Context: an optimization exercise on an open-source flow, tuned for small area. The choices shown serve that exercise and are no tape-out recipe. RTL that was checked went through simulation tests only; none was proved equivalent to the original. Some runs may be left out. An edit can pass the tests and still lose a function that they never use. For run 13, only the layout was checked, not whether the RTL still works. The clock cells of runs 10 to 12 come from the design's own scripts or RTL, not from TritonCTS. The clock port is modelled as an ideal driver, which makes a skipped or thinned clock tree look cheaper than it is; a real chip needs a root buffer or a tree.

==> flow/design.v <==
module nunchuk_driver_top(
	input clk,             
	input rst,             
	output scl,
	output sda_o,          
	output sda_oe,         
	input sda_i,           
	output [7:0] stick_x,
	output [7:0] stick_y,
	output [9:0] accel_x,
	output [9:0] accel_y,
	output [9:0] accel_z,
	output z,
	output c,
	output [47:0] segs
);
	localparam [2:0] C_I = 3'd0, C_S = 3'd1, C_P = 3'd2, C_W = 3'd3, C_R = 3'd4, C_N = 3'd5;
	reg [1:0] step;
	reg [11:0] q;
	reg [3:0] idx;
	reg [3:0] b;
	reg failed;
	reg acked;
	reg [45:0] sh;     
	reg [45:0] dat;    
	wire [1:0] ph = q[1:0];
	wire poll = (q == 12'd3999);
	reg [2:0] rom;
	always_comb begin
		if (step[1] == 1'b0) begin
			case (idx)
				4'd0: rom = C_S;
				4'd1, 4'd2, 4'd3: rom = C_W;
				4'd4: rom = C_P;
				default: rom = C_I;
			endcase
		end else if (step[0] == 1'b0) begin
			case (idx)
				4'd0: rom = C_S;
				4'd1, 4'd2: rom = C_W;
				4'd3: rom = C_P;
				default: rom = C_I;
			endcase
		end else begin
			case (idx)
				4'd0: rom = C_S;
				4'd1: rom = C_W;
				4'd2, 4'd3, 4'd4, 4'd5, 4'd6: rom = C_R;
				4'd7: rom = C_N;
				4'd8: rom = C_P;
				default: rom = C_I;
			endcase
		end
	end
	wire [2:0] cmd = (b == 4'd9) ? C_P : rom;
	wire is_w = (cmd == C_W);
	wire is_rd = (cmd == C_R) || (cmd == C_N);
	wire is_byte = is_w || is_rd;
	wire is_i = (cmd == C_I);
	wire b0 = (b == 4'd0);
	wire ending = is_i && (idx != 4'd15) && !failed;
	reg [7:0] wbyte;
	always_comb begin
		case ({step, idx[1:0], failed})
			5'b00_01_0, 5'b01_01_0, 5'b10_01_0: wbyte = 8'hA4;
			5'b11_01_0: wbyte = 8'hA5;
			5'b00_10_0, 5'b00_11_1: wbyte = 8'hF0;
			5'b01_10_0, 5'b01_11_1: wbyte = 8'hFB;
			5'b00_11_0: wbyte = 8'h55;
			default: wbyte = 8'h00;
		endcase
	end
	wire [3:0] bm1 = b - 4'd1;
	wire wbit = wbyte[bm1[2:0]];
	assign scl = !is_i && (ph == 2'd1 || ph == 2'd2);
	assign sda_oe = (cmd == C_S) || (cmd == C_P) || (is_w && !b0) || (is_rd && b0);
	assign sda_o = (cmd == C_S) ? !ph[1] :
	               (cmd == C_P) ? ph[1] :
	               is_w ? wbit :
	               (cmd == C_N);
	always @(posedge clk) begin
		if (rst) begin
			q <= 12'd1998;
			idx <= 4'd15;
			b <= 4'd8;
			step <= 2'd0;
			dat <= 46'd0;
		end else begin
			q <= poll ? 12'd0 : q + 12'd1;
			if (ending && ph == 2'd1 && step == 2'd3)
				dat <= sh;
			if (poll) begin
				idx <= 4'd0;
				b <= 4'd8;
				failed <= 1'b0;
			end else if (ph == 2'd3) begin
				if (is_i) begin
					idx <= 4'd15;
					if (ending)
						step <= {step[1] | step[0], ~step[0]};
				end else if (is_byte && !b0) begin
					b <= b - 4'd1;
				end else begin
					idx <= idx + 4'd1;
					if (is_w && !acked) begin
						b <= 4'd9;
						failed <= 1'b1;
					end else begin
						b <= 4'd8;
					end
				end
			end
		end
		if (is_w && b0 && ph == 2'd2)
			acked <= !sda_i;
		if (is_rd && !b0 && ph == 2'd2 && !(cmd == C_N && (b == 4'd8 || b == 4'd7)))
			sh <= {sh[44:0], sda_i};
	end
	assign stick_x = dat[45:38];
	assign stick_y = dat[37:30];
	assign accel_x = {dat[29:22], dat[1:0]};
	assign accel_y = {dat[21:14], dat[5:4]};
	assign accel_z = {dat[13:6], dat[3:2]};
	assign z = ~dat[1];
	assign c = ~dat[0];
	function automatic [7:0] seg7(input [3:0] d);
		case (d)
			4'd0: seg7 = 8'b11000000;
			4'd1: seg7 = 8'b11111001;
			4'd2: seg7 = 8'b10100100;
			4'd3: seg7 = 8'b10110000;
			4'd4: seg7 = 8'b10011001;
			4'd5: seg7 = 8'b10010010;
			4'd6: seg7 = 8'b10000010;
			4'd7: seg7 = 8'b11111000;
			4'd8: seg7 = 8'b10000000;
			default: seg7 = 8'b10010000;
		endcase
	endfunction
	function automatic [9:0] bcd(input [7:0] v);
		reg [17:0] s;
		integer i;
		begin
			s = {10'd0, v};
			for (i = 0; i < 8; i = i + 1) begin
				if (s[11:8] >= 5) s[11:8] = s[11:8] + 3;
				if (s[15:12] >= 5) s[15:12] = s[15:12] + 3;
				s = s << 1;
			end
			bcd = s[17:8];
		end
	endfunction
	wire [9:0] bx = bcd(stick_x);
	wire [9:0] by = bcd(stick_y);
	assign segs = {seg7({2'b0, bx[9:8]}), seg7(bx[7:4]), seg7(bx[3:0]), seg7({2'b0, by[9:8]}), seg7(by[7:4]), seg7(by[3:0])};
endmodule
==> flow/run.sh <==
#!/bin/bash
# synth_recipe.tcl (not shown) runs the flow's synth.tcl, then flattens the netlist and writes it again
# the make line also repeats each setting of config.mk as NAME=value (left out here)
make -C /OpenROAD-flow-scripts/flow DESIGN_CONFIG=/design/flow/config.mk WORK_HOME=/design/flow/orfs CLKGATE_MAP_FILE= SYNTH_SCRIPT=/design/flow/synth_recipe.tcl finish
==> flow/config.mk <==
export PLATFORM = sky130hd
export DESIGN_NAME = nunchuk_driver_top
export DESIGN_NICKNAME = nunchuk_driver_top
export VERILOG_FILES = /design/flow/design.v
export SDC_FILE = /design/flow/constraint.sdc
export NUM_CORES = 4
export LEC_CHECK = 0
export ABC_AREA = 1
export CAP_MARGIN = 20
export CORE_MARGIN = 2
export CORE_UTILIZATION = 40
export SLEW_MARGIN = 20
==> flow/constraint.sdc <==
create_clock -name core_clock -period 12.0 [get_ports {clk}]
set_input_delay 2.4000 -clock core_clock [delete_from_list [all_inputs] [get_ports {clk}]]
set_output_delay 2.4000 -clock core_clock [all_outputs]
set_load 0.01 [all_outputs]
### Metal layers overlaid, run 1

Bar = 50 um. Only two layers are drawn.
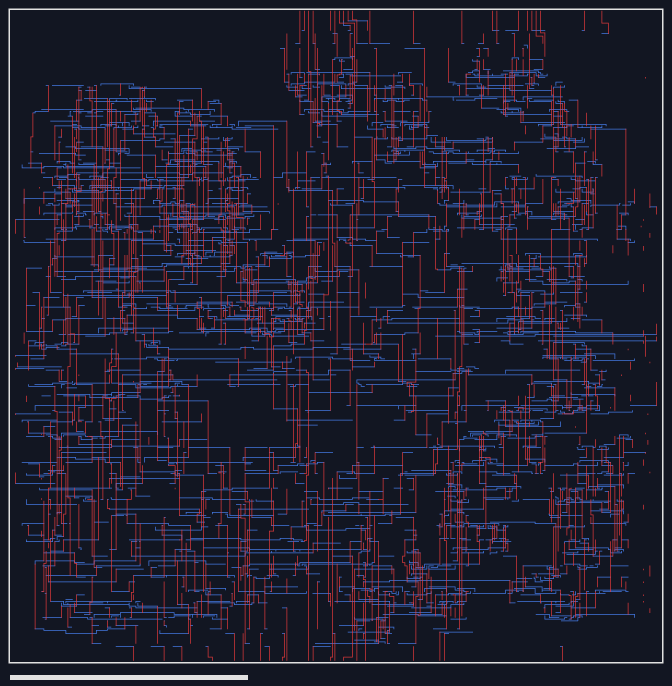
red -> metal 2  # wire length 6590 um
blue -> metal 1  # wire length 7130 um

### Cell area per tile, run 1

Bar = 50 um. 14 x 14 tiles, from white (low) to dark blue (high), 0 to 100% covered.
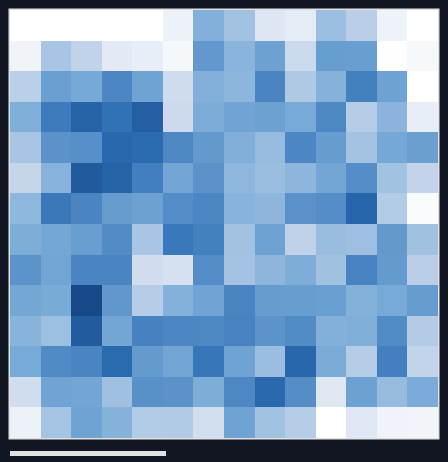
fullest tile = 90%
nearly empty tiles = 4.6%
mean over tiles = 46%
tiles over 75% full = 6.1%
utilization after layout: 0.511
Core Area: 17300 um^2

### Critical path on the layout, run 1

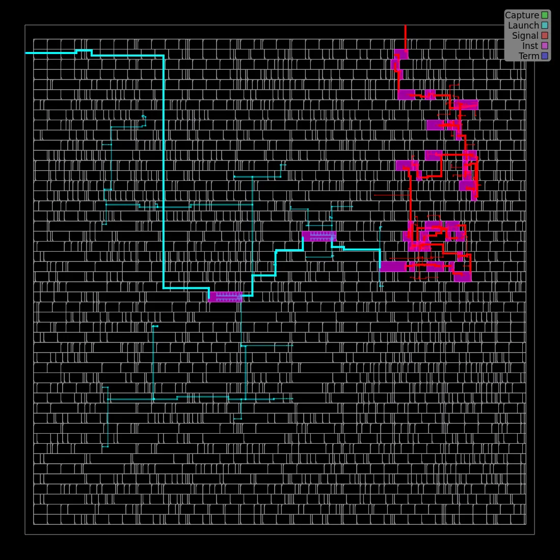
setup TNS: 0 ns
Post-Layout Cell Count: 1236
post-route minimum period: 7.79 ns
Worst Slack Setup Final: 4.21 ns

==> run 1: metrics by stage <==
step	hold slack, ns	cells
floorplan	0.421	907
global placement	0.430	1204
detailed placement	0.430	1204
CTS	0.440	1236
global route	0.449	1236
finish	0.438	1236
==> run 1: worst max-delay path by stage <==
stage                    end  slack (ns)  cells past startpoint
detailed placement  segs[11]        4.58                     36
CTS                 segs[11]        4.13                     36
finish              segs[11]        4.21                     36
global route        segs[13]        3.59                     36
global placement    segs[11]        4.70                     36
floorplan           segs[35]        5.37                     35
==> run 1: area by class of cell <==
class | count | area share
Clock inverter | 13 | 0.0195
Inverter | 124 | 0.0534
Tap cell | 225 | 0.0319
Multi-Input combinational cell | 639 | 0.412
Clock buffer | 19 | 0.0501
Timing Repair Buffer | 97 | 0.109
Sequential cell | 119 | 0.324
==> run 1: sequential cells by signal (all words and copies together), names as in the netlist, named ones only <==
register	flops
dat	46
acked	1
sh	46
failed	1
q	12
b	4
step	2
idx	4
==> run 1: per-layer routing <==
layer / vias up / wire (um) / global-route usage
li1: 3118 / - / -
met1: 2617 / 7130 / 0.210
met2: 88 / 6590 / 0.253
met3: 10 / 573 / 0.0385
met4: 0 / 128 / 0.0481
met5: - / 0 / 0
==> results.json, run 1 <==
{
  "status": "finished clean",
  "clk_latency_ns": 0.41,
  "die_w_um": 137,
  "vias_per_cell": 4.72,
  "yosysWarnings": 1,
  "cts_tree": "done",
  "hold-path-endpoint": "sh[2]",
  "end_kind": "output port",
  "design_area_um2": 8830,
  "critPathSlowestCell": "clkdlybuf4s50_1",
  "dp_slack_ns": 4.58,
  "slew_violations": 0,
  "seq_area_frac_synth": 0.404,
  "final_antenna_net_count": 0,
  "async_reset_ff_frac": 0,
  "fill_cells": 1696,
  "clockRootBuffer": "clkbuf_16",
  "drc": 0,
  "core.rowCount": 48,
  "synth.area.top_cells": "edfxtp_1 (20%), dfxtp_1 (20%), nand2_1 (11%)",
  "synthAdderAreaFrac": 0.0671,
  "relSlewSlack": 0.343,
  "synth_most_common_cell": "nand2_1",
  "path_class": "register to output port",
  "htree_levels": 4,
  "avgSynthCellArea_um2": 7.86,
  "synth_top_cell_area_share": 0.203,
  "fp.dieArea_um2": 18800,
  "initial_core_util": 0.410,
  "wire_per_inst_um": 11.7,
  "rsz0062_at_grt": "no",
  "yosys.area_share.simple": 0.321,
  "fin_crit_sh": 0.649,
  "grt_pass1_vias": 5254,
  "cp_data_required_time_ns": 9.60,
  "synth-xor-area-share": 0.00971,
  "seqCellArea_um2": 2860,
  "syn_inst": 901,
  "cts_buffers": 17,
  "antenna_found_initial": 0,
  "fin_skew_ns": 0.00709,
  "cts_sinks": 119,
  "rr_endpoint": "dat[3]",
  "clk_pin_slew_ns": 0.06,
  "drtIter0Drc": 232
}
==> inputs of run 2 (changes only) <==
--- a/flow/config.mk
+++ b/flow/config.mk
@@ -10,3 +10,4 @@
 export CORE_MARGIN = 2
 export CORE_UTILIZATION = 40
+export CTS_BUF_LIST = sky130_fd_sc_hd__clkbuf_4
 export SLEW_MARGIN = 20
==> results.json, run 2 <==
{
  "nonClockInverterCount": 124,
  "synth_top_cell_area_share": 0.203,
  "final_antenna_net_count": 0,
  "htree_levels": 4,
  "yosysWarnings": 1,
  "synth.area.top_cells": "edfxtp_1 (20%), dfxtp_1 (20%), nand2_1 (11%)",
  "drc": 0,
  "fp.dieH_um": 137,
  "seq_share": 0.334,
  "antenna_found_initial": 1,
  "synth_most_common_cell": "nand2_1",
  "grt_pass1_wl_um": 23800,
  "drive_gt1_frac": 0.166,
  "tap_cells": 225,
  "slowest_delay_ns": 0.52,
  "fp.dieArea_um2": 18800,
  "cts_sinks": 119,
  "dr_wl_met2_um": 6570,
  "end_kind": "output port",
  "path_class": "register to output port",
  "postCtsSetupBuffers": 0,
  "place_congestion": 0.829,
  "grtUsageMet2": 0.249,
  "design_area_um2": 8560,
  "pin_count": 102,
  "crit_path_max_fanout": 5,
  "setup_ws_ns": 4.10,
  "dr_wl_met3_um": 622,
  "critPathSlowestCell": "clkdlybuf4s50_1",
  "vias_per_cell": 4.69,
  "rsz0062_at_grt": "no",
  "core_um2": 17300,
  "die_w_um": 137,
  "hold_path_depth": 0,
  "cts_tree": "done",
  "gr-usage-met3": 0.0422,
  "start_kind": "register",
  "layout_min_cycle_time_ns": 7.90,
  "grt.met1_usage": 0.209,
  "reg2reg_from": "idx[0]",
  "fill_cells": 1736,
  "cts_buffers": 17,
  "final_cell_mix": "nand2_1 (215), inv_1 (107), clkdlybuf4s50_1 (93)",
  "slew_violations": 0,
  "multi_input_gates": 639,
  "fin_setup_tns_ns": 0,
  "buffer_area_frac": 0.115,
  "reg.largest.list": "dat (46), sh (46), q (12)",
  "async_reset_ff_frac": 0,
  "status": "finished clean",
  "synth_common_cells": "nand2_1 (215), inv_1 (108), dfxtp_1 (71), nor2_1 (61)",
  "dp_slack_ns": 4.58,
  "crit_family": "simple AND/OR/NAND/NOR gates",
  "nFlopsAndLatches": 119,
  "clkCellAreaFrac": 0.0364,
  "final_util": 0.495,
  "relSlewSlack": 0.588,
  "clockBufferCount": 18,
  "hold_path_class": "register to register",
  "portBuffers": 93,
  "grt_pass1_vias": 5214,
  "n_all_buffers": 98,
  "rr_worst_depth": 12,
  "num-nets-final": 1040,
  "holdWs_ns": 0.455,
  "clk_pin_slew_ns": 0.11,
  "syn_inst": 901,
  "grt-busiest-layer": "met2",
  "met1_length_um": 7080,
  "dp_cells": 1204,
  "seqCellArea_um2": 2860,
  "largestClassByArea": "multi-input gates",
  "seq_area_frac_synth": 0.404,
  "wire_per_inst_um": 11.6,
  "clockRootBuffer": "clkbuf_4",
  "drtIter0Drc": 228,
  "dpl_cell_area_um2": 8220,
  "tightest_slew_ns": 0.619,
  "multi_input_area_share": 0.425,
  "core.rowCount": 48,
  "initial_core_util": 0.410,
  "hold_viol_final": 0,
  "drt-total-wl_um": 14300,
  "grt_max_degree": 64,
  "rr_endpoint": "dat[3]",
  "avgSynthCellArea_um2": 7.86,
  "highest_layer": "met4",
  "hold-path-endpoint": "sh[22]",
  "maxCapViolCount": 0,
  "r2r_slack_ns": 8.86,
  "fin_crit_sh": 0.658,
  "critPathBufInv": 9,
  "grt.overflow.total": 0,
  "cp_data_required_time_ns": 9.60,
  "stdcell_count": 1238
}
## run 2: cell count changes in the layout (fill, tap and decap cells not counted)
cell,before,now
clkbuf_4,0,18
clkbuf_16,17,0
buf_16,0,1
clkbuf_1,1,0
clkbuf_8,1,0
clkinv_1,0,1
diode_2,0,1
## run 2: cell families (layout without fill, tap and decap cells)
| logic type | after synthesis | count (layout) | synth area share |
|---|---|---|---|
| AND/OR/NAND/NOR | 454 | 454 | 0.321 |
| buffers and inverters | 149 | 254 | 0.0857 |
| AO/OA/AOI/OAI | 132 | 132 | 0.112 |
| flip-flops | 119 | 119 | 0.404 |
| adder cells (fa/ha/maj) | 38 | 38 | 0.0671 |
| XOR/XNOR | 7 | 7 | 0.00971 |
| other | 2 | 9 | 0.00106 |
## run 2: worst max path at each step
stage,start,to,slack (ns),cells after the start
floorplan,dat[43],segs[35],5.37,35
global route,dat[35],segs[13],3.42,36
CTS,dat[35],segs[11],3.98,36
finish,dat[35],segs[11],4.10,36
global placement,dat[35],segs[11],4.70,36
detailed placement,dat[35],segs[11],4.58,36
### I/O nets highlighted, run 2

Bar = 50 um.
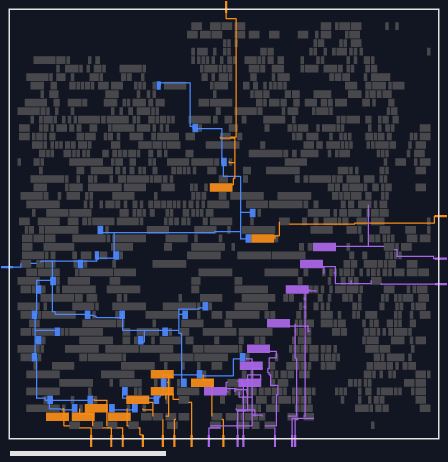
purple -> stick_x  # bits 8, direction output, edge 6 bottom, 2 right, end cells 8, buffers 8, wire 362 um
blue -> rst  # bits 1, direction input, edge left, end cells 32, buffers 2, wire 419 um
orange -> accel_y  # bits 10, direction output, edge 8 bottom, 1 top, 1 right, end cells 10, buffers 10, wire 263 um

### Routed clock nets over the placement, run 2

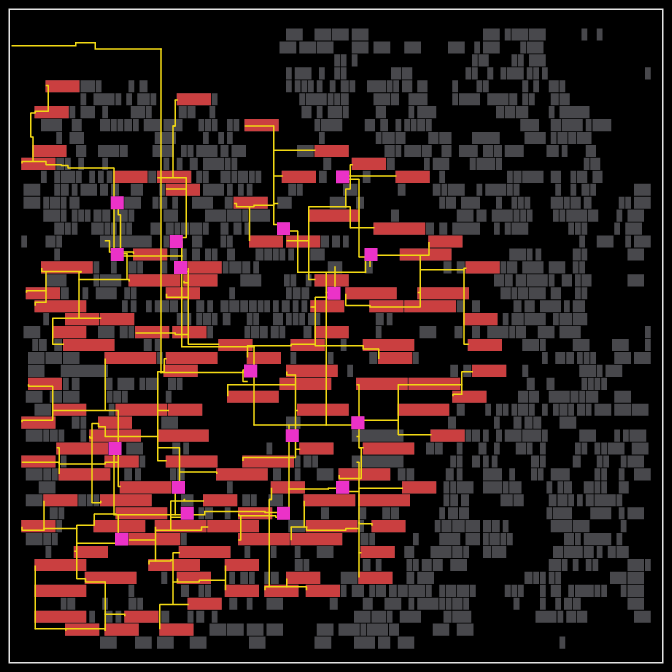
red -> flip-flops  # count 119
yellow -> clock wires  # length 1470 um
magenta -> clock drivers  # count 17
routed clock nets = 18
clk_skew: 0.0207 ns
Clock Latency Late Sink: 0.50 ns

==> inputs of run 3 (changes only) <==
--- a/flow/config.mk
+++ b/flow/config.mk
@@ -11,3 +11,5 @@
 export CORE_UTILIZATION = 40
 export CTS_BUF_LIST = sky130_fd_sc_hd__clkbuf_4
+export CTS_CLUSTER_DIAMETER = 60
+export CTS_CLUSTER_SIZE = 20
 export SLEW_MARGIN = 20
==> results.json, run 3 <==
{
  "grtUsageMet2": 0.249,
  "path_class": "register to output port",
  "yosysWarnings": 1,
  "die_w_um": 137,
  "cp_data_required_time_ns": 9.60,
  "fill_cells": 1736,
  "highest_layer": "met4",
  "final_util": 0.495,
  "clockRootBuffer": "clkbuf_4",
  "setup_ws_ns": 4.10,
  "drtIter0Drc": 228,
  "cts_buffers": 17,
  "grt-busiest-layer": "met2",
  "core_um2": 17300,
  "dr_wl_met2_um": 6570,
  "async_reset_ff_frac": 0,
  "fin_setup_tns_ns": 0,
  "pin_count": 102,
  "maxCapViolCount": 0,
  "stdcell_count": 1238,
  "fp.dieH_um": 137,
  "cts_tree": "done",
  "gr-usage-met3": 0.0422,
  "clk_latency_ns": 0.50,
  "syn_inst": 901,
  "antenna_found_initial": 1,
  "fin_skew_ns": 0.0207,
  "r2r_slack_ns": 8.86,
  "core.rowCount": 48,
  "hold_path_depth": 0,
  "synth.area.top_cells": "edfxtp_1 (20%), dfxtp_1 (20%), nand2_1 (11%)",
  "status": "finished clean",
  "design_area_um2": 8560,
  "endpoint": "segs[11]",
  "slowest_delay_ns": 0.52,
  "rr_worst_depth": 12,
  "portBuffers": 93,
  "final_antenna_net_count": 0,
  "avgSynthCellArea_um2": 7.86,
  "htree_levels": 4,
  "hold_viol_final": 0,
  "initial_core_util": 0.410,
  "seqCellArea_um2": 2860,
  "grt_pass1_vias": 5214,
  "met1_length_um": 7080,
  "reg.largest.list": "dat (46), sh (46), q (12)",
  "grt.met1_usage": 0.209,
  "drc": 0,
  "place_congestion": 0.829,
  "dp_slack_ns": 4.58,
  "postCtsSetupBuffers": 0,
  "startpoint": "dat[35]",
  "end_kind": "output port",
  "rsz0062_at_grt": "no",
  "relSlewSlack": 0.588,
  "start_kind": "register",
  "hold-path-endpoint": "sh[22]",
  "holdWs_ns": 0.455,
  "num-nets-final": 1040,
  "rr_endpoint": "dat[3]",
  "fp.dieArea_um2": 18800,
  "dp_cells": 1204,
  "hold_path_class": "register to register",
  "tightest_slew_ns": 0.619,
  "cts_sinks": 119,
  "seq_area_frac_synth": 0.404,
  "synth_common_cells": "nand2_1 (215), inv_1 (108), dfxtp_1 (71), nor2_1 (61)",
  "critPathSlowestCell": "clkdlybuf4s50_1",
  "slew_violations": 0,
  "synth_most_common_cell": "nand2_1",
  "grt.overflow.total": 0,
  "drive_gt1_frac": 0.166,
  "crit_path_max_fanout": 5,
  "dr_wl_met3_um": 622
}
## run 3: cell families (layout without fill, tap and decap cells)
family | after synthesis | after routing | share of synthesized area
compound gates | 132 | 132 | 0.112
xor+xnor | 7 | 7 | 0.00971
fa+ha+maj | 38 | 38 | 0.0671
buf+inv | 149 | 254 | 0.0857
flops | 119 | 119 | 0.404
other cells | 2 | 9 | 0.00106
simple gates | 454 | 454 | 0.321
## run 3: critical path, delay by kind of cell, from the launching register on
family	cells	cell delay (ns)
compound gates	1	0.22
buf+inv	9	1.09
simple gates	19	1.86
flops	1	0.41
fa+ha+maj	7	1.43
## run 3: layout make-up
cell class	instances	share of cell area
well taps	225	0.0329
clock buffers	18	0.0158
repair buffers	98	0.115
multi-input cells	639	0.425
clock inverters	14	0.0206
diodes	1	0.000292
flip-flops and latches	119	0.334
inverters	124	0.0551
### Cell area per tile, run 3

Bar = 50 um. 14 x 14 tiles, from white (low) to dark blue (high), 0 to 100% covered.
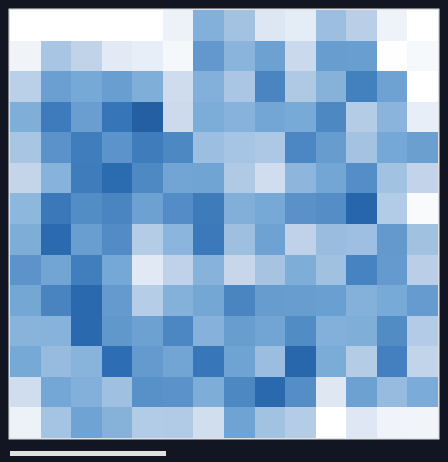
tiles over 75% full = 4.6%
nearly empty tiles = 4.6%
fullest tile = 81%
mean over tiles = 44%

### Metal layers overlaid, run 3

Bar = 50 um. Only two layers are drawn.
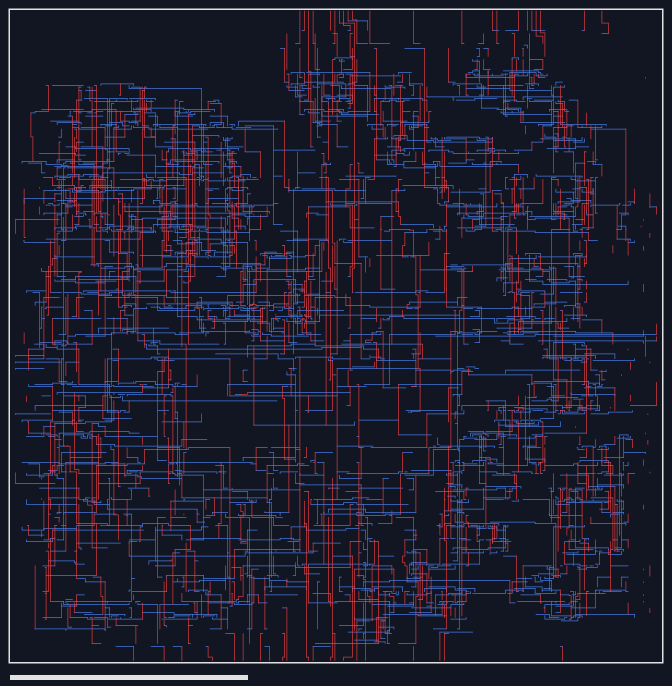
blue -> metal 1  # wire length 7080 um
red -> metal 2  # wire length 6570 um
WL final: 14300 um
Tot GR Track Use: 0.157
via count: 5807
drt wl/cell: 11.6 um

==> inputs of run 4 (changes only) <==
--- a/flow/config.mk
+++ b/flow/config.mk
@@ -10,6 +10,5 @@
 export CORE_MARGIN = 2
 export CORE_UTILIZATION = 40
-export CTS_BUF_LIST = sky130_fd_sc_hd__clkbuf_4
-export CTS_CLUSTER_DIAMETER = 60
-export CTS_CLUSTER_SIZE = 20
+export CTS_BUF_LIST = sky130_fd_sc_hd__clkbuf_8
+export CTS_CLUSTER_SIZE = 30
 export SLEW_MARGIN = 20
==> results.json, run 4 <==
{
  "yosysWarnings": 1,
  "rsz0062_at_grt": "no",
  "core_um2": 17300,
  "crit_family": "simple AND/OR/NAND/NOR gates",
  "grt_pass1_wl_um": 23800,
  "track_usage": 0.156,
  "clockRootBuffer": "clkbuf_8",
  "dpl_cell_area_um2": 8220,
  "diodes": 0,
  "wire_per_inst_um": 11.5,
  "postCtsSetupBuffers": 0,
  "final_cell_mix": "nand2_1 (215), inv_1 (108), clkdlybuf4s50_1 (93)",
  "maxCapViolCount": 0,
  "vias_per_cell": 4.72,
  "fp.dieH_um": 137,
  "vias": 5836,
  "startpoint": "dat[35]",
  "stdcell_count": 1237,
  "core.rowCount": 48,
  "design_area_um2": 8670,
  "seq_area_frac_synth": 0.404,
  "drtIter0Drc": 195,
  "grt_max_degree": 64,
  "async_reset_ff_frac": 0,
  "status": "finished clean",
  "reg2reg_from": "idx[0]",
  "tightest_slew_ns": 0.620,
  "r2r_slack_ns": 8.84,
  "synth_most_common_cell": "nand2_1",
  "gr-usage-met3": 0.0378,
  "slew_violations": 0,
  "grt.met1_usage": 0.209,
  "path_class": "register to output port",
  "setup_ws_ns": 4.19,
  "layout_min_cycle_time_ns": 7.81,
  "fill_cells": 1724,
  "fin_crit_sh": 0.650,
  "dp_slack_ns": 4.58,
  "synth.area.top_cells": "edfxtp_1 (20%), dfxtp_1 (20%), nand2_1 (11%)",
  "rr_endpoint": "dat[4]",
  "crit_path_max_fanout": 5,
  "rr_worst_depth": 12,
  "critPathBufInv": 9,
  "clk_pin_slew_ns": 0.07,
  "grt.overflow.total": 0,
  "firstDrtPassIters": 4,
  "clk_latency_ns": 0.41,
  "synth_common_cells": "nand2_1 (215), inv_1 (108), dfxtp_1 (71), nor2_1 (61)",
  "fin_skew_ns": 0.00710,
  "syn_inst": 901,
  "reg.largest.list": "dat (46), sh (46), q (12)",
  "fp.dieArea_um2": 18800,
  "dpl.hpwl_um": 10400,
  "dr_wl_met3_um": 620,
  "die_w_um": 137,
  "cts_tree": "done",
  "cp_data_required_time_ns": 9.60,
  "dp_cells": 1204,
  "fin_setup_tns_ns": 0,
  "relSlewSlack": 0.587,
  "final_antenna_net_count": 0,
  "hold_viol_final": 0,
  "cts_sinks": 119,
  "slowest_delay_ns": 0.52,
  "synth_top_cell_area_share": 0.203,
  "end_kind": "output port",
  "cts_buffers": 17,
  "drt-total-wl_um": 14200,
  "drc": 0,
  "hold_path_depth": 0,
  "critPathSlowestCell": "clkdlybuf4s50_1",
  "avgSynthCellArea_um2": 7.86,
  "grt_pass1_vias": 5214,
  "grt-busiest-layer": "met2",
  "met1_length_um": 7070
}
run 4: area by class of cell:
type	count	area, um^2	share of cell area
Tap cell	225	282	0.0325
Timing Repair Buffer	98	988	0.114
Clock buffer	18	248	0.0286
Clock inverter	14	176	0.0203
Inverter	124	472	0.0544
Multi-Input combinational cell	639	3640	0.420
Sequential cell	119	2860	0.330
run 4: worst max path at each step:
stage	to	slack (ns)	cells past startpoint
3_3_place_gp	segs[11]	4.70	36
6_report	segs[11]	4.19	36
3_5_place_dp	segs[11]	4.58	36
4_1_cts	segs[11]	4.11	36
5_1_grt	segs[13]	3.56	36
2_1_floorplan	segs[35]	5.37	35
run 4: logic make-up (layout without fill, tap and decap cells):
kind of cell	Yosys count	after routing	synth area share
xor+xnor	7	7	0.00971
buf+inv	149	254	0.0857
other cells	2	8	0.00106
fa+ha+maj	38	38	0.0671
flops	119	119	0.404
compound gates	132	132	0.112
simple gates	454	454	0.321
### I/O nets highlighted, run 4

Bar = 50 um.
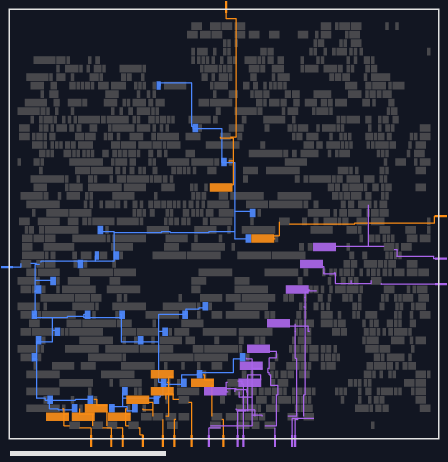
IO buf count: 93
I/O Pins: 102

### Cell area per tile, run 4

Bar = 50 um. 14 x 14 tiles, from white (low) to dark blue (high), 0 to 100% covered.
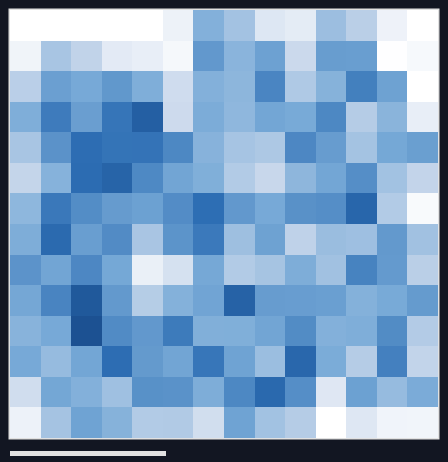
nearly empty tiles = 4.6%
fullest tile = 87%
tiles over 75% full = 6.1%
utilization after layout: 0.501
Initial Utilization: 0.410

==> inputs of run 5 (changes only) <==
==> flow/flow/run.sh (new file) <==
#!/bin/bash
# Own layout flow: the standard synthesis, then an area-only re-mapping of the
# combinational logic between the (untouched) registers, then the standard
# ORFS layout with minimum-size port buffers and a clock tree of clkbuf_4.
# Each tool's output goes to a log file of its own in the work folder.
set -euo pipefail
W=$(pwd)
R=$W/orfs/results/${FLOW_PLATFORM:-sky130hd}/nunchuk_driver_top/base
export LIB=$FLOW_HOME/platforms/sky130hd/lib/sky130_fd_sc_hd__tt_025C_1v80.lib

# 1. standard synthesis (unchanged)
bash standard.sh synth > $W/run_synth.log 2>&1

# 2. re-map the combinational logic for area, registers kept as they are
cp $R/1_2_yosys.v $W/std_synth.v
export REMAP_IN=$W/std_synth.v REMAP_OUT=$W/remap.v REMAP_ABC=$W/flow/remap.abc
yosys -c $W/flow/remap.tcl > $W/run_remap.log 2>&1
cp $W/remap.v $R/1_2_yosys.v
rm -f $R/1_synth.odb $R/1_synth.sdc

# 3. the rest of the standard layout
export BUFFER_PORTS_ARGS="-buffer_cell sky130_fd_sc_hd__buf_1"
export CTS_ARGS="-sink_clustering_enable -repair_clock_nets -buf_list sky130_fd_sc_hd__clkbuf_4"
bash standard.sh > $W/run_layout.log 2>&1
==> flow/flow/remap.abc (new file) <==
strash
dch -f
map -a
topo
strash
dch -f
map -a
topo
strash
dch -f
map -a
topo
strash
dch -f
map -a
topo
==> flow/flow/remap.tcl (new file) <==
# Re-map the combinational cells of the standard synthesis for area.
# Registers (flip-flop cells) are kept as they are (not flattened), so their names and
# cell types stay those of the standard synthesis.
yosys read_liberty -ignore_miss_func $::env(LIB)
yosys read_verilog $::env(REMAP_IN)
yosys hierarchy -top nunchuk_driver_top
yosys setattr -mod -set keep_hierarchy 1 sky130_fd_sc_hd__*df*
yosys flatten
yosys opt_clean -purge nunchuk_driver_top
set f [open $::env(LIB) r]
set text [read $f]
close $f
set dont_use {}
foreach {m name} [regexp -all -inline {cell\s*\(\s*"?([A-Za-z0-9_]+)"?\s*\)} $text] {
  if {[string match *probe* $name] || [string match *lpflow* $name]} {
    lappend dont_use -dont_use $name
  }
}
yosys abc -script $::env(REMAP_ABC) -liberty $::env(LIB) {*}$dont_use nunchuk_driver_top
yosys opt_clean -purge nunchuk_driver_top
# cell modules back to plain library cells
yosys delete sky130_fd_sc_hd__*
yosys read_liberty -lib -ignore_miss_func $::env(LIB)
yosys hilomap -singleton -hicell sky130_fd_sc_hd__conb_1 HI -locell sky130_fd_sc_hd__conb_1 LO nunchuk_driver_top
yosys insbuf -buf sky130_fd_sc_hd__buf_1 A X nunchuk_driver_top
yosys splitnets nunchuk_driver_top
yosys opt_clean -purge nunchuk_driver_top
yosys stat -liberty $::env(LIB)
yosys check -assert nunchuk_driver_top
yosys select -module nunchuk_driver_top
yosys write_verilog -selected -noattr -nohex -nodec $::env(REMAP_OUT)
==> flow/standard.sh (new file) <==
#!/bin/bash
# synth_recipe.tcl (not shown) runs the flow's synth.tcl, then flattens the netlist and writes it again
# the make line also repeats each setting of config.mk as NAME=value (left out here)
make -C /OpenROAD-flow-scripts/flow DESIGN_CONFIG=/design/flow/config.mk WORK_HOME=/design/flow/orfs CLKGATE_MAP_FILE= SYNTH_SCRIPT=/design/flow/synth_recipe.tcl "${@:-finish}"
--- a/flow/config.mk
+++ b/flow/config.mk
@@ -10,5 +10,3 @@
 export CORE_MARGIN = 2
 export CORE_UTILIZATION = 40
-export CTS_BUF_LIST = sky130_fd_sc_hd__clkbuf_8
-export CTS_CLUSTER_SIZE = 30
 export SLEW_MARGIN = 20
removed: flow/run.sh
==> results.json, run 5 <==
{
  "fin_crit_sh": 0.647,
  "n_all_buffers": 96,
  "grt.overflow.total": 0,
  "relSlewSlack": 0.364,
  "tap_cells": 176,
  "clockBufferCount": 24,
  "rsz0062_at_grt": "no",
  "grt_max_degree": 64,
  "start_kind": "register",
  "drive_gt1_frac": 0.0458,
  "end_kind": "output port",
  "cts_sinks": 119,
  "status": "finished clean",
  "die_w_um": 120,
  "fp.dieH_um": 120,
  "fin_skew_ns": 0.0150,
  "grt_pass1_vias": 4240,
  "crit_family": "compound AO/OA/AOI/OAI gates",
  "maxCapViolCount": 0,
  "num-nets-final": 776,
  "met1_length_um": 5290,
  "cp_data_required_time_ns": 9.60,
  "pin_count": 102,
  "dr_wl_met2_um": 5490,
  "htree_levels": 4,
  "crit_path_max_fanout": 5,
  "core.rowCount": 42,
  "vias_per_cell": 4.85,
  "nFlopsAndLatches": 119,
  "cts_buffers": 17,
  "seqCellArea_um2": 2860,
  "critPathSlowestCell": "dfxtp_1",
  "slowest_delay_ns": 0.35,
  "grt_pass1_wl_um": 19000,
  "path_class": "register to output port",
  "cts_tree": "done",
  "drc": 0,
  "syn_inst": 710,
  "dr_wl_met3_um": 556,
  "clk_pin_slew_ns": 0.09,
  "multi_input_gates": 434,
  "final_antenna_net_count": 0,
  "multi_input_area_share": 0.325,
  "tightest_slew_ns": 0.953,
  "hold_path_class": "register to register",
  "place_congestion": 0.907,
  "fill_cells": 1328,
  "firstDrtPassIters": 5,
  "critPathBufInv": 10,
  "seq_share": 0.473,
  "slew_violations": 0,
  "hold_viol_final": 0,
  "highest_layer": "met4",
  "nonClockInverterCount": 105,
  "final_cell_mix": "nand2_1 (121), nor2_1 (115), clkinv_1 (110)"
}
-- run 5: metal layers --
layer  global-route usage  vias up
li1                     -     2400
met1                0.201     2147
met2                0.274      103
met3               0.0443       16
met4               0.0516        0
met5                    0        -
-- run 5: through the flow --
step,instance area [um^2],hold slack [ns],setup slack (ns),std cells
finish,6050,0.448,4.24,962
global route,6050,0.459,3.34,962
CTS,6050,0.449,4.26,962
detailed placement,5810,0.426,4.85,930
global placement,5810,0.427,5.08,930
floorplan,5430,0.414,2.82,716
-- run 5: worst reg2reg max path, cell delays in order (launching register included) --
cell and delay, ns:
dfxtp_1 0.42, clkinv_1 0.11, nor2_1 0.28, clkinv_1 0.23, a31oi_1 0.20, nand3_1 0.14, a31oi_1 0.20, nand2_1 0.13
clkinv_1 0.13, nand2_1 0.09, nor4_2 0.13, buf_4 0.34, inv_2 0.46, o21ai_0 0.36, a21oi_1 0.06
-- run 5: worst paths after layout --
kind / start / endpoint / slack, ns / depth (start not counted)
worst max-delay path: dat[35] / segs[11] / 4.24 / 31
worst min-delay path: sh[33] / sh[34] / 0.45 / 0
worst max register to register: step[0] / dat[37] / 8.58 / 14
worst min register to register: sh[33] / sh[34] / 0.45 / 0
### Metal layers overlaid, run 5

Bar = 20 um. Only two layers are drawn.
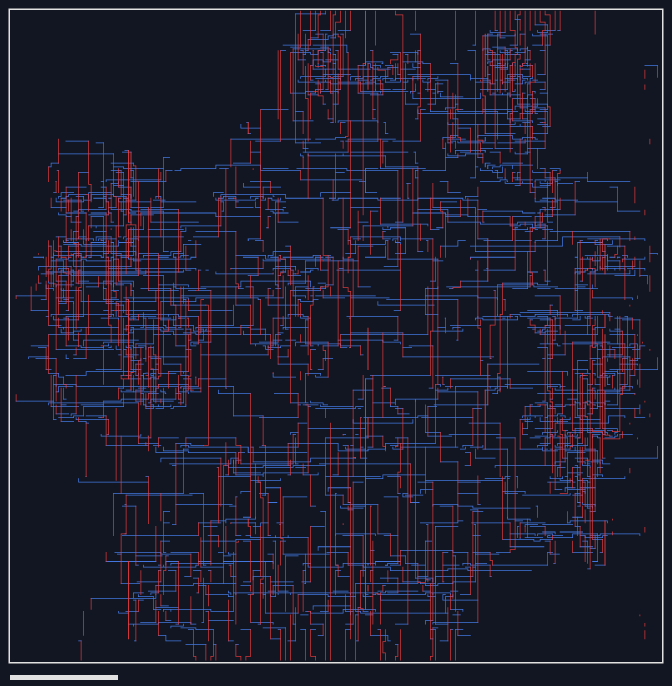
red -> metal 2  # wire length 5490 um
blue -> metal 1  # wire length 5290 um
Tot GR Track Use: 0.162
WL final: 11500 um
drt wl/cell: 11.9 um
via count: 4666

### Critical path on the layout, run 5

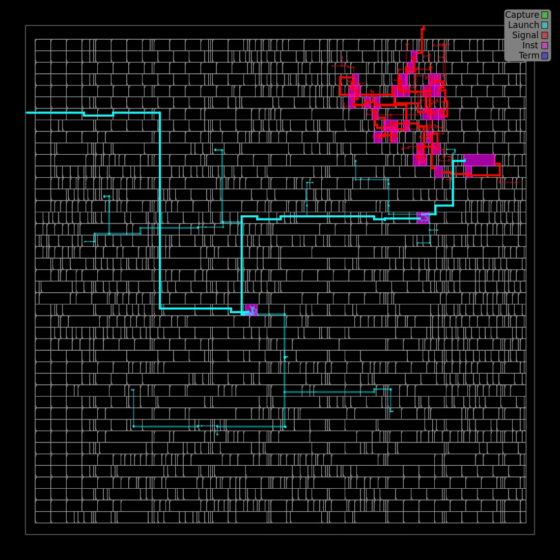
Worst Slack Setup Final: 4.24 ns
post-route minimum period: 7.76 ns
Post-Layout Cell Count: 962
utilization after layout: 0.457

==> inputs of run 6 (changes only) <==
--- a/flow/flow/run.sh
+++ b/flow/flow/run.sh
@@ -21,4 +21,4 @@
 # 3. the rest of the standard layout
 export BUFFER_PORTS_ARGS="-buffer_cell sky130_fd_sc_hd__buf_1"
-export CTS_ARGS="-sink_clustering_enable -repair_clock_nets -buf_list sky130_fd_sc_hd__clkbuf_4"
+export CTS_ARGS="-sink_clustering_enable -repair_clock_nets -buf_list sky130_fd_sc_hd__clkbuf_4 -dont_use_dummy_load"
 bash standard.sh > $W/run_layout.log 2>&1
==> flow/flow/remap.abc (replaced) <==
strash
dch -f
amap -F 4 -A 8
topo
strash
dch -f
amap -F 4 -A 8
topo
strash
dch -f
amap -F 4 -A 8
topo
strash
dch -f
amap -F 4 -A 8
topo
==> results.json, run 6 <==
{
  "status": "finished clean",
  "clk_pin_slew_ns": 0.09,
  "relSlewSlack": 0.510,
  "avgSynthCellArea_um2": 8.42,
  "tap_cells": 172,
  "hold_viol_final": 0,
  "fin_setup_tns_ns": 0,
  "cp_data_required_time_ns": 9.60,
  "stdcell_count": 847,
  "drc": 0,
  "reg2reg_from": "b[0]",
  "fp.dieH_um": 118,
  "dp_cells": 829,
  "reg.largest.list": "dat (46), sh (46), q (12)",
  "path_class": "register to output port",
  "maxCapViolCount": 0,
  "grt.overflow.total": 0,
  "hold_path_depth": 0,
  "start_kind": "register",
  "areaGrowthSynthToFinish_pct": 10.5,
  "grt_max_degree": 57,
  "drtIter0Drc": 251,
  "final_common_cell": "nor2_1",
  "firstDrtPassIters": 5,
  "multi_input_gates": 374,
  "fp.dieArea_um2": 13800,
  "grt_pass1_wl_um": 18200,
  "buffer_area_frac": 0.0688,
  "nFlopsAndLatches": 119,
  "htree_levels": 4,
  "place_congestion": 0.793,
  "path_cells": "o21ai_0 -> clkinv_1 -> a21oi_1 -> nor2_1 -> o21ai_0 -> clkinv_1 -> a21oi_1 -> nand2_1 -> a21oi_1 -> nor2_1 -> a21oi_1 -> nor2b_1 -> o21ai_0 -> o21ai_0 -> nand2_1 -> nand2_1 -> clkinv_1 -> o22ai_1 -> clkinv_1 -> o21ai_0 -> clkinv_1 -> a211oi_1 -> buf_1",
  "critPathBufInv": 6,
  "clock_path_buffers": 2,
  "rsz0062_at_grt": "no",
  "nonClockInverterCount": 68,
  "initial_core_util": 0.409,
  "fin_skew_ns": 0.0541,
  "hold-path-endpoint": "sh[36]",
  "num-nets-final": 680,
  "clockBufferCount": 17,
  "crit_path_max_fanout": 6,
  "fin_crit_sh": 0.653,
  "multi_input_area_share": 0.325,
  "fill_cells": 1287,
  "clkCellAreaFrac": 0.0224,
  "hold_path_class": "register to register",
  "antenna_found_initial": 0,
  "seq_share": 0.502,
  "clockRootBuffer": "clkbuf_4",
  "rr_worst_depth": 12,
  "critPathSlowestCell": "dfxtp_1",
  "final_antenna_net_count": 0,
  "final_cell_mix": "nor2_1 (115), buf_1 (92), dfxtp_1 (71)",
  "clock.fmax_ghz": 0.128,
  "cts_tree": "done",
  "grt_pass1_vias": 4010,
  "tightest_slew_ns": 0.730,
  "cts_resized": 0,
  "seqCellArea_um2": 2860,
  "r2r_slack_ns": 8.45,
  "largestClassByArea": "registers",
  "cts_sinks": 119,
  "postCtsSetupBuffers": 0,
  "end_kind": "output port",
  "slew_violations": 0,
  "syn_inst": 613,
  "crit_family": "compound AO/OA/AOI/OAI gates",
  "layout_min_cycle_time_ns": 7.84,
  "core_um2": 12600,
  "hold_start": "sh[35]",
  "drive_gt1_frac": 0.0356,
  "slowest_delay_ns": 0.36,
  "diodes": 0,
  "setup_violations": 0,
  "n_all_buffers": 97,
  "core.rowCount": 41,
  "multi_input_area_um2": 1850,
  "dpl.hpwl_um": 7530,
  "cts_buffers": 17,
  "cts_hold_buf": 0,
  "vias_per_cell": 5.12,
  "yosysWarnings": 1,
  "syn_area_um2": 5160,
  "die_w_um": 118,
  "portBuffers": 93,
  "pin_count": 102,
  "cp_data_arrival_time_ns": 5.44
}
## run 6: how the worst max path moves through the flow
stage	startpoint	end	slack, ns	cells past startpoint
finish	dat[35]	segs[14]	4.16	23
global route	dat[35]	segs[14]	3.28	23
CTS	dat[35]	segs[14]	4.16	23
detailed placement	dat[35]	segs[14]	4.75	23
global placement	dat[35]	segs[11]	5.09	23
floorplan	dat[35]	segs[14]	5.36	22
## run 6: metrics by stage
step	hold WS (ns)	utilization	instance area, um^2	setup slack (ns)
floorplan	0.421	-	5180	5.36
global placement	0.430	0.441	5560	5.09
detailed placement	0.434	0.441	5560	4.75
CTS	0.439	0.451	5690	4.16
global route	0.440	0.452	5710	3.28
finish	0.443	0.452	5710	4.16
## run 6: layer usage
layer / wire length [um] / vias up / part of all wire / track usage
met5: 0 / - / 0 / 0
li1: - / 2217 / - / -
met2: 5120 / 105 / 0.46 / 0.262
met3: 526 / 16 / 0.047 / 0.0465
met4: 140 / 0 / 0.013 / 0.0497
met1: 5350 / 2000 / 0.48 / 0.206
### Routed clock nets over the placement, run 6

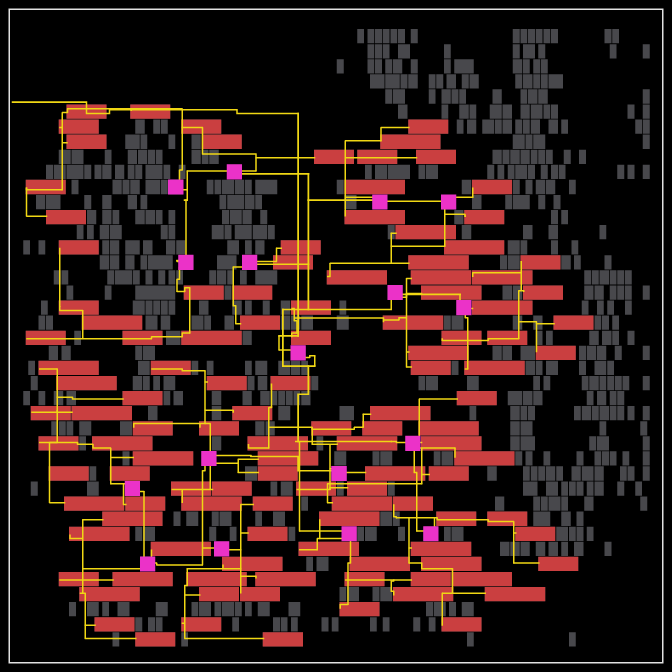
Clock Latency Late Sink: 0.52 ns

### Metal layers overlaid, run 6

Bar = 20 um. Only two layers are drawn.
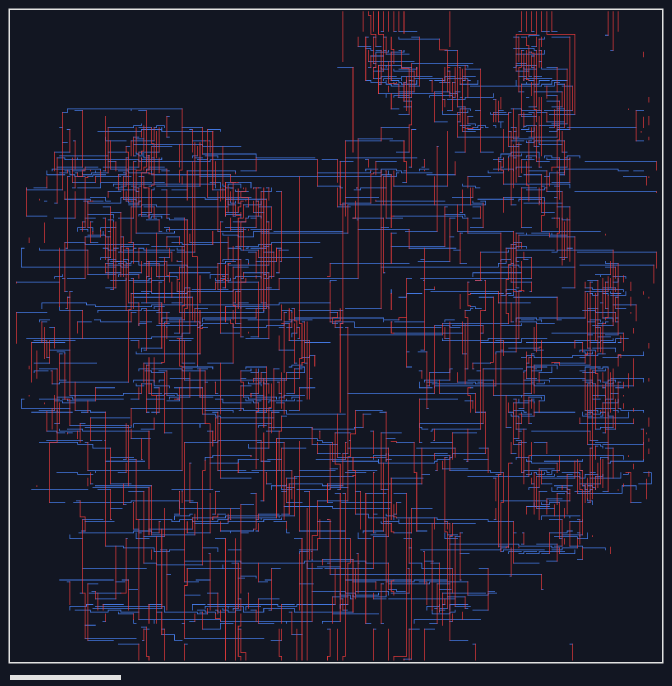
red -> metal 2  # wire length 5120 um
blue -> metal 1  # wire length 5350 um
Tot GR Track Use: 0.160
drt wl/cell: 13.1 um
via count: 4338
WL final: 11100 um

==> inputs of run 7 (changes only) <==
==> flow/design.v (replaced) <==
module nunchuk_driver_top(
	input clk,             
	input rst,             
	output scl,
	output sda_o,          
	output sda_oe,         
	input sda_i,           
	output [7:0] stick_x,
	output [7:0] stick_y,
	output [9:0] accel_x,
	output [9:0] accel_y,
	output [9:0] accel_z,
	output z,
	output c,
	output [47:0] segs
);
	localparam [6:0] X = 7'd100;
	reg [1:0] ph;
	reg [3:0] lo;
	reg [6:0] hi;
	reg jumped;
	reg [1:0] step;    
	reg failed;        
	reg [45:0] sh;     
	reg [45:0] dat;    
	wire s3 = (ph == 2'b10);
	wire s2 = (ph == 2'b11);
	wire rd = (step == 2'd3);
	wire ovr = (lo == 4'd15);
	wire ack = lo[3];
	wire [6:0] hp = rd ? 7'd8 : step[1] ? 7'd3 : 7'd4;
	wire at_p = (hi == hp);
	wire is_s = (hi == 7'd0) && ack;
	wire is_p = ovr || (at_p && lo == 4'd0);
	wire is_i = at_p && lo == 4'd1;
	wire is_w = !ovr && ((hi == 7'd1) || (!step[1] && (hi == 7'd2 || hi == 7'd3)) || (step == 2'd2 && hi == 7'd2));
	wire is_n = !ovr && rd && (hi == 7'd7);
	wire is_rd = !ovr && rd && (hi >= 7'd2 && hi <= 7'd7);
	wire jump = s3 && is_w && ack && failed && ((hi == 7'd1) || (!step[1] && hi == 7'd2));
	wire [3:0] wrap = ovr ? 4'd15 : (hi == X) ? (jumped ? 4'd7 : 4'd9) : 4'd8;
	reg [7:0] wbyte;
	always_comb begin
		case ({step, hi[1:0], failed})
			5'b00_01_0, 5'b01_01_0, 5'b10_01_0: wbyte = 8'hA4;
			5'b11_01_0: wbyte = 8'hA5;
			5'b00_10_0, 5'b00_11_1: wbyte = 8'hF0;
			5'b01_10_0, 5'b01_11_1: wbyte = 8'hFB;
			5'b00_11_0: wbyte = 8'h55;
			default: wbyte = 8'h00;
		endcase
	end
	wire wbit = wbyte[~lo[2:0]];
	assign scl = (is_s || is_p || is_w || is_rd) && ph[0];
	assign sda_oe = is_s || is_p || (is_w && !ack) || (is_rd && ack);
	assign sda_o = is_s ? !ph[1] :
	               is_p ? ph[1] :
	               is_w ? wbit :
	               is_n;
	always @(posedge clk) begin
		if (rst) begin
			ph <= 2'b11;
			lo <= 4'd3;
			hi <= 7'd56;
			jumped <= 1'b0;
			step <= 2'd0;
			failed <= 1'b1;
			dat <= 46'd0;
		end else begin
			ph <= {ph[0], ~ph[1]};
			if (is_i && ph == 2'b01 && !failed && rd)
				dat <= sh;
			if (s3) begin
				if (jump) begin
					lo <= 4'd15;
					hi <= hi + 7'd1;
					jumped <= 1'b1;
				end else if (lo == wrap) begin
					lo <= 4'd0;
					if (hi == X && jumped && !ovr)
						jumped <= 1'b0;
					else
						hi <= (hi == 7'd110) ? 7'd0 : hi + 7'd1;
				end else begin
					lo <= lo + 4'd1;
				end
				if (is_s)
					failed <= 1'b0;
				if (hi == X && lo == 4'd0 && !failed)
					step <= {step[1] | step[0], ~step[0]};
			end
		end
		if (is_w && ack && s2 && sda_i)
			failed <= 1'b1;
		if (is_rd && !ack && s2 && !(is_n && lo[2:1] == 2'b00))
			sh <= {sh[44:0], sda_i};
	end
	assign stick_x = dat[45:38];
	assign stick_y = dat[37:30];
	assign accel_x = {dat[29:22], dat[1:0]};
	assign accel_y = {dat[21:14], dat[5:4]};
	assign accel_z = {dat[13:6], dat[3:2]};
	assign z = ~dat[1];
	assign c = ~dat[0];
	function automatic [7:0] seg7(input [3:0] d);
		case (d)
			4'd0: seg7 = 8'b11000000;
			4'd1: seg7 = 8'b11111001;
			4'd2: seg7 = 8'b10100100;
			4'd3: seg7 = 8'b10110000;
			4'd4: seg7 = 8'b10011001;
			4'd5: seg7 = 8'b10010010;
			4'd6: seg7 = 8'b10000010;
			4'd7: seg7 = 8'b11111000;
			4'd8: seg7 = 8'b10000000;
			default: seg7 = 8'b10010000;
		endcase
	endfunction
	function automatic [9:0] bcd(input [7:0] v);
		reg [17:0] s;
		integer i;
		begin
			s = {10'd0, v};
			for (i = 0; i < 8; i = i + 1) begin
				if (s[11:8] >= 5) s[11:8] = s[11:8] + 3;
				if (s[15:12] >= 5) s[15:12] = s[15:12] + 3;
				s = s << 1;
			end
			bcd = s[17:8];
		end
	endfunction
	wire [9:0] bx = bcd(stick_x);
	wire [9:0] by = bcd(stick_y);
	assign segs = {seg7({2'b0, bx[9:8]}), seg7(bx[7:4]), seg7(bx[3:0]), seg7({2'b0, by[9:8]}), seg7(by[7:4]), seg7(by[3:0])};
endmodule
--- a/flow/flow/run.sh
+++ b/flow/flow/run.sh
@@ -21,4 +21,4 @@
 # 3. the rest of the standard layout
 export BUFFER_PORTS_ARGS="-buffer_cell sky130_fd_sc_hd__buf_1"
-export CTS_ARGS="-sink_clustering_enable -repair_clock_nets -buf_list sky130_fd_sc_hd__clkbuf_4 -dont_use_dummy_load"
+export CTS_ARGS="-sink_clustering_enable -repair_clock_nets -buf_list sky130_fd_sc_hd__clkbuf_8 -dont_use_dummy_load"
 bash standard.sh > $W/run_layout.log 2>&1
==> results.json, run 7 <==
{
  "syn_inst": 593,
  "grt_max_degree": 55,
  "dp_cells": 785,
  "diodes": 0,
  "cp_data_required_time_ns": 9.60,
  "reg.largest.list": "dat (46), sh (46), hi (7)",
  "cts_hold_buf": 0,
  "place_congestion": 0.861,
  "maxCapViolCount": 0,
  "pin_count": 102,
  "grt_pass1_vias": 3855,
  "initial_core_util": 0.409,
  "drtIter0Drc": 221,
  "clk_pin_slew_ns": 0.10,
  "grt.overflow.total": 0,
  "vias_per_cell": 5.30,
  "areaGrowthSynthToFinish_pct": 10.5,
  "fp.dieArea_um2": 13100,
  "final_antenna_net_count": 0,
  "rr_worst_depth": 19,
  "yosysWarnings": 1,
  "reg2reg_from": "lo[0]",
  "crit_path_max_fanout": 7,
  "cts_resized": 0,
  "grt_pass1_wl_um": 17900,
  "clock_path_buffers": 2,
  "core_um2": 12000,
  "firstDrtPassIters": 5,
  "cts_tree": "done",
  "critPathSlowestCell": "dfxtp_1",
  "vias": 4208,
  "drc": 0,
  "wire_per_inst_um": 13.9,
  "drt-total-wl_um": 11000,
  "critPathBufInv": 7,
  "fp.dieH_um": 115,
  "die_w_um": 115,
  "status": "finished clean",
  "cts_buffers": 9,
  "drive_gt1_frac": 0.0247,
  "hold_viol_final": 0
}
## run 7: layout make-up
class	count	area [um^2]
clock buffer	9	124
fill	1177	6560
inverter	67	251
multi-input combinational	365	1820
sequential	109	2640
tap	147	184
timing repair buffer	97	380
## run 7: worst max-delay path by stage
| stage | start | endpoint | slack, ns | cells past startpoint |
|---|---|---|---|---|
| detailed placement | dat[35] | segs[3] | 4.95 | 28 |
| floorplan | hi[0] | dat[30] | 5.45 | 7 |
| CTS | dat[35] | segs[3] | 4.53 | 28 |
| global route | dat[35] | segs[3] | 3.65 | 28 |
| finish | dat[35] | segs[3] | 4.43 | 28 |
| global placement | dat[43] | segs[38] | 5.35 | 25 |
## run 7: metrics by stage
step	area (um^2)	hold WS, ns	worst slack, ns
after floorplan	4910	0.394	5.45
after global placement	5280	0.412	5.35
after detailed placement	5280	0.421	4.95
after CTS	5410	0.439	4.53
after global routing	5410	0.448	3.65
final	5410	0.433	4.43
## run 7: routing by layer
layer  GRT usage  routed length, um
met1       0.216               5160
met3      0.0360                542
met2       0.284               5220
met5           0                  0
met4      0.0455                 94
### I/O nets highlighted, run 7

Bar = 20 um.
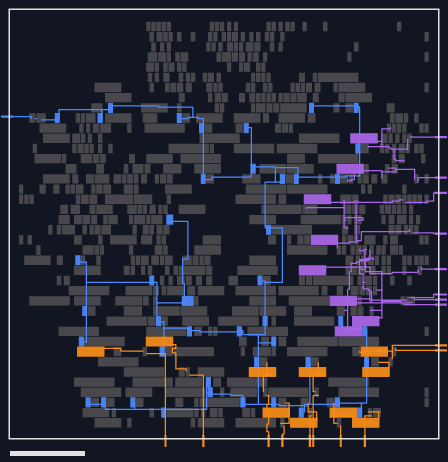

### Critical path on the layout, run 7

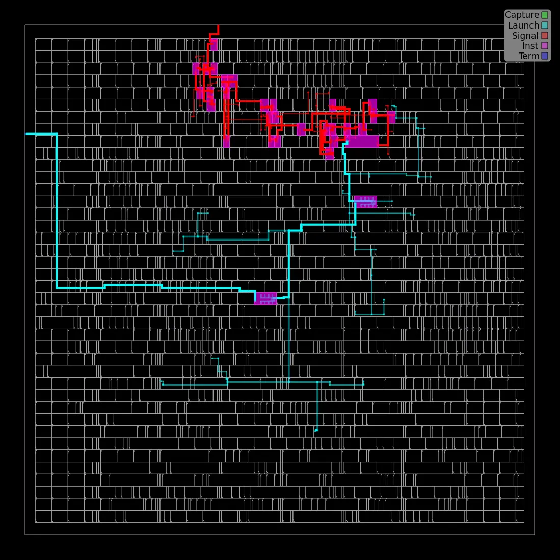
Post-Layout Cell Count: 794
Worst Slack Setup Final: 4.43 ns
post-route minimum period: 7.57 ns

==> inputs of run 8 (changes only) <==
--- a/flow/design.v
+++ b/flow/design.v
@@ -15,5 +15,5 @@
 	output [47:0] segs
 );
-	localparam [6:0] X = 7'd100;
+	localparam [6:0] X = 7'd64;
 	reg [1:0] ph;
 	reg [3:0] lo;
@@ -38,5 +38,6 @@
 	wire is_rd = !ovr && rd && (hi >= 7'd2 && hi <= 7'd7);
 	wire jump = s3 && is_w && ack && failed && ((hi == 7'd1) || (!step[1] && hi == 7'd2));
-	wire [3:0] wrap = ovr ? 4'd15 : (hi == X) ? (jumped ? 4'd7 : 4'd9) : 4'd8;
+	wire [3:0] wrap = ovr ? 4'd15 : (hi[6:1] == X[6:1] && jumped) ? 4'd11 :
+	                  (hi[6:3] == 4'd0) ? 4'd8 : (hi[6] && hi[5]) ? 4'd6 : 4'd7;
 	reg [7:0] wbyte;
 	always_comb begin
@@ -61,5 +62,5 @@
 			ph <= 2'b11;
 			lo <= 4'd3;
-			hi <= 7'd56;
+			hi <= 7'd62;
 			jumped <= 1'b0;
 			step <= 2'd0;
@@ -77,8 +78,7 @@
 				end else if (lo == wrap) begin
 					lo <= 4'd0;
-					if (hi == X && jumped && !ovr)
+					hi <= hi + 7'd1;
+					if (hi == X + 7'd1)
 						jumped <= 1'b0;
-					else
-						hi <= (hi == 7'd110) ? 7'd0 : hi + 7'd1;
 				end else begin
 					lo <= lo + 4'd1;
==> results.json, run 8 <==
{
  "status": "finished clean",
  "fin_setup_tns_ns": 0,
  "clk_pin_slew_ns": 0.09,
  "crit_family": "compound AO/OA/AOI/OAI gates",
  "syn_area_um2": 4860,
  "wire_per_inst_um": 13.8,
  "clock_path_buffers": 2,
  "place_congestion": 0.883,
  "diodes": 0,
  "pin_count": 102,
  "drtIter0Drc": 268,
  "areaGrowthSynthToFinish_pct": 10.6,
  "dpl.hpwl_um": 7390,
  "slowest_delay_ns": 0.36,
  "hold_path_class": "register to register",
  "hold_start": "sh[32]",
  "portBuffers": 93,
  "clock.fmax_ghz": 0.135,
  "fp.dieH_um": 114,
  "fp.dieArea_um2": 13000,
  "vias": 4164,
  "final_common_cell": "nor2_1",
  "syn_inst": 582,
  "reg.largest.list": "dat (46), sh (46), hi (7)",
  "drive_gt1_frac": 0.0252,
  "core_um2": 11900,
  "hold_path_depth": 0,
  "setup_ws_ns": 4.57,
  "grt_max_degree": 58,
  "relSlewSlack": 0.411,
  "vias_per_cell": 5.32,
  "final_antenna_net_count": 0,
  "slew_violations": 0,
  "cts_sinks": 109,
  "cp_num_cells": 27,
  "reg2reg_from": "hi[5]",
  "postCtsSetupBuffers": 0,
  "antenna_found_initial": 0,
  "dp_slack_ns": 5.04,
  "fill_cells": 1194,
  "grt_pass1_wl_um": 17600,
  "yosysWarnings": 1,
  "die_w_um": 114,
  "firstDrtPassIters": 5,
  "tightest_slew_ns": 0.872,
  "grt.overflow.total": 0,
  "num-nets-final": 641,
  "cts_hold_buf": 0,
  "initial_core_util": 0.408,
  "cp_data_arrival_time_ns": 5.03,
  "maxCapViolCount": 0,
  "endpoint": "segs[35]",
  "grt_pass1_vias": 3822,
  "r2r_slack_ns": 7.87,
  "drt-total-wl_um": 10800,
  "drc": 0,
  "startpoint": "dat[43]",
  "avgSynthCellArea_um2": 8.35,
  "fin_crit_sh": 0.619,
  "critPathBufInv": 8,
  "core.rowCount": 40,
  "final_cell_mix": "nor2_1 (106), buf_1 (92), clkinv_1 (65)",
  "crit_path_max_fanout": 5,
  "setup_violations": 0,
  "htree_levels": 3,
  "start_kind": "register",
  "track_usage": 0.167,
  "cts_resized": 0,
  "path_class": "register to output port",
  "hold-path-endpoint": "sh[33]",
  "cts_tree": "done",
  "rr_endpoint": "hi[6]"
}
-- run 8: changes by cell type in the layout (fill, tap and decap cells not counted), moves of 4 or more --
cell / change
nor2_1: -28
nand2_1: +11
o21ai_0: +9
o21a_1: +6
a211oi_1: +4
nor4_1: -4
-- run 8: layout make-up --
type                       instances  area [um^2]  area share
clock buffer                       9          124      0.0231
inverter                          65          244      0.0454
multi-input combinational        356         1800       0.335
sequential                       109         2640       0.492
tap                              147          184      0.0342
timing repair buffer              97          380      0.0708
-- run 8: stage by stage --
| step | instances | hold WS, ns | area, um^2 | utilization |
|---|---|---|---|---|
| CTS | 783 | 0.437 | 5370 | 0.451 |
| global placement | 774 | 0.426 | 5250 | 0.441 |
| global route | 783 | 0.444 | 5370 | 0.451 |
| finish | 783 | 0.439 | 5370 | 0.451 |
| floorplan | 588 | 0.418 | 4880 | - |
| detailed placement | 774 | 0.426 | 5250 | 0.441 |
-- run 8: routing by layer --
layer  global-route usage  up-vias  routed length, um
met1                0.211     1922               4960
li1                     -     2098                  -
met2                0.281      116               5070
met3               0.0291       28                467
met5                    0        -                  0
met4               0.0724        0                276
### Routed clock nets over the placement, run 8

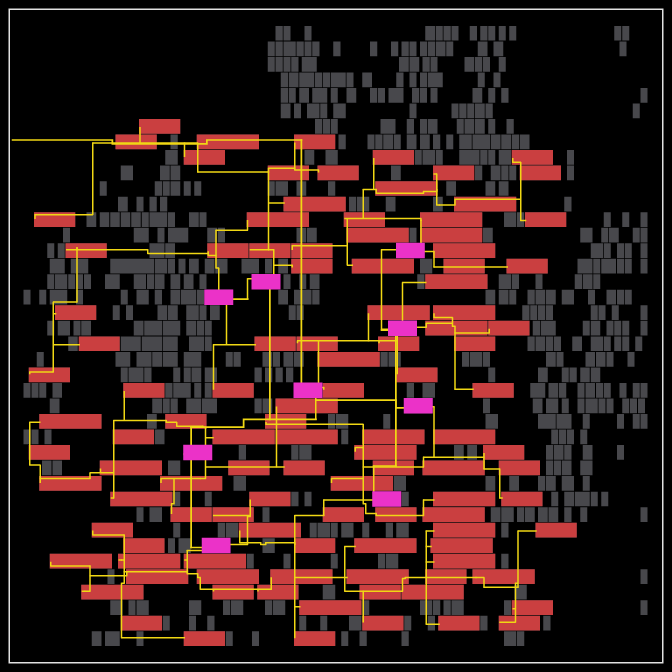
yellow -> clock wires  # length 1180 um
magenta -> clock drivers  # count 9
red -> flip-flops  # count 109
routed clock nets = 10
Clock Latency Late Sink: 0.37 ns
clk_skew: 0.0358 ns

### Critical path on the layout, run 8

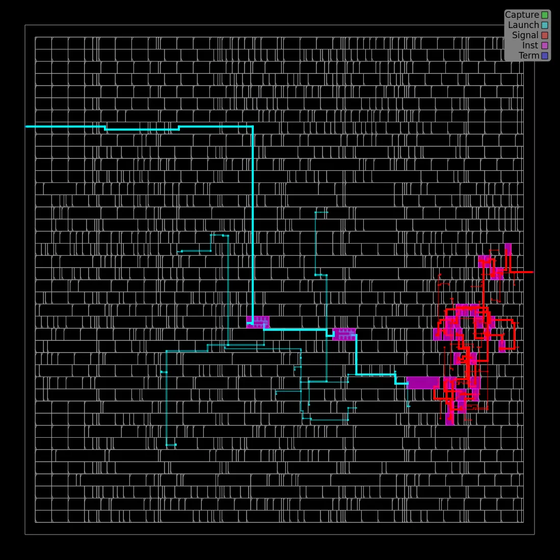
post-route minimum period: 7.43 ns
utilization after layout: 0.451

==> inputs of run 9 (changes only) <==
--- a/flow/flow/run.sh
+++ b/flow/flow/run.sh
@@ -2,5 +2,5 @@
 # Own layout flow: the standard synthesis, then an area-only re-mapping of the
 # combinational logic between the (untouched) registers, then the standard
-# ORFS layout with minimum-size port buffers and a clock tree of clkbuf_4.
+# ORFS layout with minimum-size port buffers and a clock tree of clkbuf_8.
 # Each tool's output goes to a log file of its own in the work folder.
 set -euo pipefail
@@ -16,8 +16,11 @@
 export REMAP_IN=$W/std_synth.v REMAP_OUT=$W/remap.v REMAP_ABC=$W/flow/remap.abc
 yosys -c $W/flow/remap.tcl > $W/run_remap.log 2>&1
-cp $W/remap.v $R/1_2_yosys.v
+# 2b. flip-flop inputs of the form "reset over a 2:1 mux" as one a22o cell
+python3 $W/flow/fixmux.py $W/remap.v $W/remap_mux.v > $W/run_fixmux.log 2>&1
+cp $W/remap_mux.v $R/1_2_yosys.v
 rm -f $R/1_synth.odb $R/1_synth.sdc
 
-# 3. the rest of the standard layout
+# 3. the rest of the standard layout; one tie cell per constant value
+export SKIP_REPAIR_TIE_FANOUT=1
 export BUFFER_PORTS_ARGS="-buffer_cell sky130_fd_sc_hd__buf_1"
 export CTS_ARGS="-sink_clustering_enable -repair_clock_nets -buf_list sky130_fd_sc_hd__clkbuf_8 -dont_use_dummy_load"
==> flow/flow/fixmux.py (new file) <==
#!/usr/bin/env python3
"""Rewrite "nor2(rst, o22ai(a, ~l, b, l))" (a flip-flop input that is a
synchronous reset over a 2:1 mux) as "a22o(a, l & ~rst, b, ~l & ~rst)",
sharing the two select terms between all such muxes with the same select.
usage: fixmux.py in.v out.v"""
import re, sys, collections

src = open(sys.argv[1]).read()
cell_re = re.compile(r'^(\s*)(sky130_fd_sc_hd__\w+)\s+(\S+)\s*\((.*?)\);\n', re.S | re.M)
cells = []
for m in cell_re.finditer(src):
    pins = dict((k, v.strip()) for k, v in re.findall(r'\.(\w+)\(([^()]*)\)', m.group(4)))
    cells.append(dict(m=m, type=m.group(2), name=m.group(3), pins=pins))
OUT = ('Y', 'X', 'Q', 'Q_N', 'HI', 'LO', 'SUM', 'COUT')
drv, fan = {}, collections.Counter()
for c in cells:
    for p, n in c['pins'].items():
        if p in OUT:
            drv[n] = c
        else:
            fan[n] += 1
for port in re.findall(r'^\s*output\s+(?:\[[^\]]*\]\s*)?(.*?);', src, re.M):
    pass  # outputs are never the internal nets matched below
RST = 'rst'
repl, sel_terms, new_cells = {}, {}, []
uid = [0]
def q(n):
    return n + ' ' if n.startswith('\\') else n
def newnet():
    uid[0] += 1
    return f'fixmux_n{uid[0]}'
def inv_of(n):
    c = drv.get(n)
    if c and c['type'] in ('sky130_fd_sc_hd__clkinv_1', 'sky130_fd_sc_hd__inv_1'):
        return c['pins']['A']
    return None
for c in cells:
    if c['type'] != 'sky130_fd_sc_hd__nor2_1':
        continue
    a, b = c['pins']['A'], c['pins']['B']
    x = b if a == RST else a if b == RST else None
    if x is None or fan[x] != 1 or x not in drv:
        continue
    o = drv[x]
    if o['type'] != 'sky130_fd_sc_hd__o22ai_1':
        continue
    p = o['pins']
    l = None
    if inv_of(p['A2']) == p['B2']:
        l, da, db = p['B2'], p['A1'], p['B1']
    elif inv_of(p['B2']) == p['A2']:
        l, da, db = p['A2'], p['B1'], p['A1']
    if l is None:
        continue
    if l not in sel_terms:
        t, k = newnet(), newnet()
        nl = p['A2'] if l == p['B2'] else p['B2']
        new_cells.append(f" sky130_fd_sc_hd__nor2_1 fixmux_t{len(sel_terms)} (.A({q(nl)}), .B({RST}), .Y({t}));\n")
        new_cells.append(f" sky130_fd_sc_hd__nor2_1 fixmux_k{len(sel_terms)} (.A({q(l)}), .B({RST}), .Y({k}));\n")
        sel_terms[l] = (t, k)
    t, k = sel_terms[l]
    y = c['pins']['Y']
    repl[c['name']] = f" sky130_fd_sc_hd__a22o_1 {q(c['name'])} (.A1({q(da)}), .A2({t}), .B1({q(db)}), .B2({k}), .X({q(y)}));\n"
    repl[o['name']] = ''
out, pos = [], 0
for c in cells:
    m = c['m']
    if c['name'] in repl:
        out.append(src[pos:m.start()])
        out.append(repl[c['name']])
        pos = m.end()
out.append(src[pos:])
res = ''.join(out)
wires = ''.join(f"  wire {n};\n" for t, k in sel_terms.values() for n in (t, k))
i = res.index('\n', res.index('module ')) + 1
# declarations must come before use: put wires after the port list
j = res.index(');', res.index('module ')) + 3
res = res[:j] + wires + res[j:]
k = res.rindex('endmodule')
res = res[:k] + ''.join(new_cells) + res[k:]
open(sys.argv[2], 'w').write(res)
print(f"fixmux: {len(repl) // 2} muxes rewritten, {len(sel_terms)} select(s)")
==> results.json, run 9 <==
{
  "avgSynthCellArea_um2": 8.79,
  "pin_count": 102,
  "relSlewSlack": 0.481,
  "num-nets-final": 601,
  "firstDrtPassIters": 4,
  "setup_violations": 0,
  "htree_levels": 3,
  "grt-busiest-layer": "met2",
  "yosysWarnings": 1,
  "hold_viol_final": 0,
  "core.rowCount": 40,
  "diodes": 0,
  "drc": 0,
  "crit_path_max_fanout": 5,
  "grt.overflow.total": 0,
  "vias": 3927,
  "slew_violations": 0,
  "vias_per_cell": 5.29,
  "clockRootBuffer": "clkbuf_8",
  "grt_pass1_vias": 3679,
  "cts_tree": "done",
  "cts_sinks": 109,
  "reg.largest.list": "dat (46), sh (46), hi (7)",
  "clock_path_buffers": 2,
  "fin_crit_sh": 0.616,
  "hold-path-endpoint": "sh[34]",
  "tightest_slew_ns": 0.778,
  "portBuffers": 93,
  "fp.dieH_um": 114,
  "hold_start": "sh[33]",
  "design_area_um2": 5310,
  "hold_path_class": "register to register",
  "postCtsSetupBuffers": 0,
  "critPathBufInv": 8,
  "place_congestion": 0.880,
  "holdWs_ns": 0.427,
  "rr_endpoint": "hi[6]",
  "die_w_um": 114,
  "hold_path_depth": 0,
  "dpl_cell_area_um2": 5180,
  "dp_cells": 734,
  "areaGrowthSynthToFinish_pct": 9.98,
  "start_kind": "register",
  "final_antenna_net_count": 0,
  "clk_pin_slew_ns": 0.09,
  "reg2reg_from": "hi[5]",
  "syn_area_um2": 4820,
  "drt-total-wl_um": 10600,
  "syn_inst": 549,
  "grtUsageMet2": 0.267,
  "grt.met1_usage": 0.225,
  "fin_setup_tns_ns": 0,
  "track_usage": 0.165,
  "fin_skew_ns": 0.0357,
  "dp_slack_ns": 4.99,
  "end_kind": "output port",
  "rsz0062_at_grt": "no",
  "fp.dieArea_um2": 13000,
  "wire_per_inst_um": 14.2,
  "clock.fmax_ghz": 0.135,
  "antenna_found_initial": 0,
  "final_common_cell": "buf_1",
  "startpoint": "dat[43]",
  "cts_hold_buf": 0,
  "dpl.hpwl_um": 7640,
  "grt_pass1_wl_um": 17400,
  "gr-usage-met3": 0.0324,
  "drive_gt1_frac": 0.0252,
  "cts_buffers": 9,
  "grt_max_degree": 36,
  "critPathSlowestCell": "o21ai_0",
  "cpMostUsedCell": "clkinv_1",
  "clk_latency_ns": 0.36,
  "rr_worst_depth": 15,
  "slowest_delay_ns": 0.38,
  "r2r_slack_ns": 8.01,
  "cts_resized": 0,
  "cp_data_arrival_time_ns": 5.00,
  "status": "finished clean",
  "final_cell_mix": "buf_1 (93), nor2_1 (71), clkinv_1 (65)",
  "drtIter0Drc": 150,
  "crit_family": "compound AO/OA/AOI/OAI gates",
  "cp_data_required_time_ns": 9.60,
  "path_class": "register to output port",
  "maxCapViolCount": 0
}
## run 9: cell type report
type / count / area (um^2)
fill: 1187 / 6610
timing repair buffer: 96 / 372
tap: 147 / 184
multi-input combinational: 317 / 1740
sequential: 109 / 2640
clock buffer: 9 / 124
inverter: 65 / 244
## run 9: worst max-delay path by stage
stage | to | slack, ns | cells after the start
CTS | segs[35] | 4.60 | 27
floorplan | segs[35] | 5.73 | 26
global placement | segs[13] | 5.30 | 26
detailed placement | segs[35] | 4.99 | 27
finish | segs[35] | 4.60 | 27
global route | segs[32] | 3.83 | 27
## run 9: per-layer routing
metal | part of all wire | vias to the layer above
met3 | 0.038 | 6
li1 | - | 1998
met5 | 0 | -
met4 | 0.0080 | 0
met1 | 0.48 | 1844
met2 | 0.47 | 79
### Cell area per tile, run 9

Bar = 20 um. 11 x 11 tiles, from white (low) to dark blue (high), 0 to 100% covered.
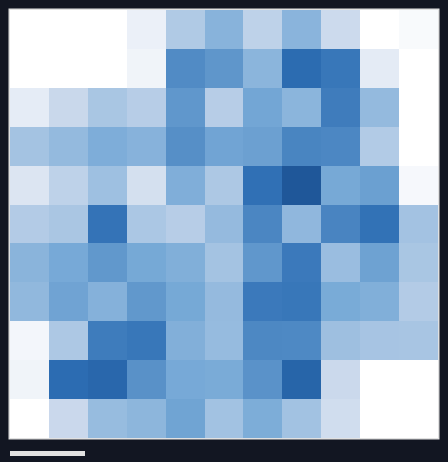
emptiest ninth of the die = top left
mean over tiles = 40%
tiles over 75% full = 4.1%
fullest tile = 84%
Core Area: 11900 um^2
utilization after layout: 0.445
Initial Utilization: 0.405

### Critical path on the layout, run 9

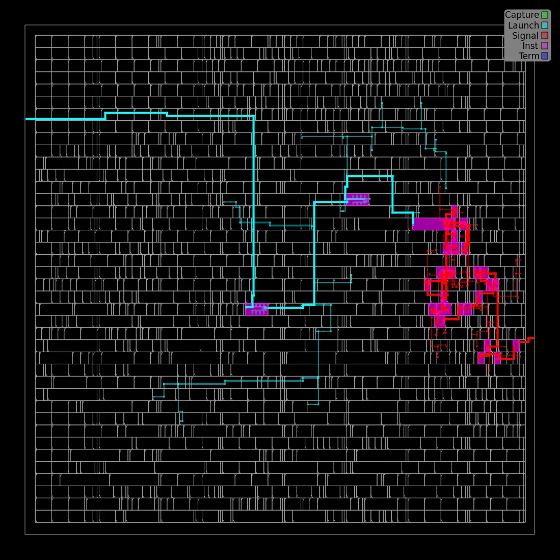
Worst Slack Setup Final: 4.60 ns
Post-Layout Cell Count: 743
post-route minimum period: 7.40 ns

==> inputs of run 10 (changes only) <==
--- a/flow/flow/run.sh
+++ b/flow/flow/run.sh
@@ -2,5 +2,5 @@
 # Own layout flow: the standard synthesis, then an area-only re-mapping of the
 # combinational logic between the (untouched) registers, then the standard
-# ORFS layout with minimum-size port buffers and a clock tree of clkbuf_8.
+# ORFS layout with minimum-size port buffers and a one-level clock tree.
 # Each tool's output goes to a log file of its own in the work folder.
 set -euo pipefail
@@ -24,4 +24,12 @@
 export SKIP_REPAIR_TIE_FANOUT=1
 export BUFFER_PORTS_ARGS="-buffer_cell sky130_fd_sc_hd__buf_1"
-export CTS_ARGS="-sink_clustering_enable -repair_clock_nets -buf_list sky130_fd_sc_hd__clkbuf_8 -dont_use_dummy_load"
+bash standard.sh place > $W/run_place.log 2>&1
+
+# 4. clock tree: the clock port drives four clkbuf_16, each at the centre of
+# a quarter of the flip-flops (2 x 2 grid) and driving that quarter
+export MYCTS_RESULTS=$R MYCTS_LIB=$LIB MYCTS_PLATFORM_DIR=$FLOW_HOME/platforms/sky130hd
+export MYCTS_TREE=$W/flow/cts_tree.tcl MYCTS_GX=2 MYCTS_GY=2 MYCTS_BUF=sky130_fd_sc_hd__clkbuf_16
+openroad -no_init -exit $W/flow/cts.tcl > $W/run_cts.log 2>&1
+
+# 5. routing and the rest of the standard layout
 bash standard.sh > $W/run_layout.log 2>&1
==> flow/flow/cts.tcl (new file) <==
# Replacement for ORFS's CTS step: a one-level clock tree (cts_tree.tcl),
# then legal placement, written where ORFS's CTS step writes its results.
set R $::env(MYCTS_RESULTS)
read_liberty $::env(MYCTS_LIB)
read_db $R/3_place.odb
read_sdc $R/3_place.sdc
source $::env(MYCTS_PLATFORM_DIR)/setRC.tcl
source $::env(MYCTS_TREE)
set_placement_padding -global -left 0 -right 0
detailed_placement
check_placement -verbose
estimate_parasitics -placement
set_propagated_clock [all_clocks]
report_clock_skew
report_worst_slack -max
report_worst_slack -min
unset_propagated_clock [all_clocks]
write_db $R/4_1_cts.odb
write_sdc -no_timestamp $R/4_cts.sdc
==> flow/flow/cts_tree.tcl (new file) <==
# Manual clock tree: the clock port drives GX*GY buffers directly; each
# drives the flip-flops of one cell of a GX x GY grid over the flip-flops
# (columns of equal count by x, then rows of equal count by y), placed at
# the centre of its flip-flops.
set gx $::env(MYCTS_GX)
set gy $::env(MYCTS_GY)
set bufm $::env(MYCTS_BUF)
set block [ord::get_db_block]
set db [ord::get_db]
set clk_net [$block findNet clk]
set sinks {}
foreach it [$clk_net getITerms] {
  set inst [$it getInst]
  set bb [$inst getBBox]
  lappend sinks [list $it [expr {([$bb xMin] + [$bb xMax]) / 2}] [expr {([$bb yMin] + [$bb yMax]) / 2}]]
}
set n [llength $sinks]
puts "mytree: $n clock sinks"
set master [$db findMaster $bufm]
set src_net $clk_net
if {[info exists ::env(MYCTS_ROOT)] && $::env(MYCTS_ROOT) ne ""} {
  set sx 0; set sy 0
  foreach s $sinks { set sx [expr {$sx + [lindex $s 1]}]; set sy [expr {$sy + [lindex $s 2]}] }
  set rinst [odb::dbInst_create $block [$db findMaster $::env(MYCTS_ROOT)] "clkbuf_my_root"]
  set src_net [odb::dbNet_create $block "clknet_my_root"]
  $src_net setSigType CLOCK
  [$rinst findITerm A] connect $clk_net
  [$rinst findITerm X] connect $src_net
  $rinst setLocation [expr {$sx / $n}] [expr {$sy / $n}]
  $rinst setPlacementStatus PLACED
}
set sorted [lsort -integer -index 1 $sinks]
set k 0
for {set i 0} {$i < $gx} {incr i} {
  set col [lrange $sorted [expr {$i * $n / $gx}] [expr {($i + 1) * $n / $gx - 1}]]
  set col [lsort -integer -index 2 $col]
  set m [llength $col]
  for {set j 0} {$j < $gy} {incr j} {
    set grp [lrange $col [expr {$j * $m / $gy}] [expr {($j + 1) * $m / $gy - 1}]]
    set sx 0; set sy 0
    foreach s $grp { set sx [expr {$sx + [lindex $s 1]}]; set sy [expr {$sy + [lindex $s 2]}] }
    set cx [expr {$sx / [llength $grp]}]; set cy [expr {$sy / [llength $grp]}]
    set inst [odb::dbInst_create $block $master "clkbuf_my_$k"]
    set net [odb::dbNet_create $block "clknet_my_$k"]
    $net setSigType CLOCK
    [$inst findITerm A] connect $src_net
    [$inst findITerm X] connect $net
    foreach s $grp { set it [lindex $s 0]; $it disconnect; $it connect $net }
    $inst setLocation $cx $cy
    $inst setPlacementStatus PLACED
    puts "mytree: buffer $k at $cx $cy drives [llength $grp] sinks"
    incr k
  }
}
==> results.json, run 10 <==
{
  "place_congestion": 0.880,
  "dpl.hpwl_um": 7640,
  "antenna_found_initial": 0,
  "grt_pass1_vias": 3642,
  "yosysWarnings": 1,
  "fp.dieArea_um2": 13000,
  "final_cell_mix": "buf_1 (93), nor2_1 (71), clkinv_1 (65)",
  "fin_crit_sh": 0.601,
  "syn_area_um2": 4820,
  "slew_violations": 0,
  "crit_family": "compound AO/OA/AOI/OAI gates",
  "design_area_um2": 5280,
  "grt_pass1_wl_um": 17200,
  "seqCellArea_um2": 2640,
  "die_w_um": 114,
  "start_kind": "register",
  "path_class": "register to output port",
  "tightest_slew_ns": 0.793,
  "fp.dieH_um": 114,
  "firstDrtPassIters": 4,
  "clk_latency_ns": 0.17,
  "relSlewSlack": 0.471,
  "drive_gt1_frac": 0.0169,
  "pin_count": 102,
  "crit_path_max_fanout": 5,
  "fin_skew_ns": 0.0136,
  "num-nets-final": 596,
  "slowest_delay_ns": 0.38,
  "cp_data_required_time_ns": 9.60,
  "syn_inst": 549,
  "grt.overflow.total": 0,
  "clock.fmax_ghz": 0.139,
  "avgSynthCellArea_um2": 8.79,
  "dp_cells": 734,
  "fin_setup_tns_ns": 0,
  "startpoint": "dat[43]",
  "multi_input_area_um2": 1740,
  "initial_core_util": 0.405,
  "dpl_cell_area_um2": 5180,
  "wire_per_inst_um": 14.3,
  "portBuffers": 93,
  "grt_max_degree": 36,
  "fill_cells": 1185,
  "final_common_cell": "buf_1",
  "critPathBufInv": 8,
  "reg2reg_from": "hi[4]",
  "hold_viol_final": 0,
  "clk_pin_slew_ns": 0.11,
  "core_um2": 11900,
  "drtIter0Drc": 162,
  "hold_path_class": "register to register",
  "maxCapViolCount": 0,
  "core.rowCount": 40,
  "vias": 3883,
  "track_usage": 0.156,
  "cp_data_arrival_time_ns": 4.82,
  "cpMostUsedCell": "clkinv_1",
  "end_kind": "output port",
  "hold_start": "sh[1]",
  "status": "finished clean",
  "drt-total-wl_um": 10500,
  "diodes": 0,
  "areaGrowthSynthToFinish_pct": 9.49,
  "reg.largest.list": "dat (46), sh (46), hi (7)",
  "rsz0062_at_grt": "no",
  "critPathSlowestCell": "o21ai_0",
  "final_antenna_net_count": 0,
  "setup_violations": 0,
  "drc": 0
}
run 10: through the flow:
| step | setup WS [ns] | hold WS (ns) |
|---|---|---|
| global placement | 5.30 | 0.425 |
| detailed placement | 4.99 | 0.429 |
| finish | 4.78 | 0.453 |
| floorplan | 5.73 | 0.418 |
| global route | 4.02 | 0.465 |
run 10: layout make-up:
cell class              instances  share of cell area
repair buffers                 96              0.0703
flip-flops and latches        109               0.500
well taps                     147              0.0348
multi-input cells             317               0.329
inverters                      65              0.0462
plain buffers                   4              0.0189
run 10: metal layers:
layer / GRT usage / up-vias / share of wire / routed length [um]
met4: 0.0187 / 0 / 0.0066 / 69
met1: 0.221 / 1816 / 0.48 / 5060
li1: - / 1992 / - / -
met5: 0 / - / 0 / 0
met3: 0.0143 / 4 / 0.038 / 400
met2: 0.269 / 71 / 0.47 / 5000
run 10: path summary, 6_finish.rpt:
check                  end  slack, ns  cells after the start
setup / recovery  segs[35]       4.78                     27
hold / removal       sh[2]       0.45                      0
setup reg to reg     hi[6]       7.99                     15
hold reg to reg      sh[2]       0.45                      0
### I/O nets highlighted, run 10

Bar = 20 um.
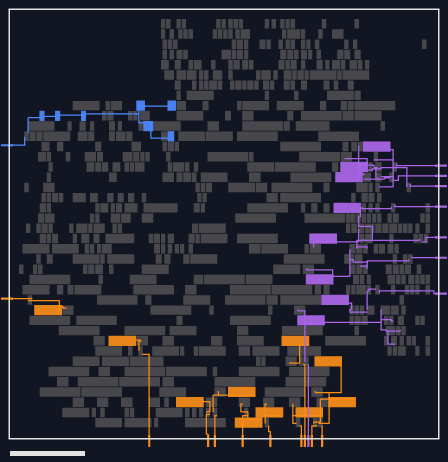
blue -> rst  # bits 1, direction input, edge left, end cells 7, buffers 1, wire 66.6 um
purple -> stick_x  # bits 8, direction output, edge 7 right, 1 bottom, end cells 8, buffers 8, wire 337 um
orange -> accel_y  # bits 10, direction output, edge 9 bottom, 1 left, end cells 10, buffers 10, wire 212 um

### Critical path on the layout, run 10

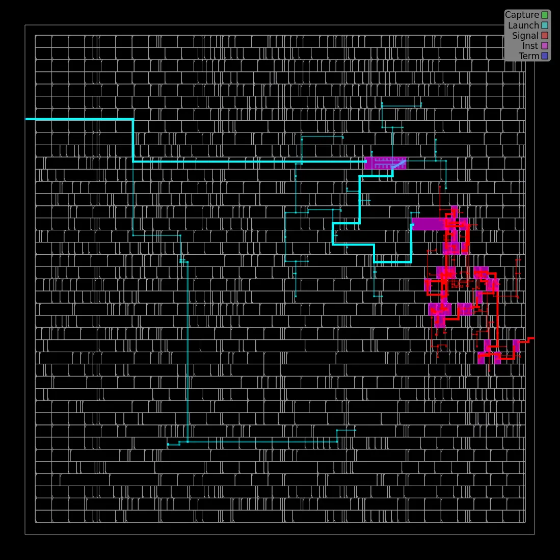
Post-Layout Cell Count: 738
utilization after layout: 0.443
Worst Slack Setup Final: 4.78 ns
post-route minimum period: 7.22 ns

==> inputs of run 11 (changes only) <==
--- a/flow/flow/run.sh
+++ b/flow/flow/run.sh
@@ -14,6 +14,11 @@
 # 2. re-map the combinational logic for area, registers kept as they are
 cp $R/1_2_yosys.v $W/std_synth.v
+# (remap.abc ends with don't-care based resynthesis, mfs3; should ABC fail
+# on it, the plain mapping script remap_safe.abc is used instead)
 export REMAP_IN=$W/std_synth.v REMAP_OUT=$W/remap.v REMAP_ABC=$W/flow/remap.abc
-yosys -c $W/flow/remap.tcl > $W/run_remap.log 2>&1
+if ! yosys -c $W/flow/remap.tcl > $W/run_remap.log 2>&1; then
+  export REMAP_ABC=$W/flow/remap_safe.abc
+  yosys -c $W/flow/remap.tcl > $W/run_remap_safe.log 2>&1
+fi
 # 2b. flip-flop inputs of the form "reset over a 2:1 mux" as one a22o cell
 python3 $W/flow/fixmux.py $W/remap.v $W/remap_mux.v > $W/run_fixmux.log 2>&1
--- a/flow/flow/remap.abc
+++ b/flow/flow/remap.abc
@@ -15,2 +15,14 @@
 amap -F 4 -A 8
 topo
+mfs3 -aez -K 8 -H 6
+topo
+mfs3 -aez -K 8 -H 6
+topo
+mfs3 -aez -K 8 -H 6
+topo
+mfs3 -aez -K 8 -H 6
+topo
+mfs3 -aez -K 8 -H 6
+topo
+mfs3 -aez -K 8 -H 6
+topo
==> flow/flow/remap_safe.abc (new file) <==
strash
dch -f
amap -F 4 -A 8
topo
strash
dch -f
amap -F 4 -A 8
topo
strash
dch -f
amap -F 4 -A 8
topo
strash
dch -f
amap -F 4 -A 8
topo
==> results.json, run 11 <==
{
  "final_common_cell": "buf_1",
  "wire_per_inst_um": 14.0,
  "portBuffers": 93,
  "grt_pass1_vias": 3410,
  "grt.overflow.total": 0,
  "setup_violations": 0,
  "num-nets-final": 569,
  "dp_cells": 703,
  "drt-total-wl_um": 9910,
  "drive_gt1_frac": 0.0177,
  "dp_slack_ns": 4.61,
  "fin_skew_ns": 0.00945,
  "avgSynthCellArea_um2": 9.05,
  "diodes": 0,
  "slowest_delay_ns": 0.50,
  "fp.dieH_um": 113,
  "grt_max_degree": 47,
  "setup_ws_ns": 4.38,
  "fill_cells": 1089,
  "relSlewSlack": 0.556,
  "core_um2": 11500,
  "pin_count": 102,
  "core.rowCount": 39,
  "rsz0062_at_grt": "no",
  "dpl_cell_area_um2": 5080,
  "grt_pass1_wl_um": 16400,
  "yosysWarnings": 1,
  "track_usage": 0.149,
  "syn_area_um2": 4720,
  "final_cell_mix": "buf_1 (93), nor2_1 (65), dfxtp_1 (63)",
  "cp_data_required_time_ns": 9.60,
  "reg2reg_from": "lo[1]",
  "place_congestion": 0.889,
  "crit_family": "compound AO/OA/AOI/OAI gates",
  "tightest_slew_ns": 0.662,
  "hold_viol_final": 0,
  "vias": 3693,
  "clk_pin_slew_ns": 0.11,
  "final_util": 0.452,
  "status": "finished clean",
  "fp.dieArea_um2": 12700,
  "initial_core_util": 0.412,
  "areaGrowthSynthToFinish_pct": 9.59,
  "design_area_um2": 5180,
  "critPathBufInv": 4,
  "drtIter0Drc": 159,
  "startpoint": "dat[44]",
  "crit_path_max_fanout": 6,
  "final_antenna_net_count": 0,
  "slew_violations": 0,
  "critPathSlowestCell": "a21boi_0",
  "cp_data_arrival_time_ns": 5.22,
  "antenna_found_initial": 0,
  "die_w_um": 113,
  "firstDrtPassIters": 4,
  "clk_latency_ns": 0.16,
  "start_kind": "register",
  "drc": 0,
  "fin_setup_tns_ns": 0,
  "holdWs_ns": 0.450,
  "vias_per_cell": 5.22
}
==> run 11: cell types whose count changed in the layout (fill, tap and decap cells not counted), moves of 3 or more <==
cell and delta:
nand2b_1 +6, nor3_1 -4, and2_0 +3, clkinv_1 -21, o22ai_1 -6, nor2_1 -6, o21ai_0 -6, nand2_1 +3
o21a_1 -3
==> run 11: path summary, 6_finish.rpt <==
path | to | slack, ns | cells after the start
worst max-delay path | segs[30] | 4.38 | 28
worst min-delay path | sh[34] | 0.45 | 0
worst max register to register | hi[6] | 8.03 | 17
worst min register to register | sh[34] | 0.45 | 0
==> run 11: area by class of cell <==
cell class                      instances  area (um^2)  share of cell area
Multi-Input combinational cell        311         1720               0.332
Tap cell                              143          179              0.0346
Buffer                                  4          100              0.0193
Sequential cell                       109         2640               0.510
Inverter                               44          165              0.0319
Timing Repair Buffer                   96          372              0.0718
==> run 11: routing by layer <==
metal	GRT usage	vias to the layer above	part of all wire
met5	0	-	0
met4	0.0179	0	0.011
met3	0.0103	8	0.037
met2	0.258	76	0.47
met1	0.213	1713	0.48
li1	-	1896	-
### Metal layers overlaid, run 11

Bar = 20 um. Only two layers are drawn.
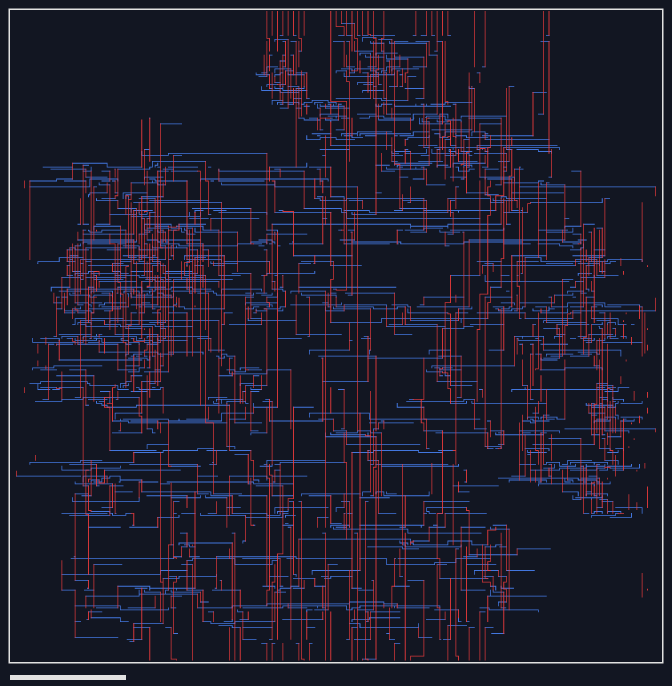
blue -> metal 1  # wire length 4780 um
red -> metal 2  # wire length 4650 um

### Routed clock nets over the placement, run 11

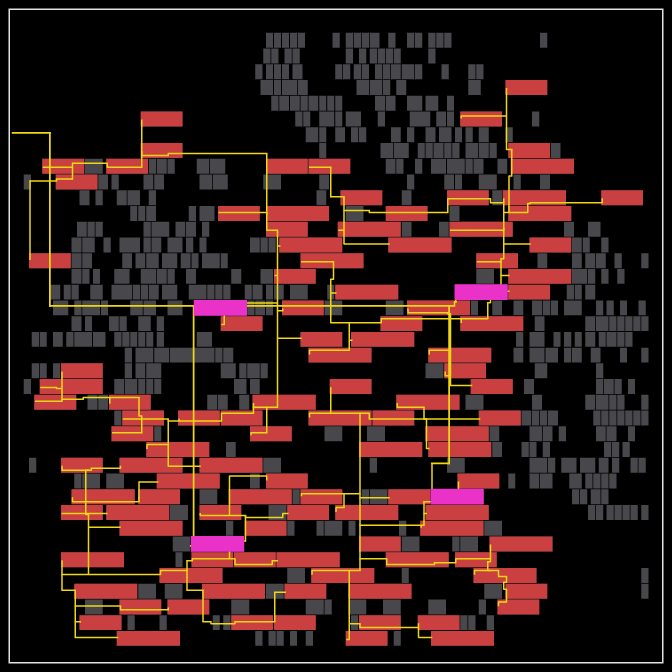
yellow -> clock wires  # length 1090 um
red -> flip-flops  # count 109
magenta -> clock drivers  # count 4
flops lie = widely spread
routed clock nets = 5

==> inputs of run 12 (changes only) <==
--- a/flow/flow/run.sh
+++ b/flow/flow/run.sh
@@ -21,6 +21,7 @@
   yosys -c $W/flow/remap.tcl > $W/run_remap_safe.log 2>&1
 fi
-# 2b. flip-flop inputs of the form "reset over a 2:1 mux" as one a22o cell
-python3 $W/flow/fixmux.py $W/remap.v $W/remap_mux.v > $W/run_fixmux.log 2>&1
+# 2b. flip-flop inputs of the form "reset over a 2:1 mux" as one a22o cell,
+# with a pair of select terms per 12 such inputs
+FIXMUX_CHUNK=12 python3 $W/flow/fixmux.py $W/remap.v $W/remap_mux.v > $W/run_fixmux.log 2>&1
 cp $W/remap_mux.v $R/1_2_yosys.v
 rm -f $R/1_synth.odb $R/1_synth.sdc
--- a/flow/flow/fixmux.py
+++ b/flow/flow/fixmux.py
@@ -1,4 +1,5 @@
 #!/usr/bin/env python3
-"""Rewrite "nor2(rst, o22ai(a, ~l, b, l))" (a flip-flop input that is a
+"""Rewrite "nor2(rst, o22ai(a, ~l, b, l))" and "a21oi(~b, ~l, o21ai(a, ~l, ~rst))"
+(each a flip-flop input that is a
 synchronous reset over a 2:1 mux) as "a22o(a, l & ~rst, b, ~l & ~rst)",
 sharing the two select terms between all such muxes with the same select.
@@ -23,5 +24,13 @@
     pass  # outputs are never the internal nets matched below
 RST = 'rst'
+import os
+CHUNK = int(os.environ.get('FIXMUX_CHUNK', '1000'))
 repl, sel_terms, new_cells = {}, {}, []
+uses = collections.Counter()
+def key_of(l):
+    # a fresh pair of select terms every CHUNK muxes, to keep their fanout low
+    n = uses[l]
+    uses[l] += 1
+    return (l, n // CHUNK)
 uid = [0]
 def q(n):
@@ -53,13 +62,54 @@
     if l is None:
         continue
-    if l not in sel_terms:
+    kk = key_of(l)
+    if kk not in sel_terms:
         t, k = newnet(), newnet()
         nl = p['A2'] if l == p['B2'] else p['B2']
         new_cells.append(f" sky130_fd_sc_hd__nor2_1 fixmux_t{len(sel_terms)} (.A({q(nl)}), .B({RST}), .Y({t}));\n")
         new_cells.append(f" sky130_fd_sc_hd__nor2_1 fixmux_k{len(sel_terms)} (.A({q(l)}), .B({RST}), .Y({k}));\n")
-        sel_terms[l] = (t, k)
-    t, k = sel_terms[l]
+        sel_terms[kk] = (t, k)
+    t, k = sel_terms[kk]
     y = c['pins']['Y']
-    repl[c['name']] = f" sky130_fd_sc_hd__a22o_1 {q(c['name'])} (.A1({q(da)}), .A2({t}), .B1({q(db)}), .B2({k}), .X({q(y)}));\n"
+    repl[c['name']] = f" sky130_fd_sc_hd__a22o_1 fixmux_m{len(repl)} (.A1({q(da)}), .A2({t}), .B1({q(db)}), .B2({k}), .X({q(y)}));\n"
+    repl[o['name']] = ''
+# pattern 2: a21oi(~d, s, o21ai(a, s, ~rst)) = ~rst & (s ? d : a)
+for c in cells:
+    if c['type'] != 'sky130_fd_sc_hd__a21oi_1' or c['name'] in repl:
+        continue
+    x = c['pins']['B1']
+    if fan[x] != 1 or x not in drv:
+        continue
+    o = drv[x]
+    if o['type'] != 'sky130_fd_sc_hd__o21ai_0' or o['name'] in repl:
+        continue
+    if inv_of(o['pins']['B1']) != RST:
+        continue
+    a1, a2 = c['pins']['A1'], c['pins']['A2']
+    found = None
+    for sel, nd in ((a2, a1), (a1, a2)):
+        d = inv_of(nd)
+        if d is None:
+            continue
+        if o['pins']['A2'] == sel:
+            found = (sel, d, o['pins']['A1'])
+        elif o['pins']['A1'] == sel:
+            found = (sel, d, o['pins']['A2'])
+        if found:
+            break
+    if not found:
+        continue
+    sel, d, a = found
+    l = inv_of(sel)          # l = ~sel: l = 1 takes a, l = 0 keeps d
+    if l is None:
+        continue
+    kk = key_of(l)
+    if kk not in sel_terms:
+        t, k = newnet(), newnet()
+        new_cells.append(f" sky130_fd_sc_hd__nor2_1 fixmux_t{len(sel_terms)} (.A({q(sel)}), .B({RST}), .Y({t}));\n")
+        new_cells.append(f" sky130_fd_sc_hd__nor2_1 fixmux_k{len(sel_terms)} (.A({q(l)}), .B({RST}), .Y({k}));\n")
+        sel_terms[kk] = (t, k)
+    t, k = sel_terms[kk]
+    y = c['pins']['Y']
+    repl[c['name']] = f" sky130_fd_sc_hd__a22o_1 fixmux_m{len(repl)} (.A1({q(a)}), .A2({t}), .B1({q(d)}), .B2({k}), .X({q(y)}));\n"
     repl[o['name']] = ''
 out, pos = [], 0
==> results.json, run 12 <==
{
  "status": "finished clean",
  "clk_latency_ns": 0.16,
  "hold_path_class": "register to register",
  "track_usage": 0.154,
  "crit_family": "compound AO/OA/AOI/OAI gates",
  "place_congestion": 0.902,
  "path_class": "register to output port",
  "final_common_cell": "buf_1",
  "critPathBufInv": 4,
  "vias_per_cell": 5.34,
  "relSlewSlack": 0.319,
  "cp_data_arrival_time_ns": 5.21,
  "slowest_delay_ns": 0.48,
  "highest_layer": "met4",
  "design_area_um2": 5170,
  "dp_cells": 696,
  "fill_cells": 1112,
  "final_antenna_net_count": 0,
  "grt.overflow.total": 0,
  "reg.largest.list": "dat (46), sh (46), hi (7)",
  "firstDrtPassIters": 5,
  "dr_wl_met2_um": 4600,
  "drive_gt1_frac": 0.0108,
  "reg2reg_from": "lo[1]",
  "die_w_um": 113,
  "fin_skew_ns": 0.00954,
  "drt-total-wl_um": 10200,
  "fp.dieH_um": 113,
  "syn_inst": 517,
  "met1_length_um": 4960,
  "grt_pass1_vias": 3451,
  "portBuffers": 93,
  "hold_start": "sh[14]",
  "drc": 0,
  "drtIter0Drc": 213,
  "cp_data_required_time_ns": 9.60,
  "tightest_slew_ns": 1.02,
  "areaGrowthSynthToFinish_pct": 9.15,
  "diodes": 0,
  "pin_count": 102,
  "dr_wl_met3_um": 543,
  "antenna_found_initial": 0,
  "num-nets-final": 562,
  "dpl_cell_area_um2": 5070,
  "clock.fmax_ghz": 0.131,
  "vias": 3736,
  "setup_violations": 0,
  "grt_max_degree": 47,
  "end_kind": "output port",
  "rsz0062_at_grt": "no",
  "syn_area_um2": 4730,
  "clk_pin_slew_ns": 0.10,
  "fp.dieArea_um2": 12700,
  "fin_setup_tns_ns": 0,
  "critPathSlowestCell": "a21boi_0",
  "cpMostUsedCell": "o21ai_0",
  "final_cell_mix": "buf_1 (93), nor2_1 (73), dfxtp_1 (63)",
  "wire_per_inst_um": 14.6,
  "slew_violations": 0,
  "yosysWarnings": 1,
  "dpl.hpwl_um": 7430,
  "fin_crit_sh": 0.634,
  "maxCapViolCount": 0,
  "crit_path_max_fanout": 6,
  "startpoint": "dat[43]",
  "core.rowCount": 39,
  "grt_pass1_wl_um": 16800,
  "avgSynthCellArea_um2": 9.16,
  "hold_viol_final": 0,
  "start_kind": "register"
}
-- run 12: changes by cell type in the layout (fill, tap and decap cells not counted), sizes merged --
cell | previous run | this run
o21ai | 52 | 41
a22o | 35 | 46
buf | 96 | 94
a21oi | 36 | 25
nor2 | 67 | 73
-- run 12: area by class of cell --
| cell class | instances | area (um^2) | share of cell area |
|---|---|---|---|
| plain buffers | 4 | 100 | 0.0194 |
| inverters | 44 | 165 | 0.0320 |
| multi-input cells | 306 | 1720 | 0.333 |
| flip-flops and latches | 109 | 2640 | 0.512 |
| well taps | 143 | 179 | 0.0346 |
| repair buffers | 94 | 357 | 0.0690 |
-- run 12: metal layers --
metal / GRT usage / vias to the layer above
li1: - / 1875
met1: 0.220 / 1753
met2: 0.265 / 99
met3: 0.0118 / 9
met4: 0.0211 / 0
met5: 0 / -
-- run 12: per-stage QoR --
step                setup slack, ns  hold slack (ns)
detailed placement             4.57            0.437
global route                   3.44            0.468
finish                         4.39            0.451
global placement               4.85            0.430
floorplan                      5.32            0.418
-- run 12: final timing paths --
kind                   end  cells past startpoint  slack (ns)
hold reg to reg     sh[15]                      0        0.45
hold / removal      sh[15]                      0        0.45
setup / recovery  segs[27]                     28        4.39
setup reg to reg     hi[6]                     17        8.04
### Cell area per tile, run 12

Bar = 20 um. 11 x 11 tiles, from white (low) to dark blue (high), 0 to 100% covered.
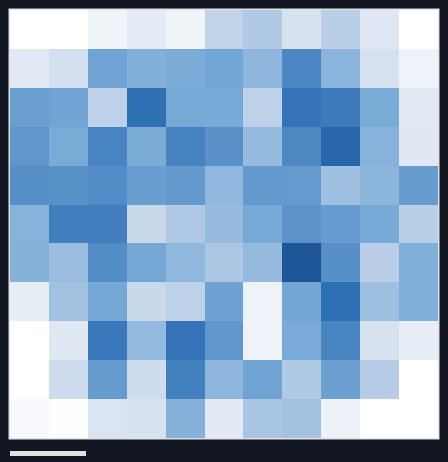
nearly empty tiles = 7.4%
mean over tiles = 39%
fullest tile = 85%
emptiest ninth of the die = bottom left
Initial Utilization: 0.413
utilization after layout: 0.451
Core Area: 11500 um^2

### Critical path on the layout, run 12

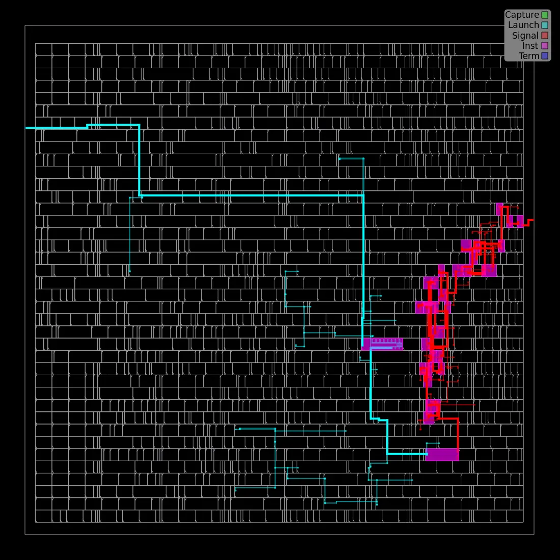
Post-Layout Cell Count: 700
post-route minimum period: 7.61 ns
Worst Slack Setup Final: 4.39 ns

==> run 13: too many edits to list; what changed since run 12 <==
flow/design.v: 134 -> 576 lines; modules unchanged: 0
  IOBuffer: new, 12 lines
  clockDivider: new, 28 lines
  i2c_driver_new: new, 320 lines
  nunchuk_driver: new, 92 lines
  nunchuck_translator: new, 22 lines
  sevenSegDigit: new, 65 lines
  nunchuk_driver_top: edited, 134 -> 37 lines
==> module nunchuk_driver as of run 13 <==
module nunchuk_driver(
	input clk,
	input rst,
	input polling_clk,
	output reg [47:0] data_read_regs,  
	output scl,
	output sda_o,
	output sda_oe,
	input sda_i
);
	localparam IDLE = 0;
	localparam HANDSHAKE1 = 1;
	localparam HANDSHAKE2 = 2;
	localparam READING = 3;
	localparam DUMMY_WRITING = 4;
	localparam [2:0] IDLE_CMD       = 0;
	localparam [2:0] START          = 1;
	localparam [2:0] STOP           = 2;
	localparam [2:0] WRITE_BYTE     = 3;
	localparam [2:0] READ_BYTE_ACK  = 4;
	localparam [2:0] READ_BYTE_NACK = 5;
	localparam [7:0] DEVICE_ADDR_WRITE = { 7'h52, 1'b0 };
	localparam [7:0] DEVICE_ADDR_READ = { 7'h52, 1'b1 };
	reg [2:0] state;
	reg [2:0] next_state;
	reg [47:0] commands;
	reg [47:0] data_write;
	wire done;
	wire [47:0] data_read;
	i2c_driver_new I2C(
		clk,
		rst,
		polling_clk,
		commands,
		data_write,
		done,
		data_read,
		scl,
		sda_o,
		sda_oe,
		sda_i
	);
	always @(posedge clk) begin
		if (rst) begin
			state <= HANDSHAKE1;
			data_read_regs <= 0;
		end else if (done) begin
			state <= next_state;
			data_read_regs <= data_read;
		end
	end
	always_comb begin
		case (state)
			HANDSHAKE1: begin
				next_state = HANDSHAKE2;
				commands =
					{ IDLE_CMD, IDLE_CMD, IDLE_CMD, IDLE_CMD, IDLE_CMD, IDLE_CMD, IDLE_CMD,
					  IDLE_CMD, IDLE_CMD, IDLE_CMD, IDLE_CMD, STOP, WRITE_BYTE, WRITE_BYTE, WRITE_BYTE, START };
				data_write = { 8'd0, 8'd0, 8'h00, 8'h55, 8'hF0, DEVICE_ADDR_WRITE };
			end
			HANDSHAKE2: begin
				next_state = DUMMY_WRITING;
				commands =
					{ IDLE_CMD, IDLE_CMD, IDLE_CMD, IDLE_CMD, IDLE_CMD, IDLE_CMD, IDLE_CMD,
					  IDLE_CMD, IDLE_CMD, IDLE_CMD, IDLE_CMD, STOP, WRITE_BYTE, WRITE_BYTE, WRITE_BYTE, START };
				data_write = { 8'd0, 8'd0, 8'd0, 8'h00, 8'hFB, DEVICE_ADDR_WRITE };
			end
			READING: begin
				next_state = DUMMY_WRITING;
				commands =
					{ IDLE_CMD, IDLE_CMD, IDLE_CMD, IDLE_CMD, IDLE_CMD, IDLE_CMD, IDLE_CMD,
					  STOP, READ_BYTE_NACK, READ_BYTE_ACK, READ_BYTE_ACK, READ_BYTE_ACK,
					  READ_BYTE_ACK, READ_BYTE_ACK, WRITE_BYTE, START };
				data_write = { 8'd0, 8'd0, 8'd0, 8'd0, 8'd0, DEVICE_ADDR_READ };
			end
			DUMMY_WRITING: begin
				next_state = READING;
				commands =
					{ IDLE_CMD, IDLE_CMD, IDLE_CMD, IDLE_CMD, IDLE_CMD, IDLE_CMD, IDLE_CMD, IDLE_CMD,
					  IDLE_CMD, IDLE_CMD, IDLE_CMD, IDLE_CMD, STOP, WRITE_BYTE, WRITE_BYTE, START };
				data_write = { 8'd0, 8'd0, 8'd0, 8'd0, 8'h00, DEVICE_ADDR_WRITE };
			end
			default: begin
				next_state = IDLE;
				commands =
					{ IDLE_CMD, IDLE_CMD, IDLE_CMD, IDLE_CMD, IDLE_CMD, IDLE_CMD, IDLE_CMD, IDLE_CMD,
					  IDLE_CMD, IDLE_CMD, IDLE_CMD, IDLE_CMD, IDLE_CMD, IDLE_CMD, IDLE_CMD, IDLE_CMD };
				data_write = { 8'd0, 8'd0, 8'd0, DEVICE_ADDR_READ, 8'h00, DEVICE_ADDR_WRITE };
			end
		endcase
	end
endmodule
==> module nunchuck_translator as of run 13 <==
module nunchuck_translator(data_in, stick_x, stick_y, accel_x, accel_y, accel_z, z, c);
	input[47:0] data_in;  
	output[7:0] stick_x, stick_y;
	output[9:0] accel_x, accel_y, accel_z;
	output z, c;
	wire [7:0] b0 = data_in[7:0];
	wire [7:0] b1 = data_in[15:8];
	wire [7:0] b2 = data_in[23:16];
	wire [7:0] b3 = data_in[31:24];
	wire [7:0] b4 = data_in[39:32];
	wire [7:0] b5 = data_in[47:40];
	assign stick_x = b0;
	assign stick_y = b1;
	assign accel_x[9:2] = b2;
	assign accel_x[1:0] = b5[1:0];
	assign accel_y[9:2] = b3;
	assign accel_y[1:0] = b5[5:4];
	assign accel_z[9:2] = b4;
	assign accel_z[1:0] = b5[3:2];
	assign z = ~b5[1];
	assign c = ~b5[0];
endmodule
==> flow/run.sh (new file) <==
#!/bin/bash
# synth_recipe.tcl (not shown) runs the flow's synth.tcl, then flattens the netlist and writes it again
# the make line also repeats each setting of config.mk as NAME=value (left out here)
make -C /OpenROAD-flow-scripts/flow DESIGN_CONFIG=/design/flow/config.mk WORK_HOME=/design/flow/orfs CLKGATE_MAP_FILE= SYNTH_SCRIPT=/design/flow/synth_recipe.tcl finish
--- a/flow/config.mk
+++ b/flow/config.mk
@@ -6,5 +6,4 @@
 export NUM_CORES = 4
 export LEC_CHECK = 0
-export ABC_AREA = 1
 export CAP_MARGIN = 20
 export CORE_MARGIN = 2
removed: flow/flow/run.sh
removed: flow/flow/cts.tcl
removed: flow/flow/cts_tree.tcl
removed: flow/flow/fixmux.py
removed: flow/flow/remap.abc
removed: flow/flow/remap.tcl
removed: flow/flow/remap_safe.abc
removed: flow/standard.sh
==> results.json, run 13 <==
{
  "status": "finished clean",
  "dp_slack_ns": 1.73,
  "setup_violations": 0,
  "cts_tree": "done",
  "vias": 10723,
  "drive_gt1_frac": 0.0669,
  "vias_per_cell": 5.53,
  "dp_cells": 1906,
  "start_kind": "register",
  "seq_area_frac_synth": 0.287,
  "met1_length_um": 14200,
  "maxCapViolCount": 0,
  "core.rowCount": 62,
  "endpoint": "segs[32]",
  "synth_top_cell_area_share": 0.266,
  "core_um2": 28500,
  "relSlewSlack": 0.342,
  "hold_start": "nd.I2C.data_read[7]",
  "initial_core_util": 0.404,
  "yosys.area_share.simple": 0.253,
  "final_util": 0.460,
  "cpMostUsedCell": "ha_1",
  "cts_resized": 0,
  "pin_count": 102,
  "cts_hold_buf": 0,
  "gr-usage-met3": 0.0213,
  "portBuffers": 93,
  "num-nets-final": 1617,
  "holdWs_ns": 0.452,
  "avgSynthCellArea_um2": 7.58,
  "wire_per_inst_um": 15.1,
  "hold_path_depth": 2,
  "synth_top_family_by_area": "simple AND/OR/NAND/NOR gates",
  "rsz0062_at_grt": "no",
  "clockRootBuffer": "clkbuf_16",
  "synth_common_cells": "nand2_1 (193), nor2_1 (191), dfxtp_1 (153), a21oi_1 (117), ha_1 (73)",
  "synth_most_common_cell": "nand2_1",
  "yosysWarnings": 10,
  "synth.area.top_cells": "dfxtp_1 (27%), ha_1 (7.9%), nand2_1 (6.3%)",
  "grt_pass1_wl_um": 48900,
  "cts_buffers": 17,
  "layout_min_cycle_time_ns": 10.80,
  "grtUsageMet2": 0.308,
  "crit_path_max_fanout": 21,
  "grt-busiest-layer": "met2",
  "dpl_cell_area_um2": 12500,
  "slew_violations": 0,
  "dpl.hpwl_um": 20500,
  "critPathBufInv": 2,
  "crit_family": "simple AND/OR/NAND/NOR gates"
}
-- run 13: changes by cell type in the layout (fill, tap and decap cells not counted), sizes merged, moves of 35 or more --
cell,delta
nand2,+154
nor2,+120
a21oi,+95
clkdlybuf4s50,+92
dfxtp,+90
buf,-86
inv,+83
ha,+73
a22o,-44
clkinv,-40
nand3,+40
edfxtp,-38
nor3,+35
-- run 13: cell type report --
class | instances | area, um^2
fill | 2899 | 15400
multi-input combinational | 1184 | 7490
sequential | 161 | 3300
timing repair buffer | 100 | 981
tap | 384 | 480
clock buffer | 19 | 433
inverter | 77 | 289
clock inverter | 13 | 118
-- run 13: logic make-up after synthesis --
group / count (synthesis)
and+or+nand+nor: 618
AOI/OAI and AO/OA: 383
buffers and inverters: 178
DFF: 161
adders and majority gates: 74
xor gates and xnor gates: 61
muxes: 40
other: 2
### I/O nets highlighted, run 13

Bar = 50 um.
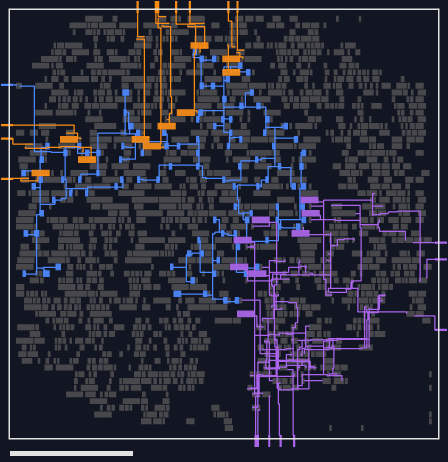
blue -> rst  # bits 1, direction input, edge left, end cells 102, buffers 2, wire 915 um
orange -> accel_y  # bits 10, direction output, edge 7 top, 3 left, end cells 10, buffers 10, wire 422 um
purple -> stick_x  # bits 8, direction output, edge 5 bottom, 3 right, end cells 8, buffers 10, wire 1420 um

### Routed clock nets over the placement, run 13

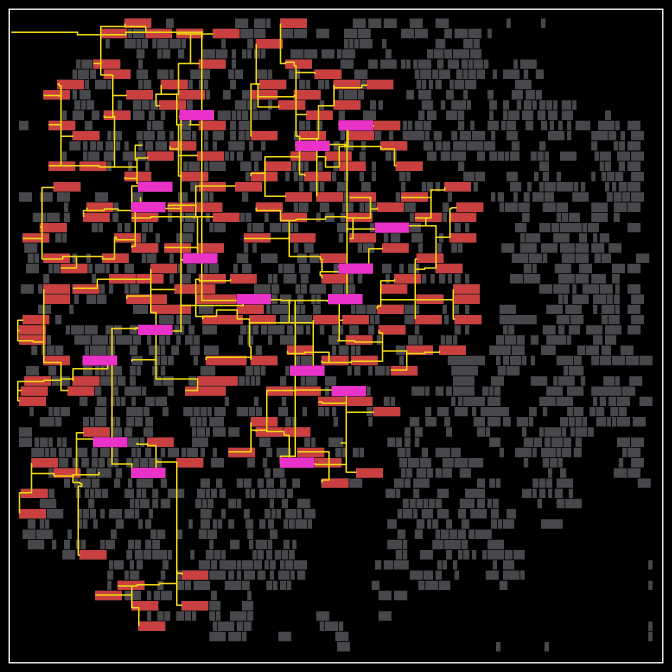
Clock Latency Late Sink: 0.43 ns
clk_skew: 0.0102 ns


==> layout pictures side by side <==
I/O nets highlighted.
panel A
Bar = 20 um.
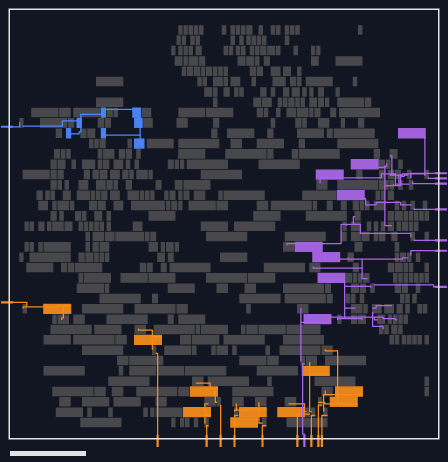
panel B
Bar = 20 um.
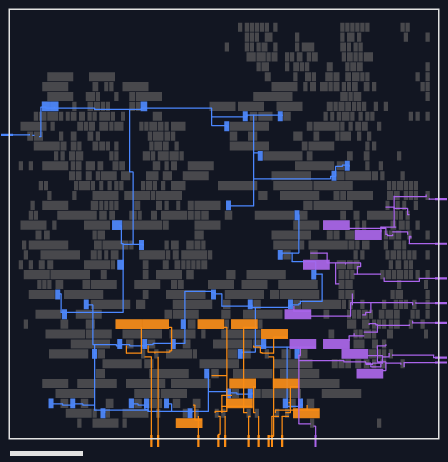
panel C
Bar = 20 um.
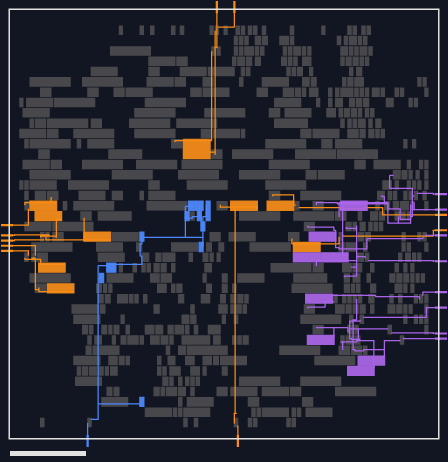
panel D
Bar = 50 um.
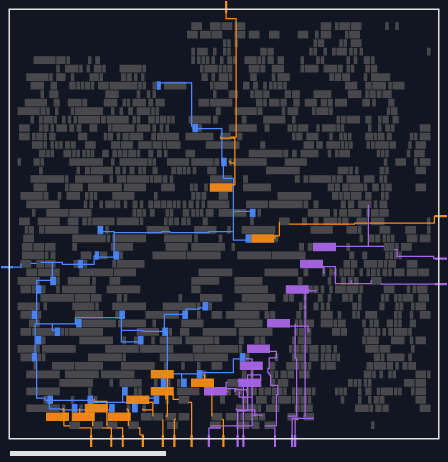
Of these, most cells: panel D
Of these, largest die: panel D
Panel C is run 12.
Panel D is run 1.
Panel B is run 6.
Panel A is run 11.

Key to panel A:
orange -> accel_y  # bits 10, direction output, edge 9 bottom, 1 left, end cells 10, buffers 10, wire 215 um
blue -> rst  # bits 1, direction input, edge left, end cells 7, buffers 1, wire 64.8 um
purple -> stick_x  # bits 8, direction output, edge 7 right, 1 bottom, end cells 8, buffers 8, wire 340 um


==> layout pictures side by side <==
Routed clock nets over the placement.
Plate I
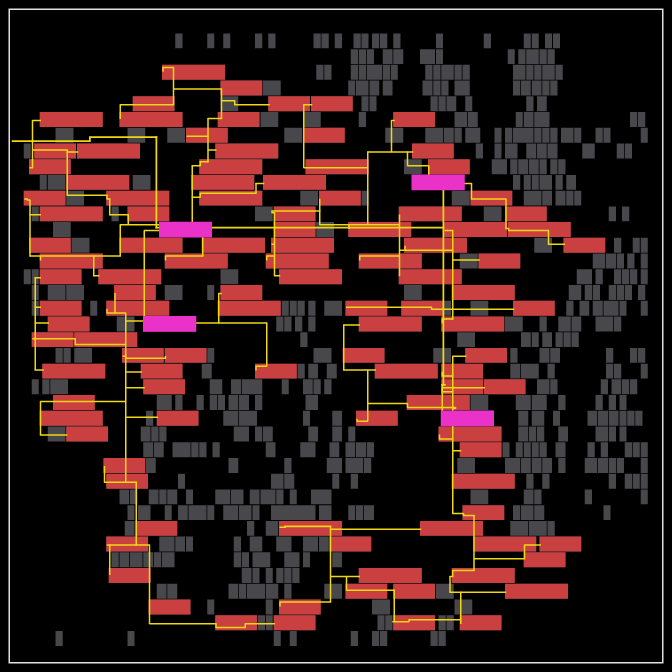
Plate II
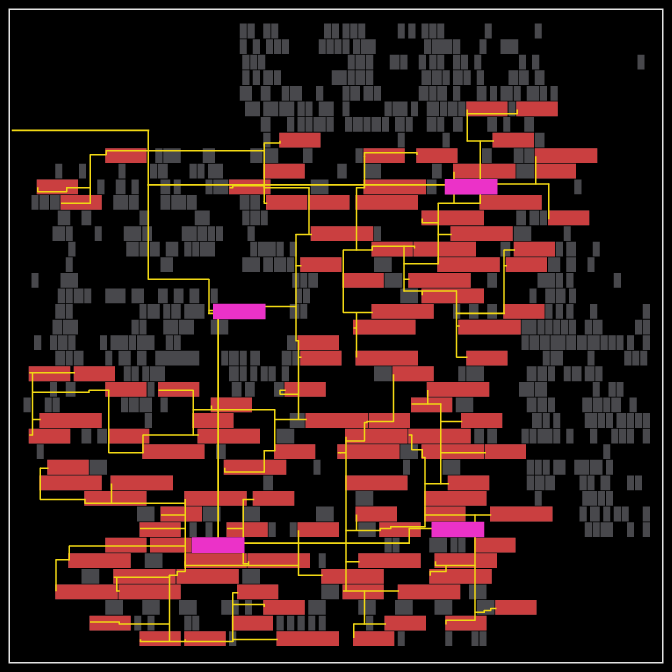
Plate III
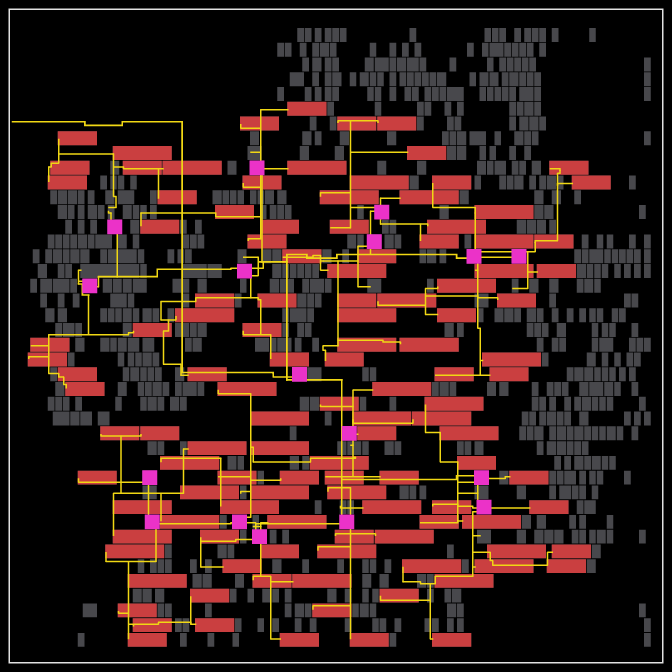
Plate IV
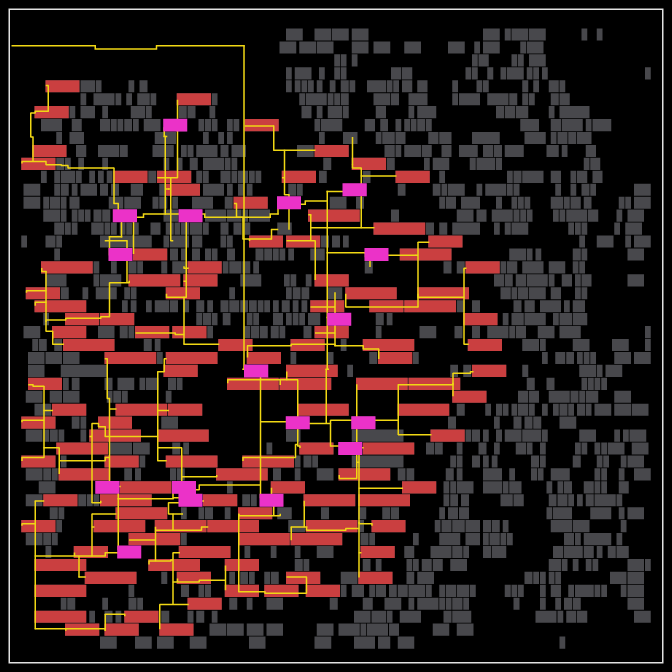
Plate V
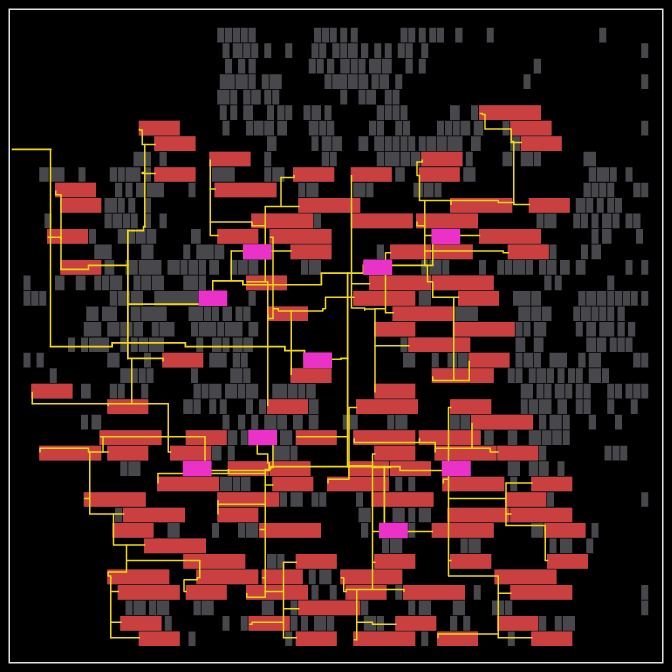
Run 5 is Plate III.
Run 12 is Plate I.
Run 7 is Plate V.
Run 4 is Plate IV.
Run 10 is Plate II.

[port drivers added, routing unchanged]
Ports are ideal in the flow. The routed layouts listed here were re-timed in OpenROAD. Step 1 (the two cells are an assumption about what drives the block):
set clk [get_ports {clk}]
set_driving_cell -lib_cell sky130_fd_sc_hd__clkbuf_16 $clk
set_driving_cell -lib_cell sky130_fd_sc_hd__buf_2 [delete_from_list [all_inputs] $clk]
Step 2 times the ports against the registers' clock, not the clock port: input delays grow and output delays shrink by t, the midpoint of the rising clock arrivals with the driver on. a / b / c = no drivers / after step 1 / after step 2; a / b = the first two.
| run | t, ns | setup WS [ns] | worst slew at a driven data input, ns |
|---|---|---|---|
| run 1 | 0.445 | 4.209 / 4.168 / 4.613 | 0.03 |
| run 2 | 0.523 | 4.104 / 4.067 / 4.590 | 0.03 |
| run 3 | 0.523 | 4.104 / 4.067 / 4.590 | 0.03 |
| run 4 | 0.445 | 4.194 / 4.159 / 4.604 | 0.03 |
| run 5 | 0.518 | 4.239 / 4.208 / 4.726 | 0.03 |
| run 6 | 0.522 | 4.160 / 4.129 / 4.651 | 0.03 |
| run 7 | 0.379 | 4.434 / 4.403 / 4.782 | 0.03 |
| run 8 | 0.384 | 4.568 / 4.536 / 4.920 | 0.03 |
| run 9 | 0.378 | 4.603 / 4.570 / 4.948 | 0.03 |
| run 10 | 0.245 | 4.785 / 4.703 / 4.948 | 0.03 |
| run 11 | 0.242 | 4.383 / 4.302 / 4.544 | 0.03 |
| run 12 | 0.232 | 4.388 / 4.315 / 4.547 | 0.03 |
| run 13 | 0.470 | 1.201 / 1.157 / 1.626 | 0.03 |
After both steps setup and hold are still met in every run listed.
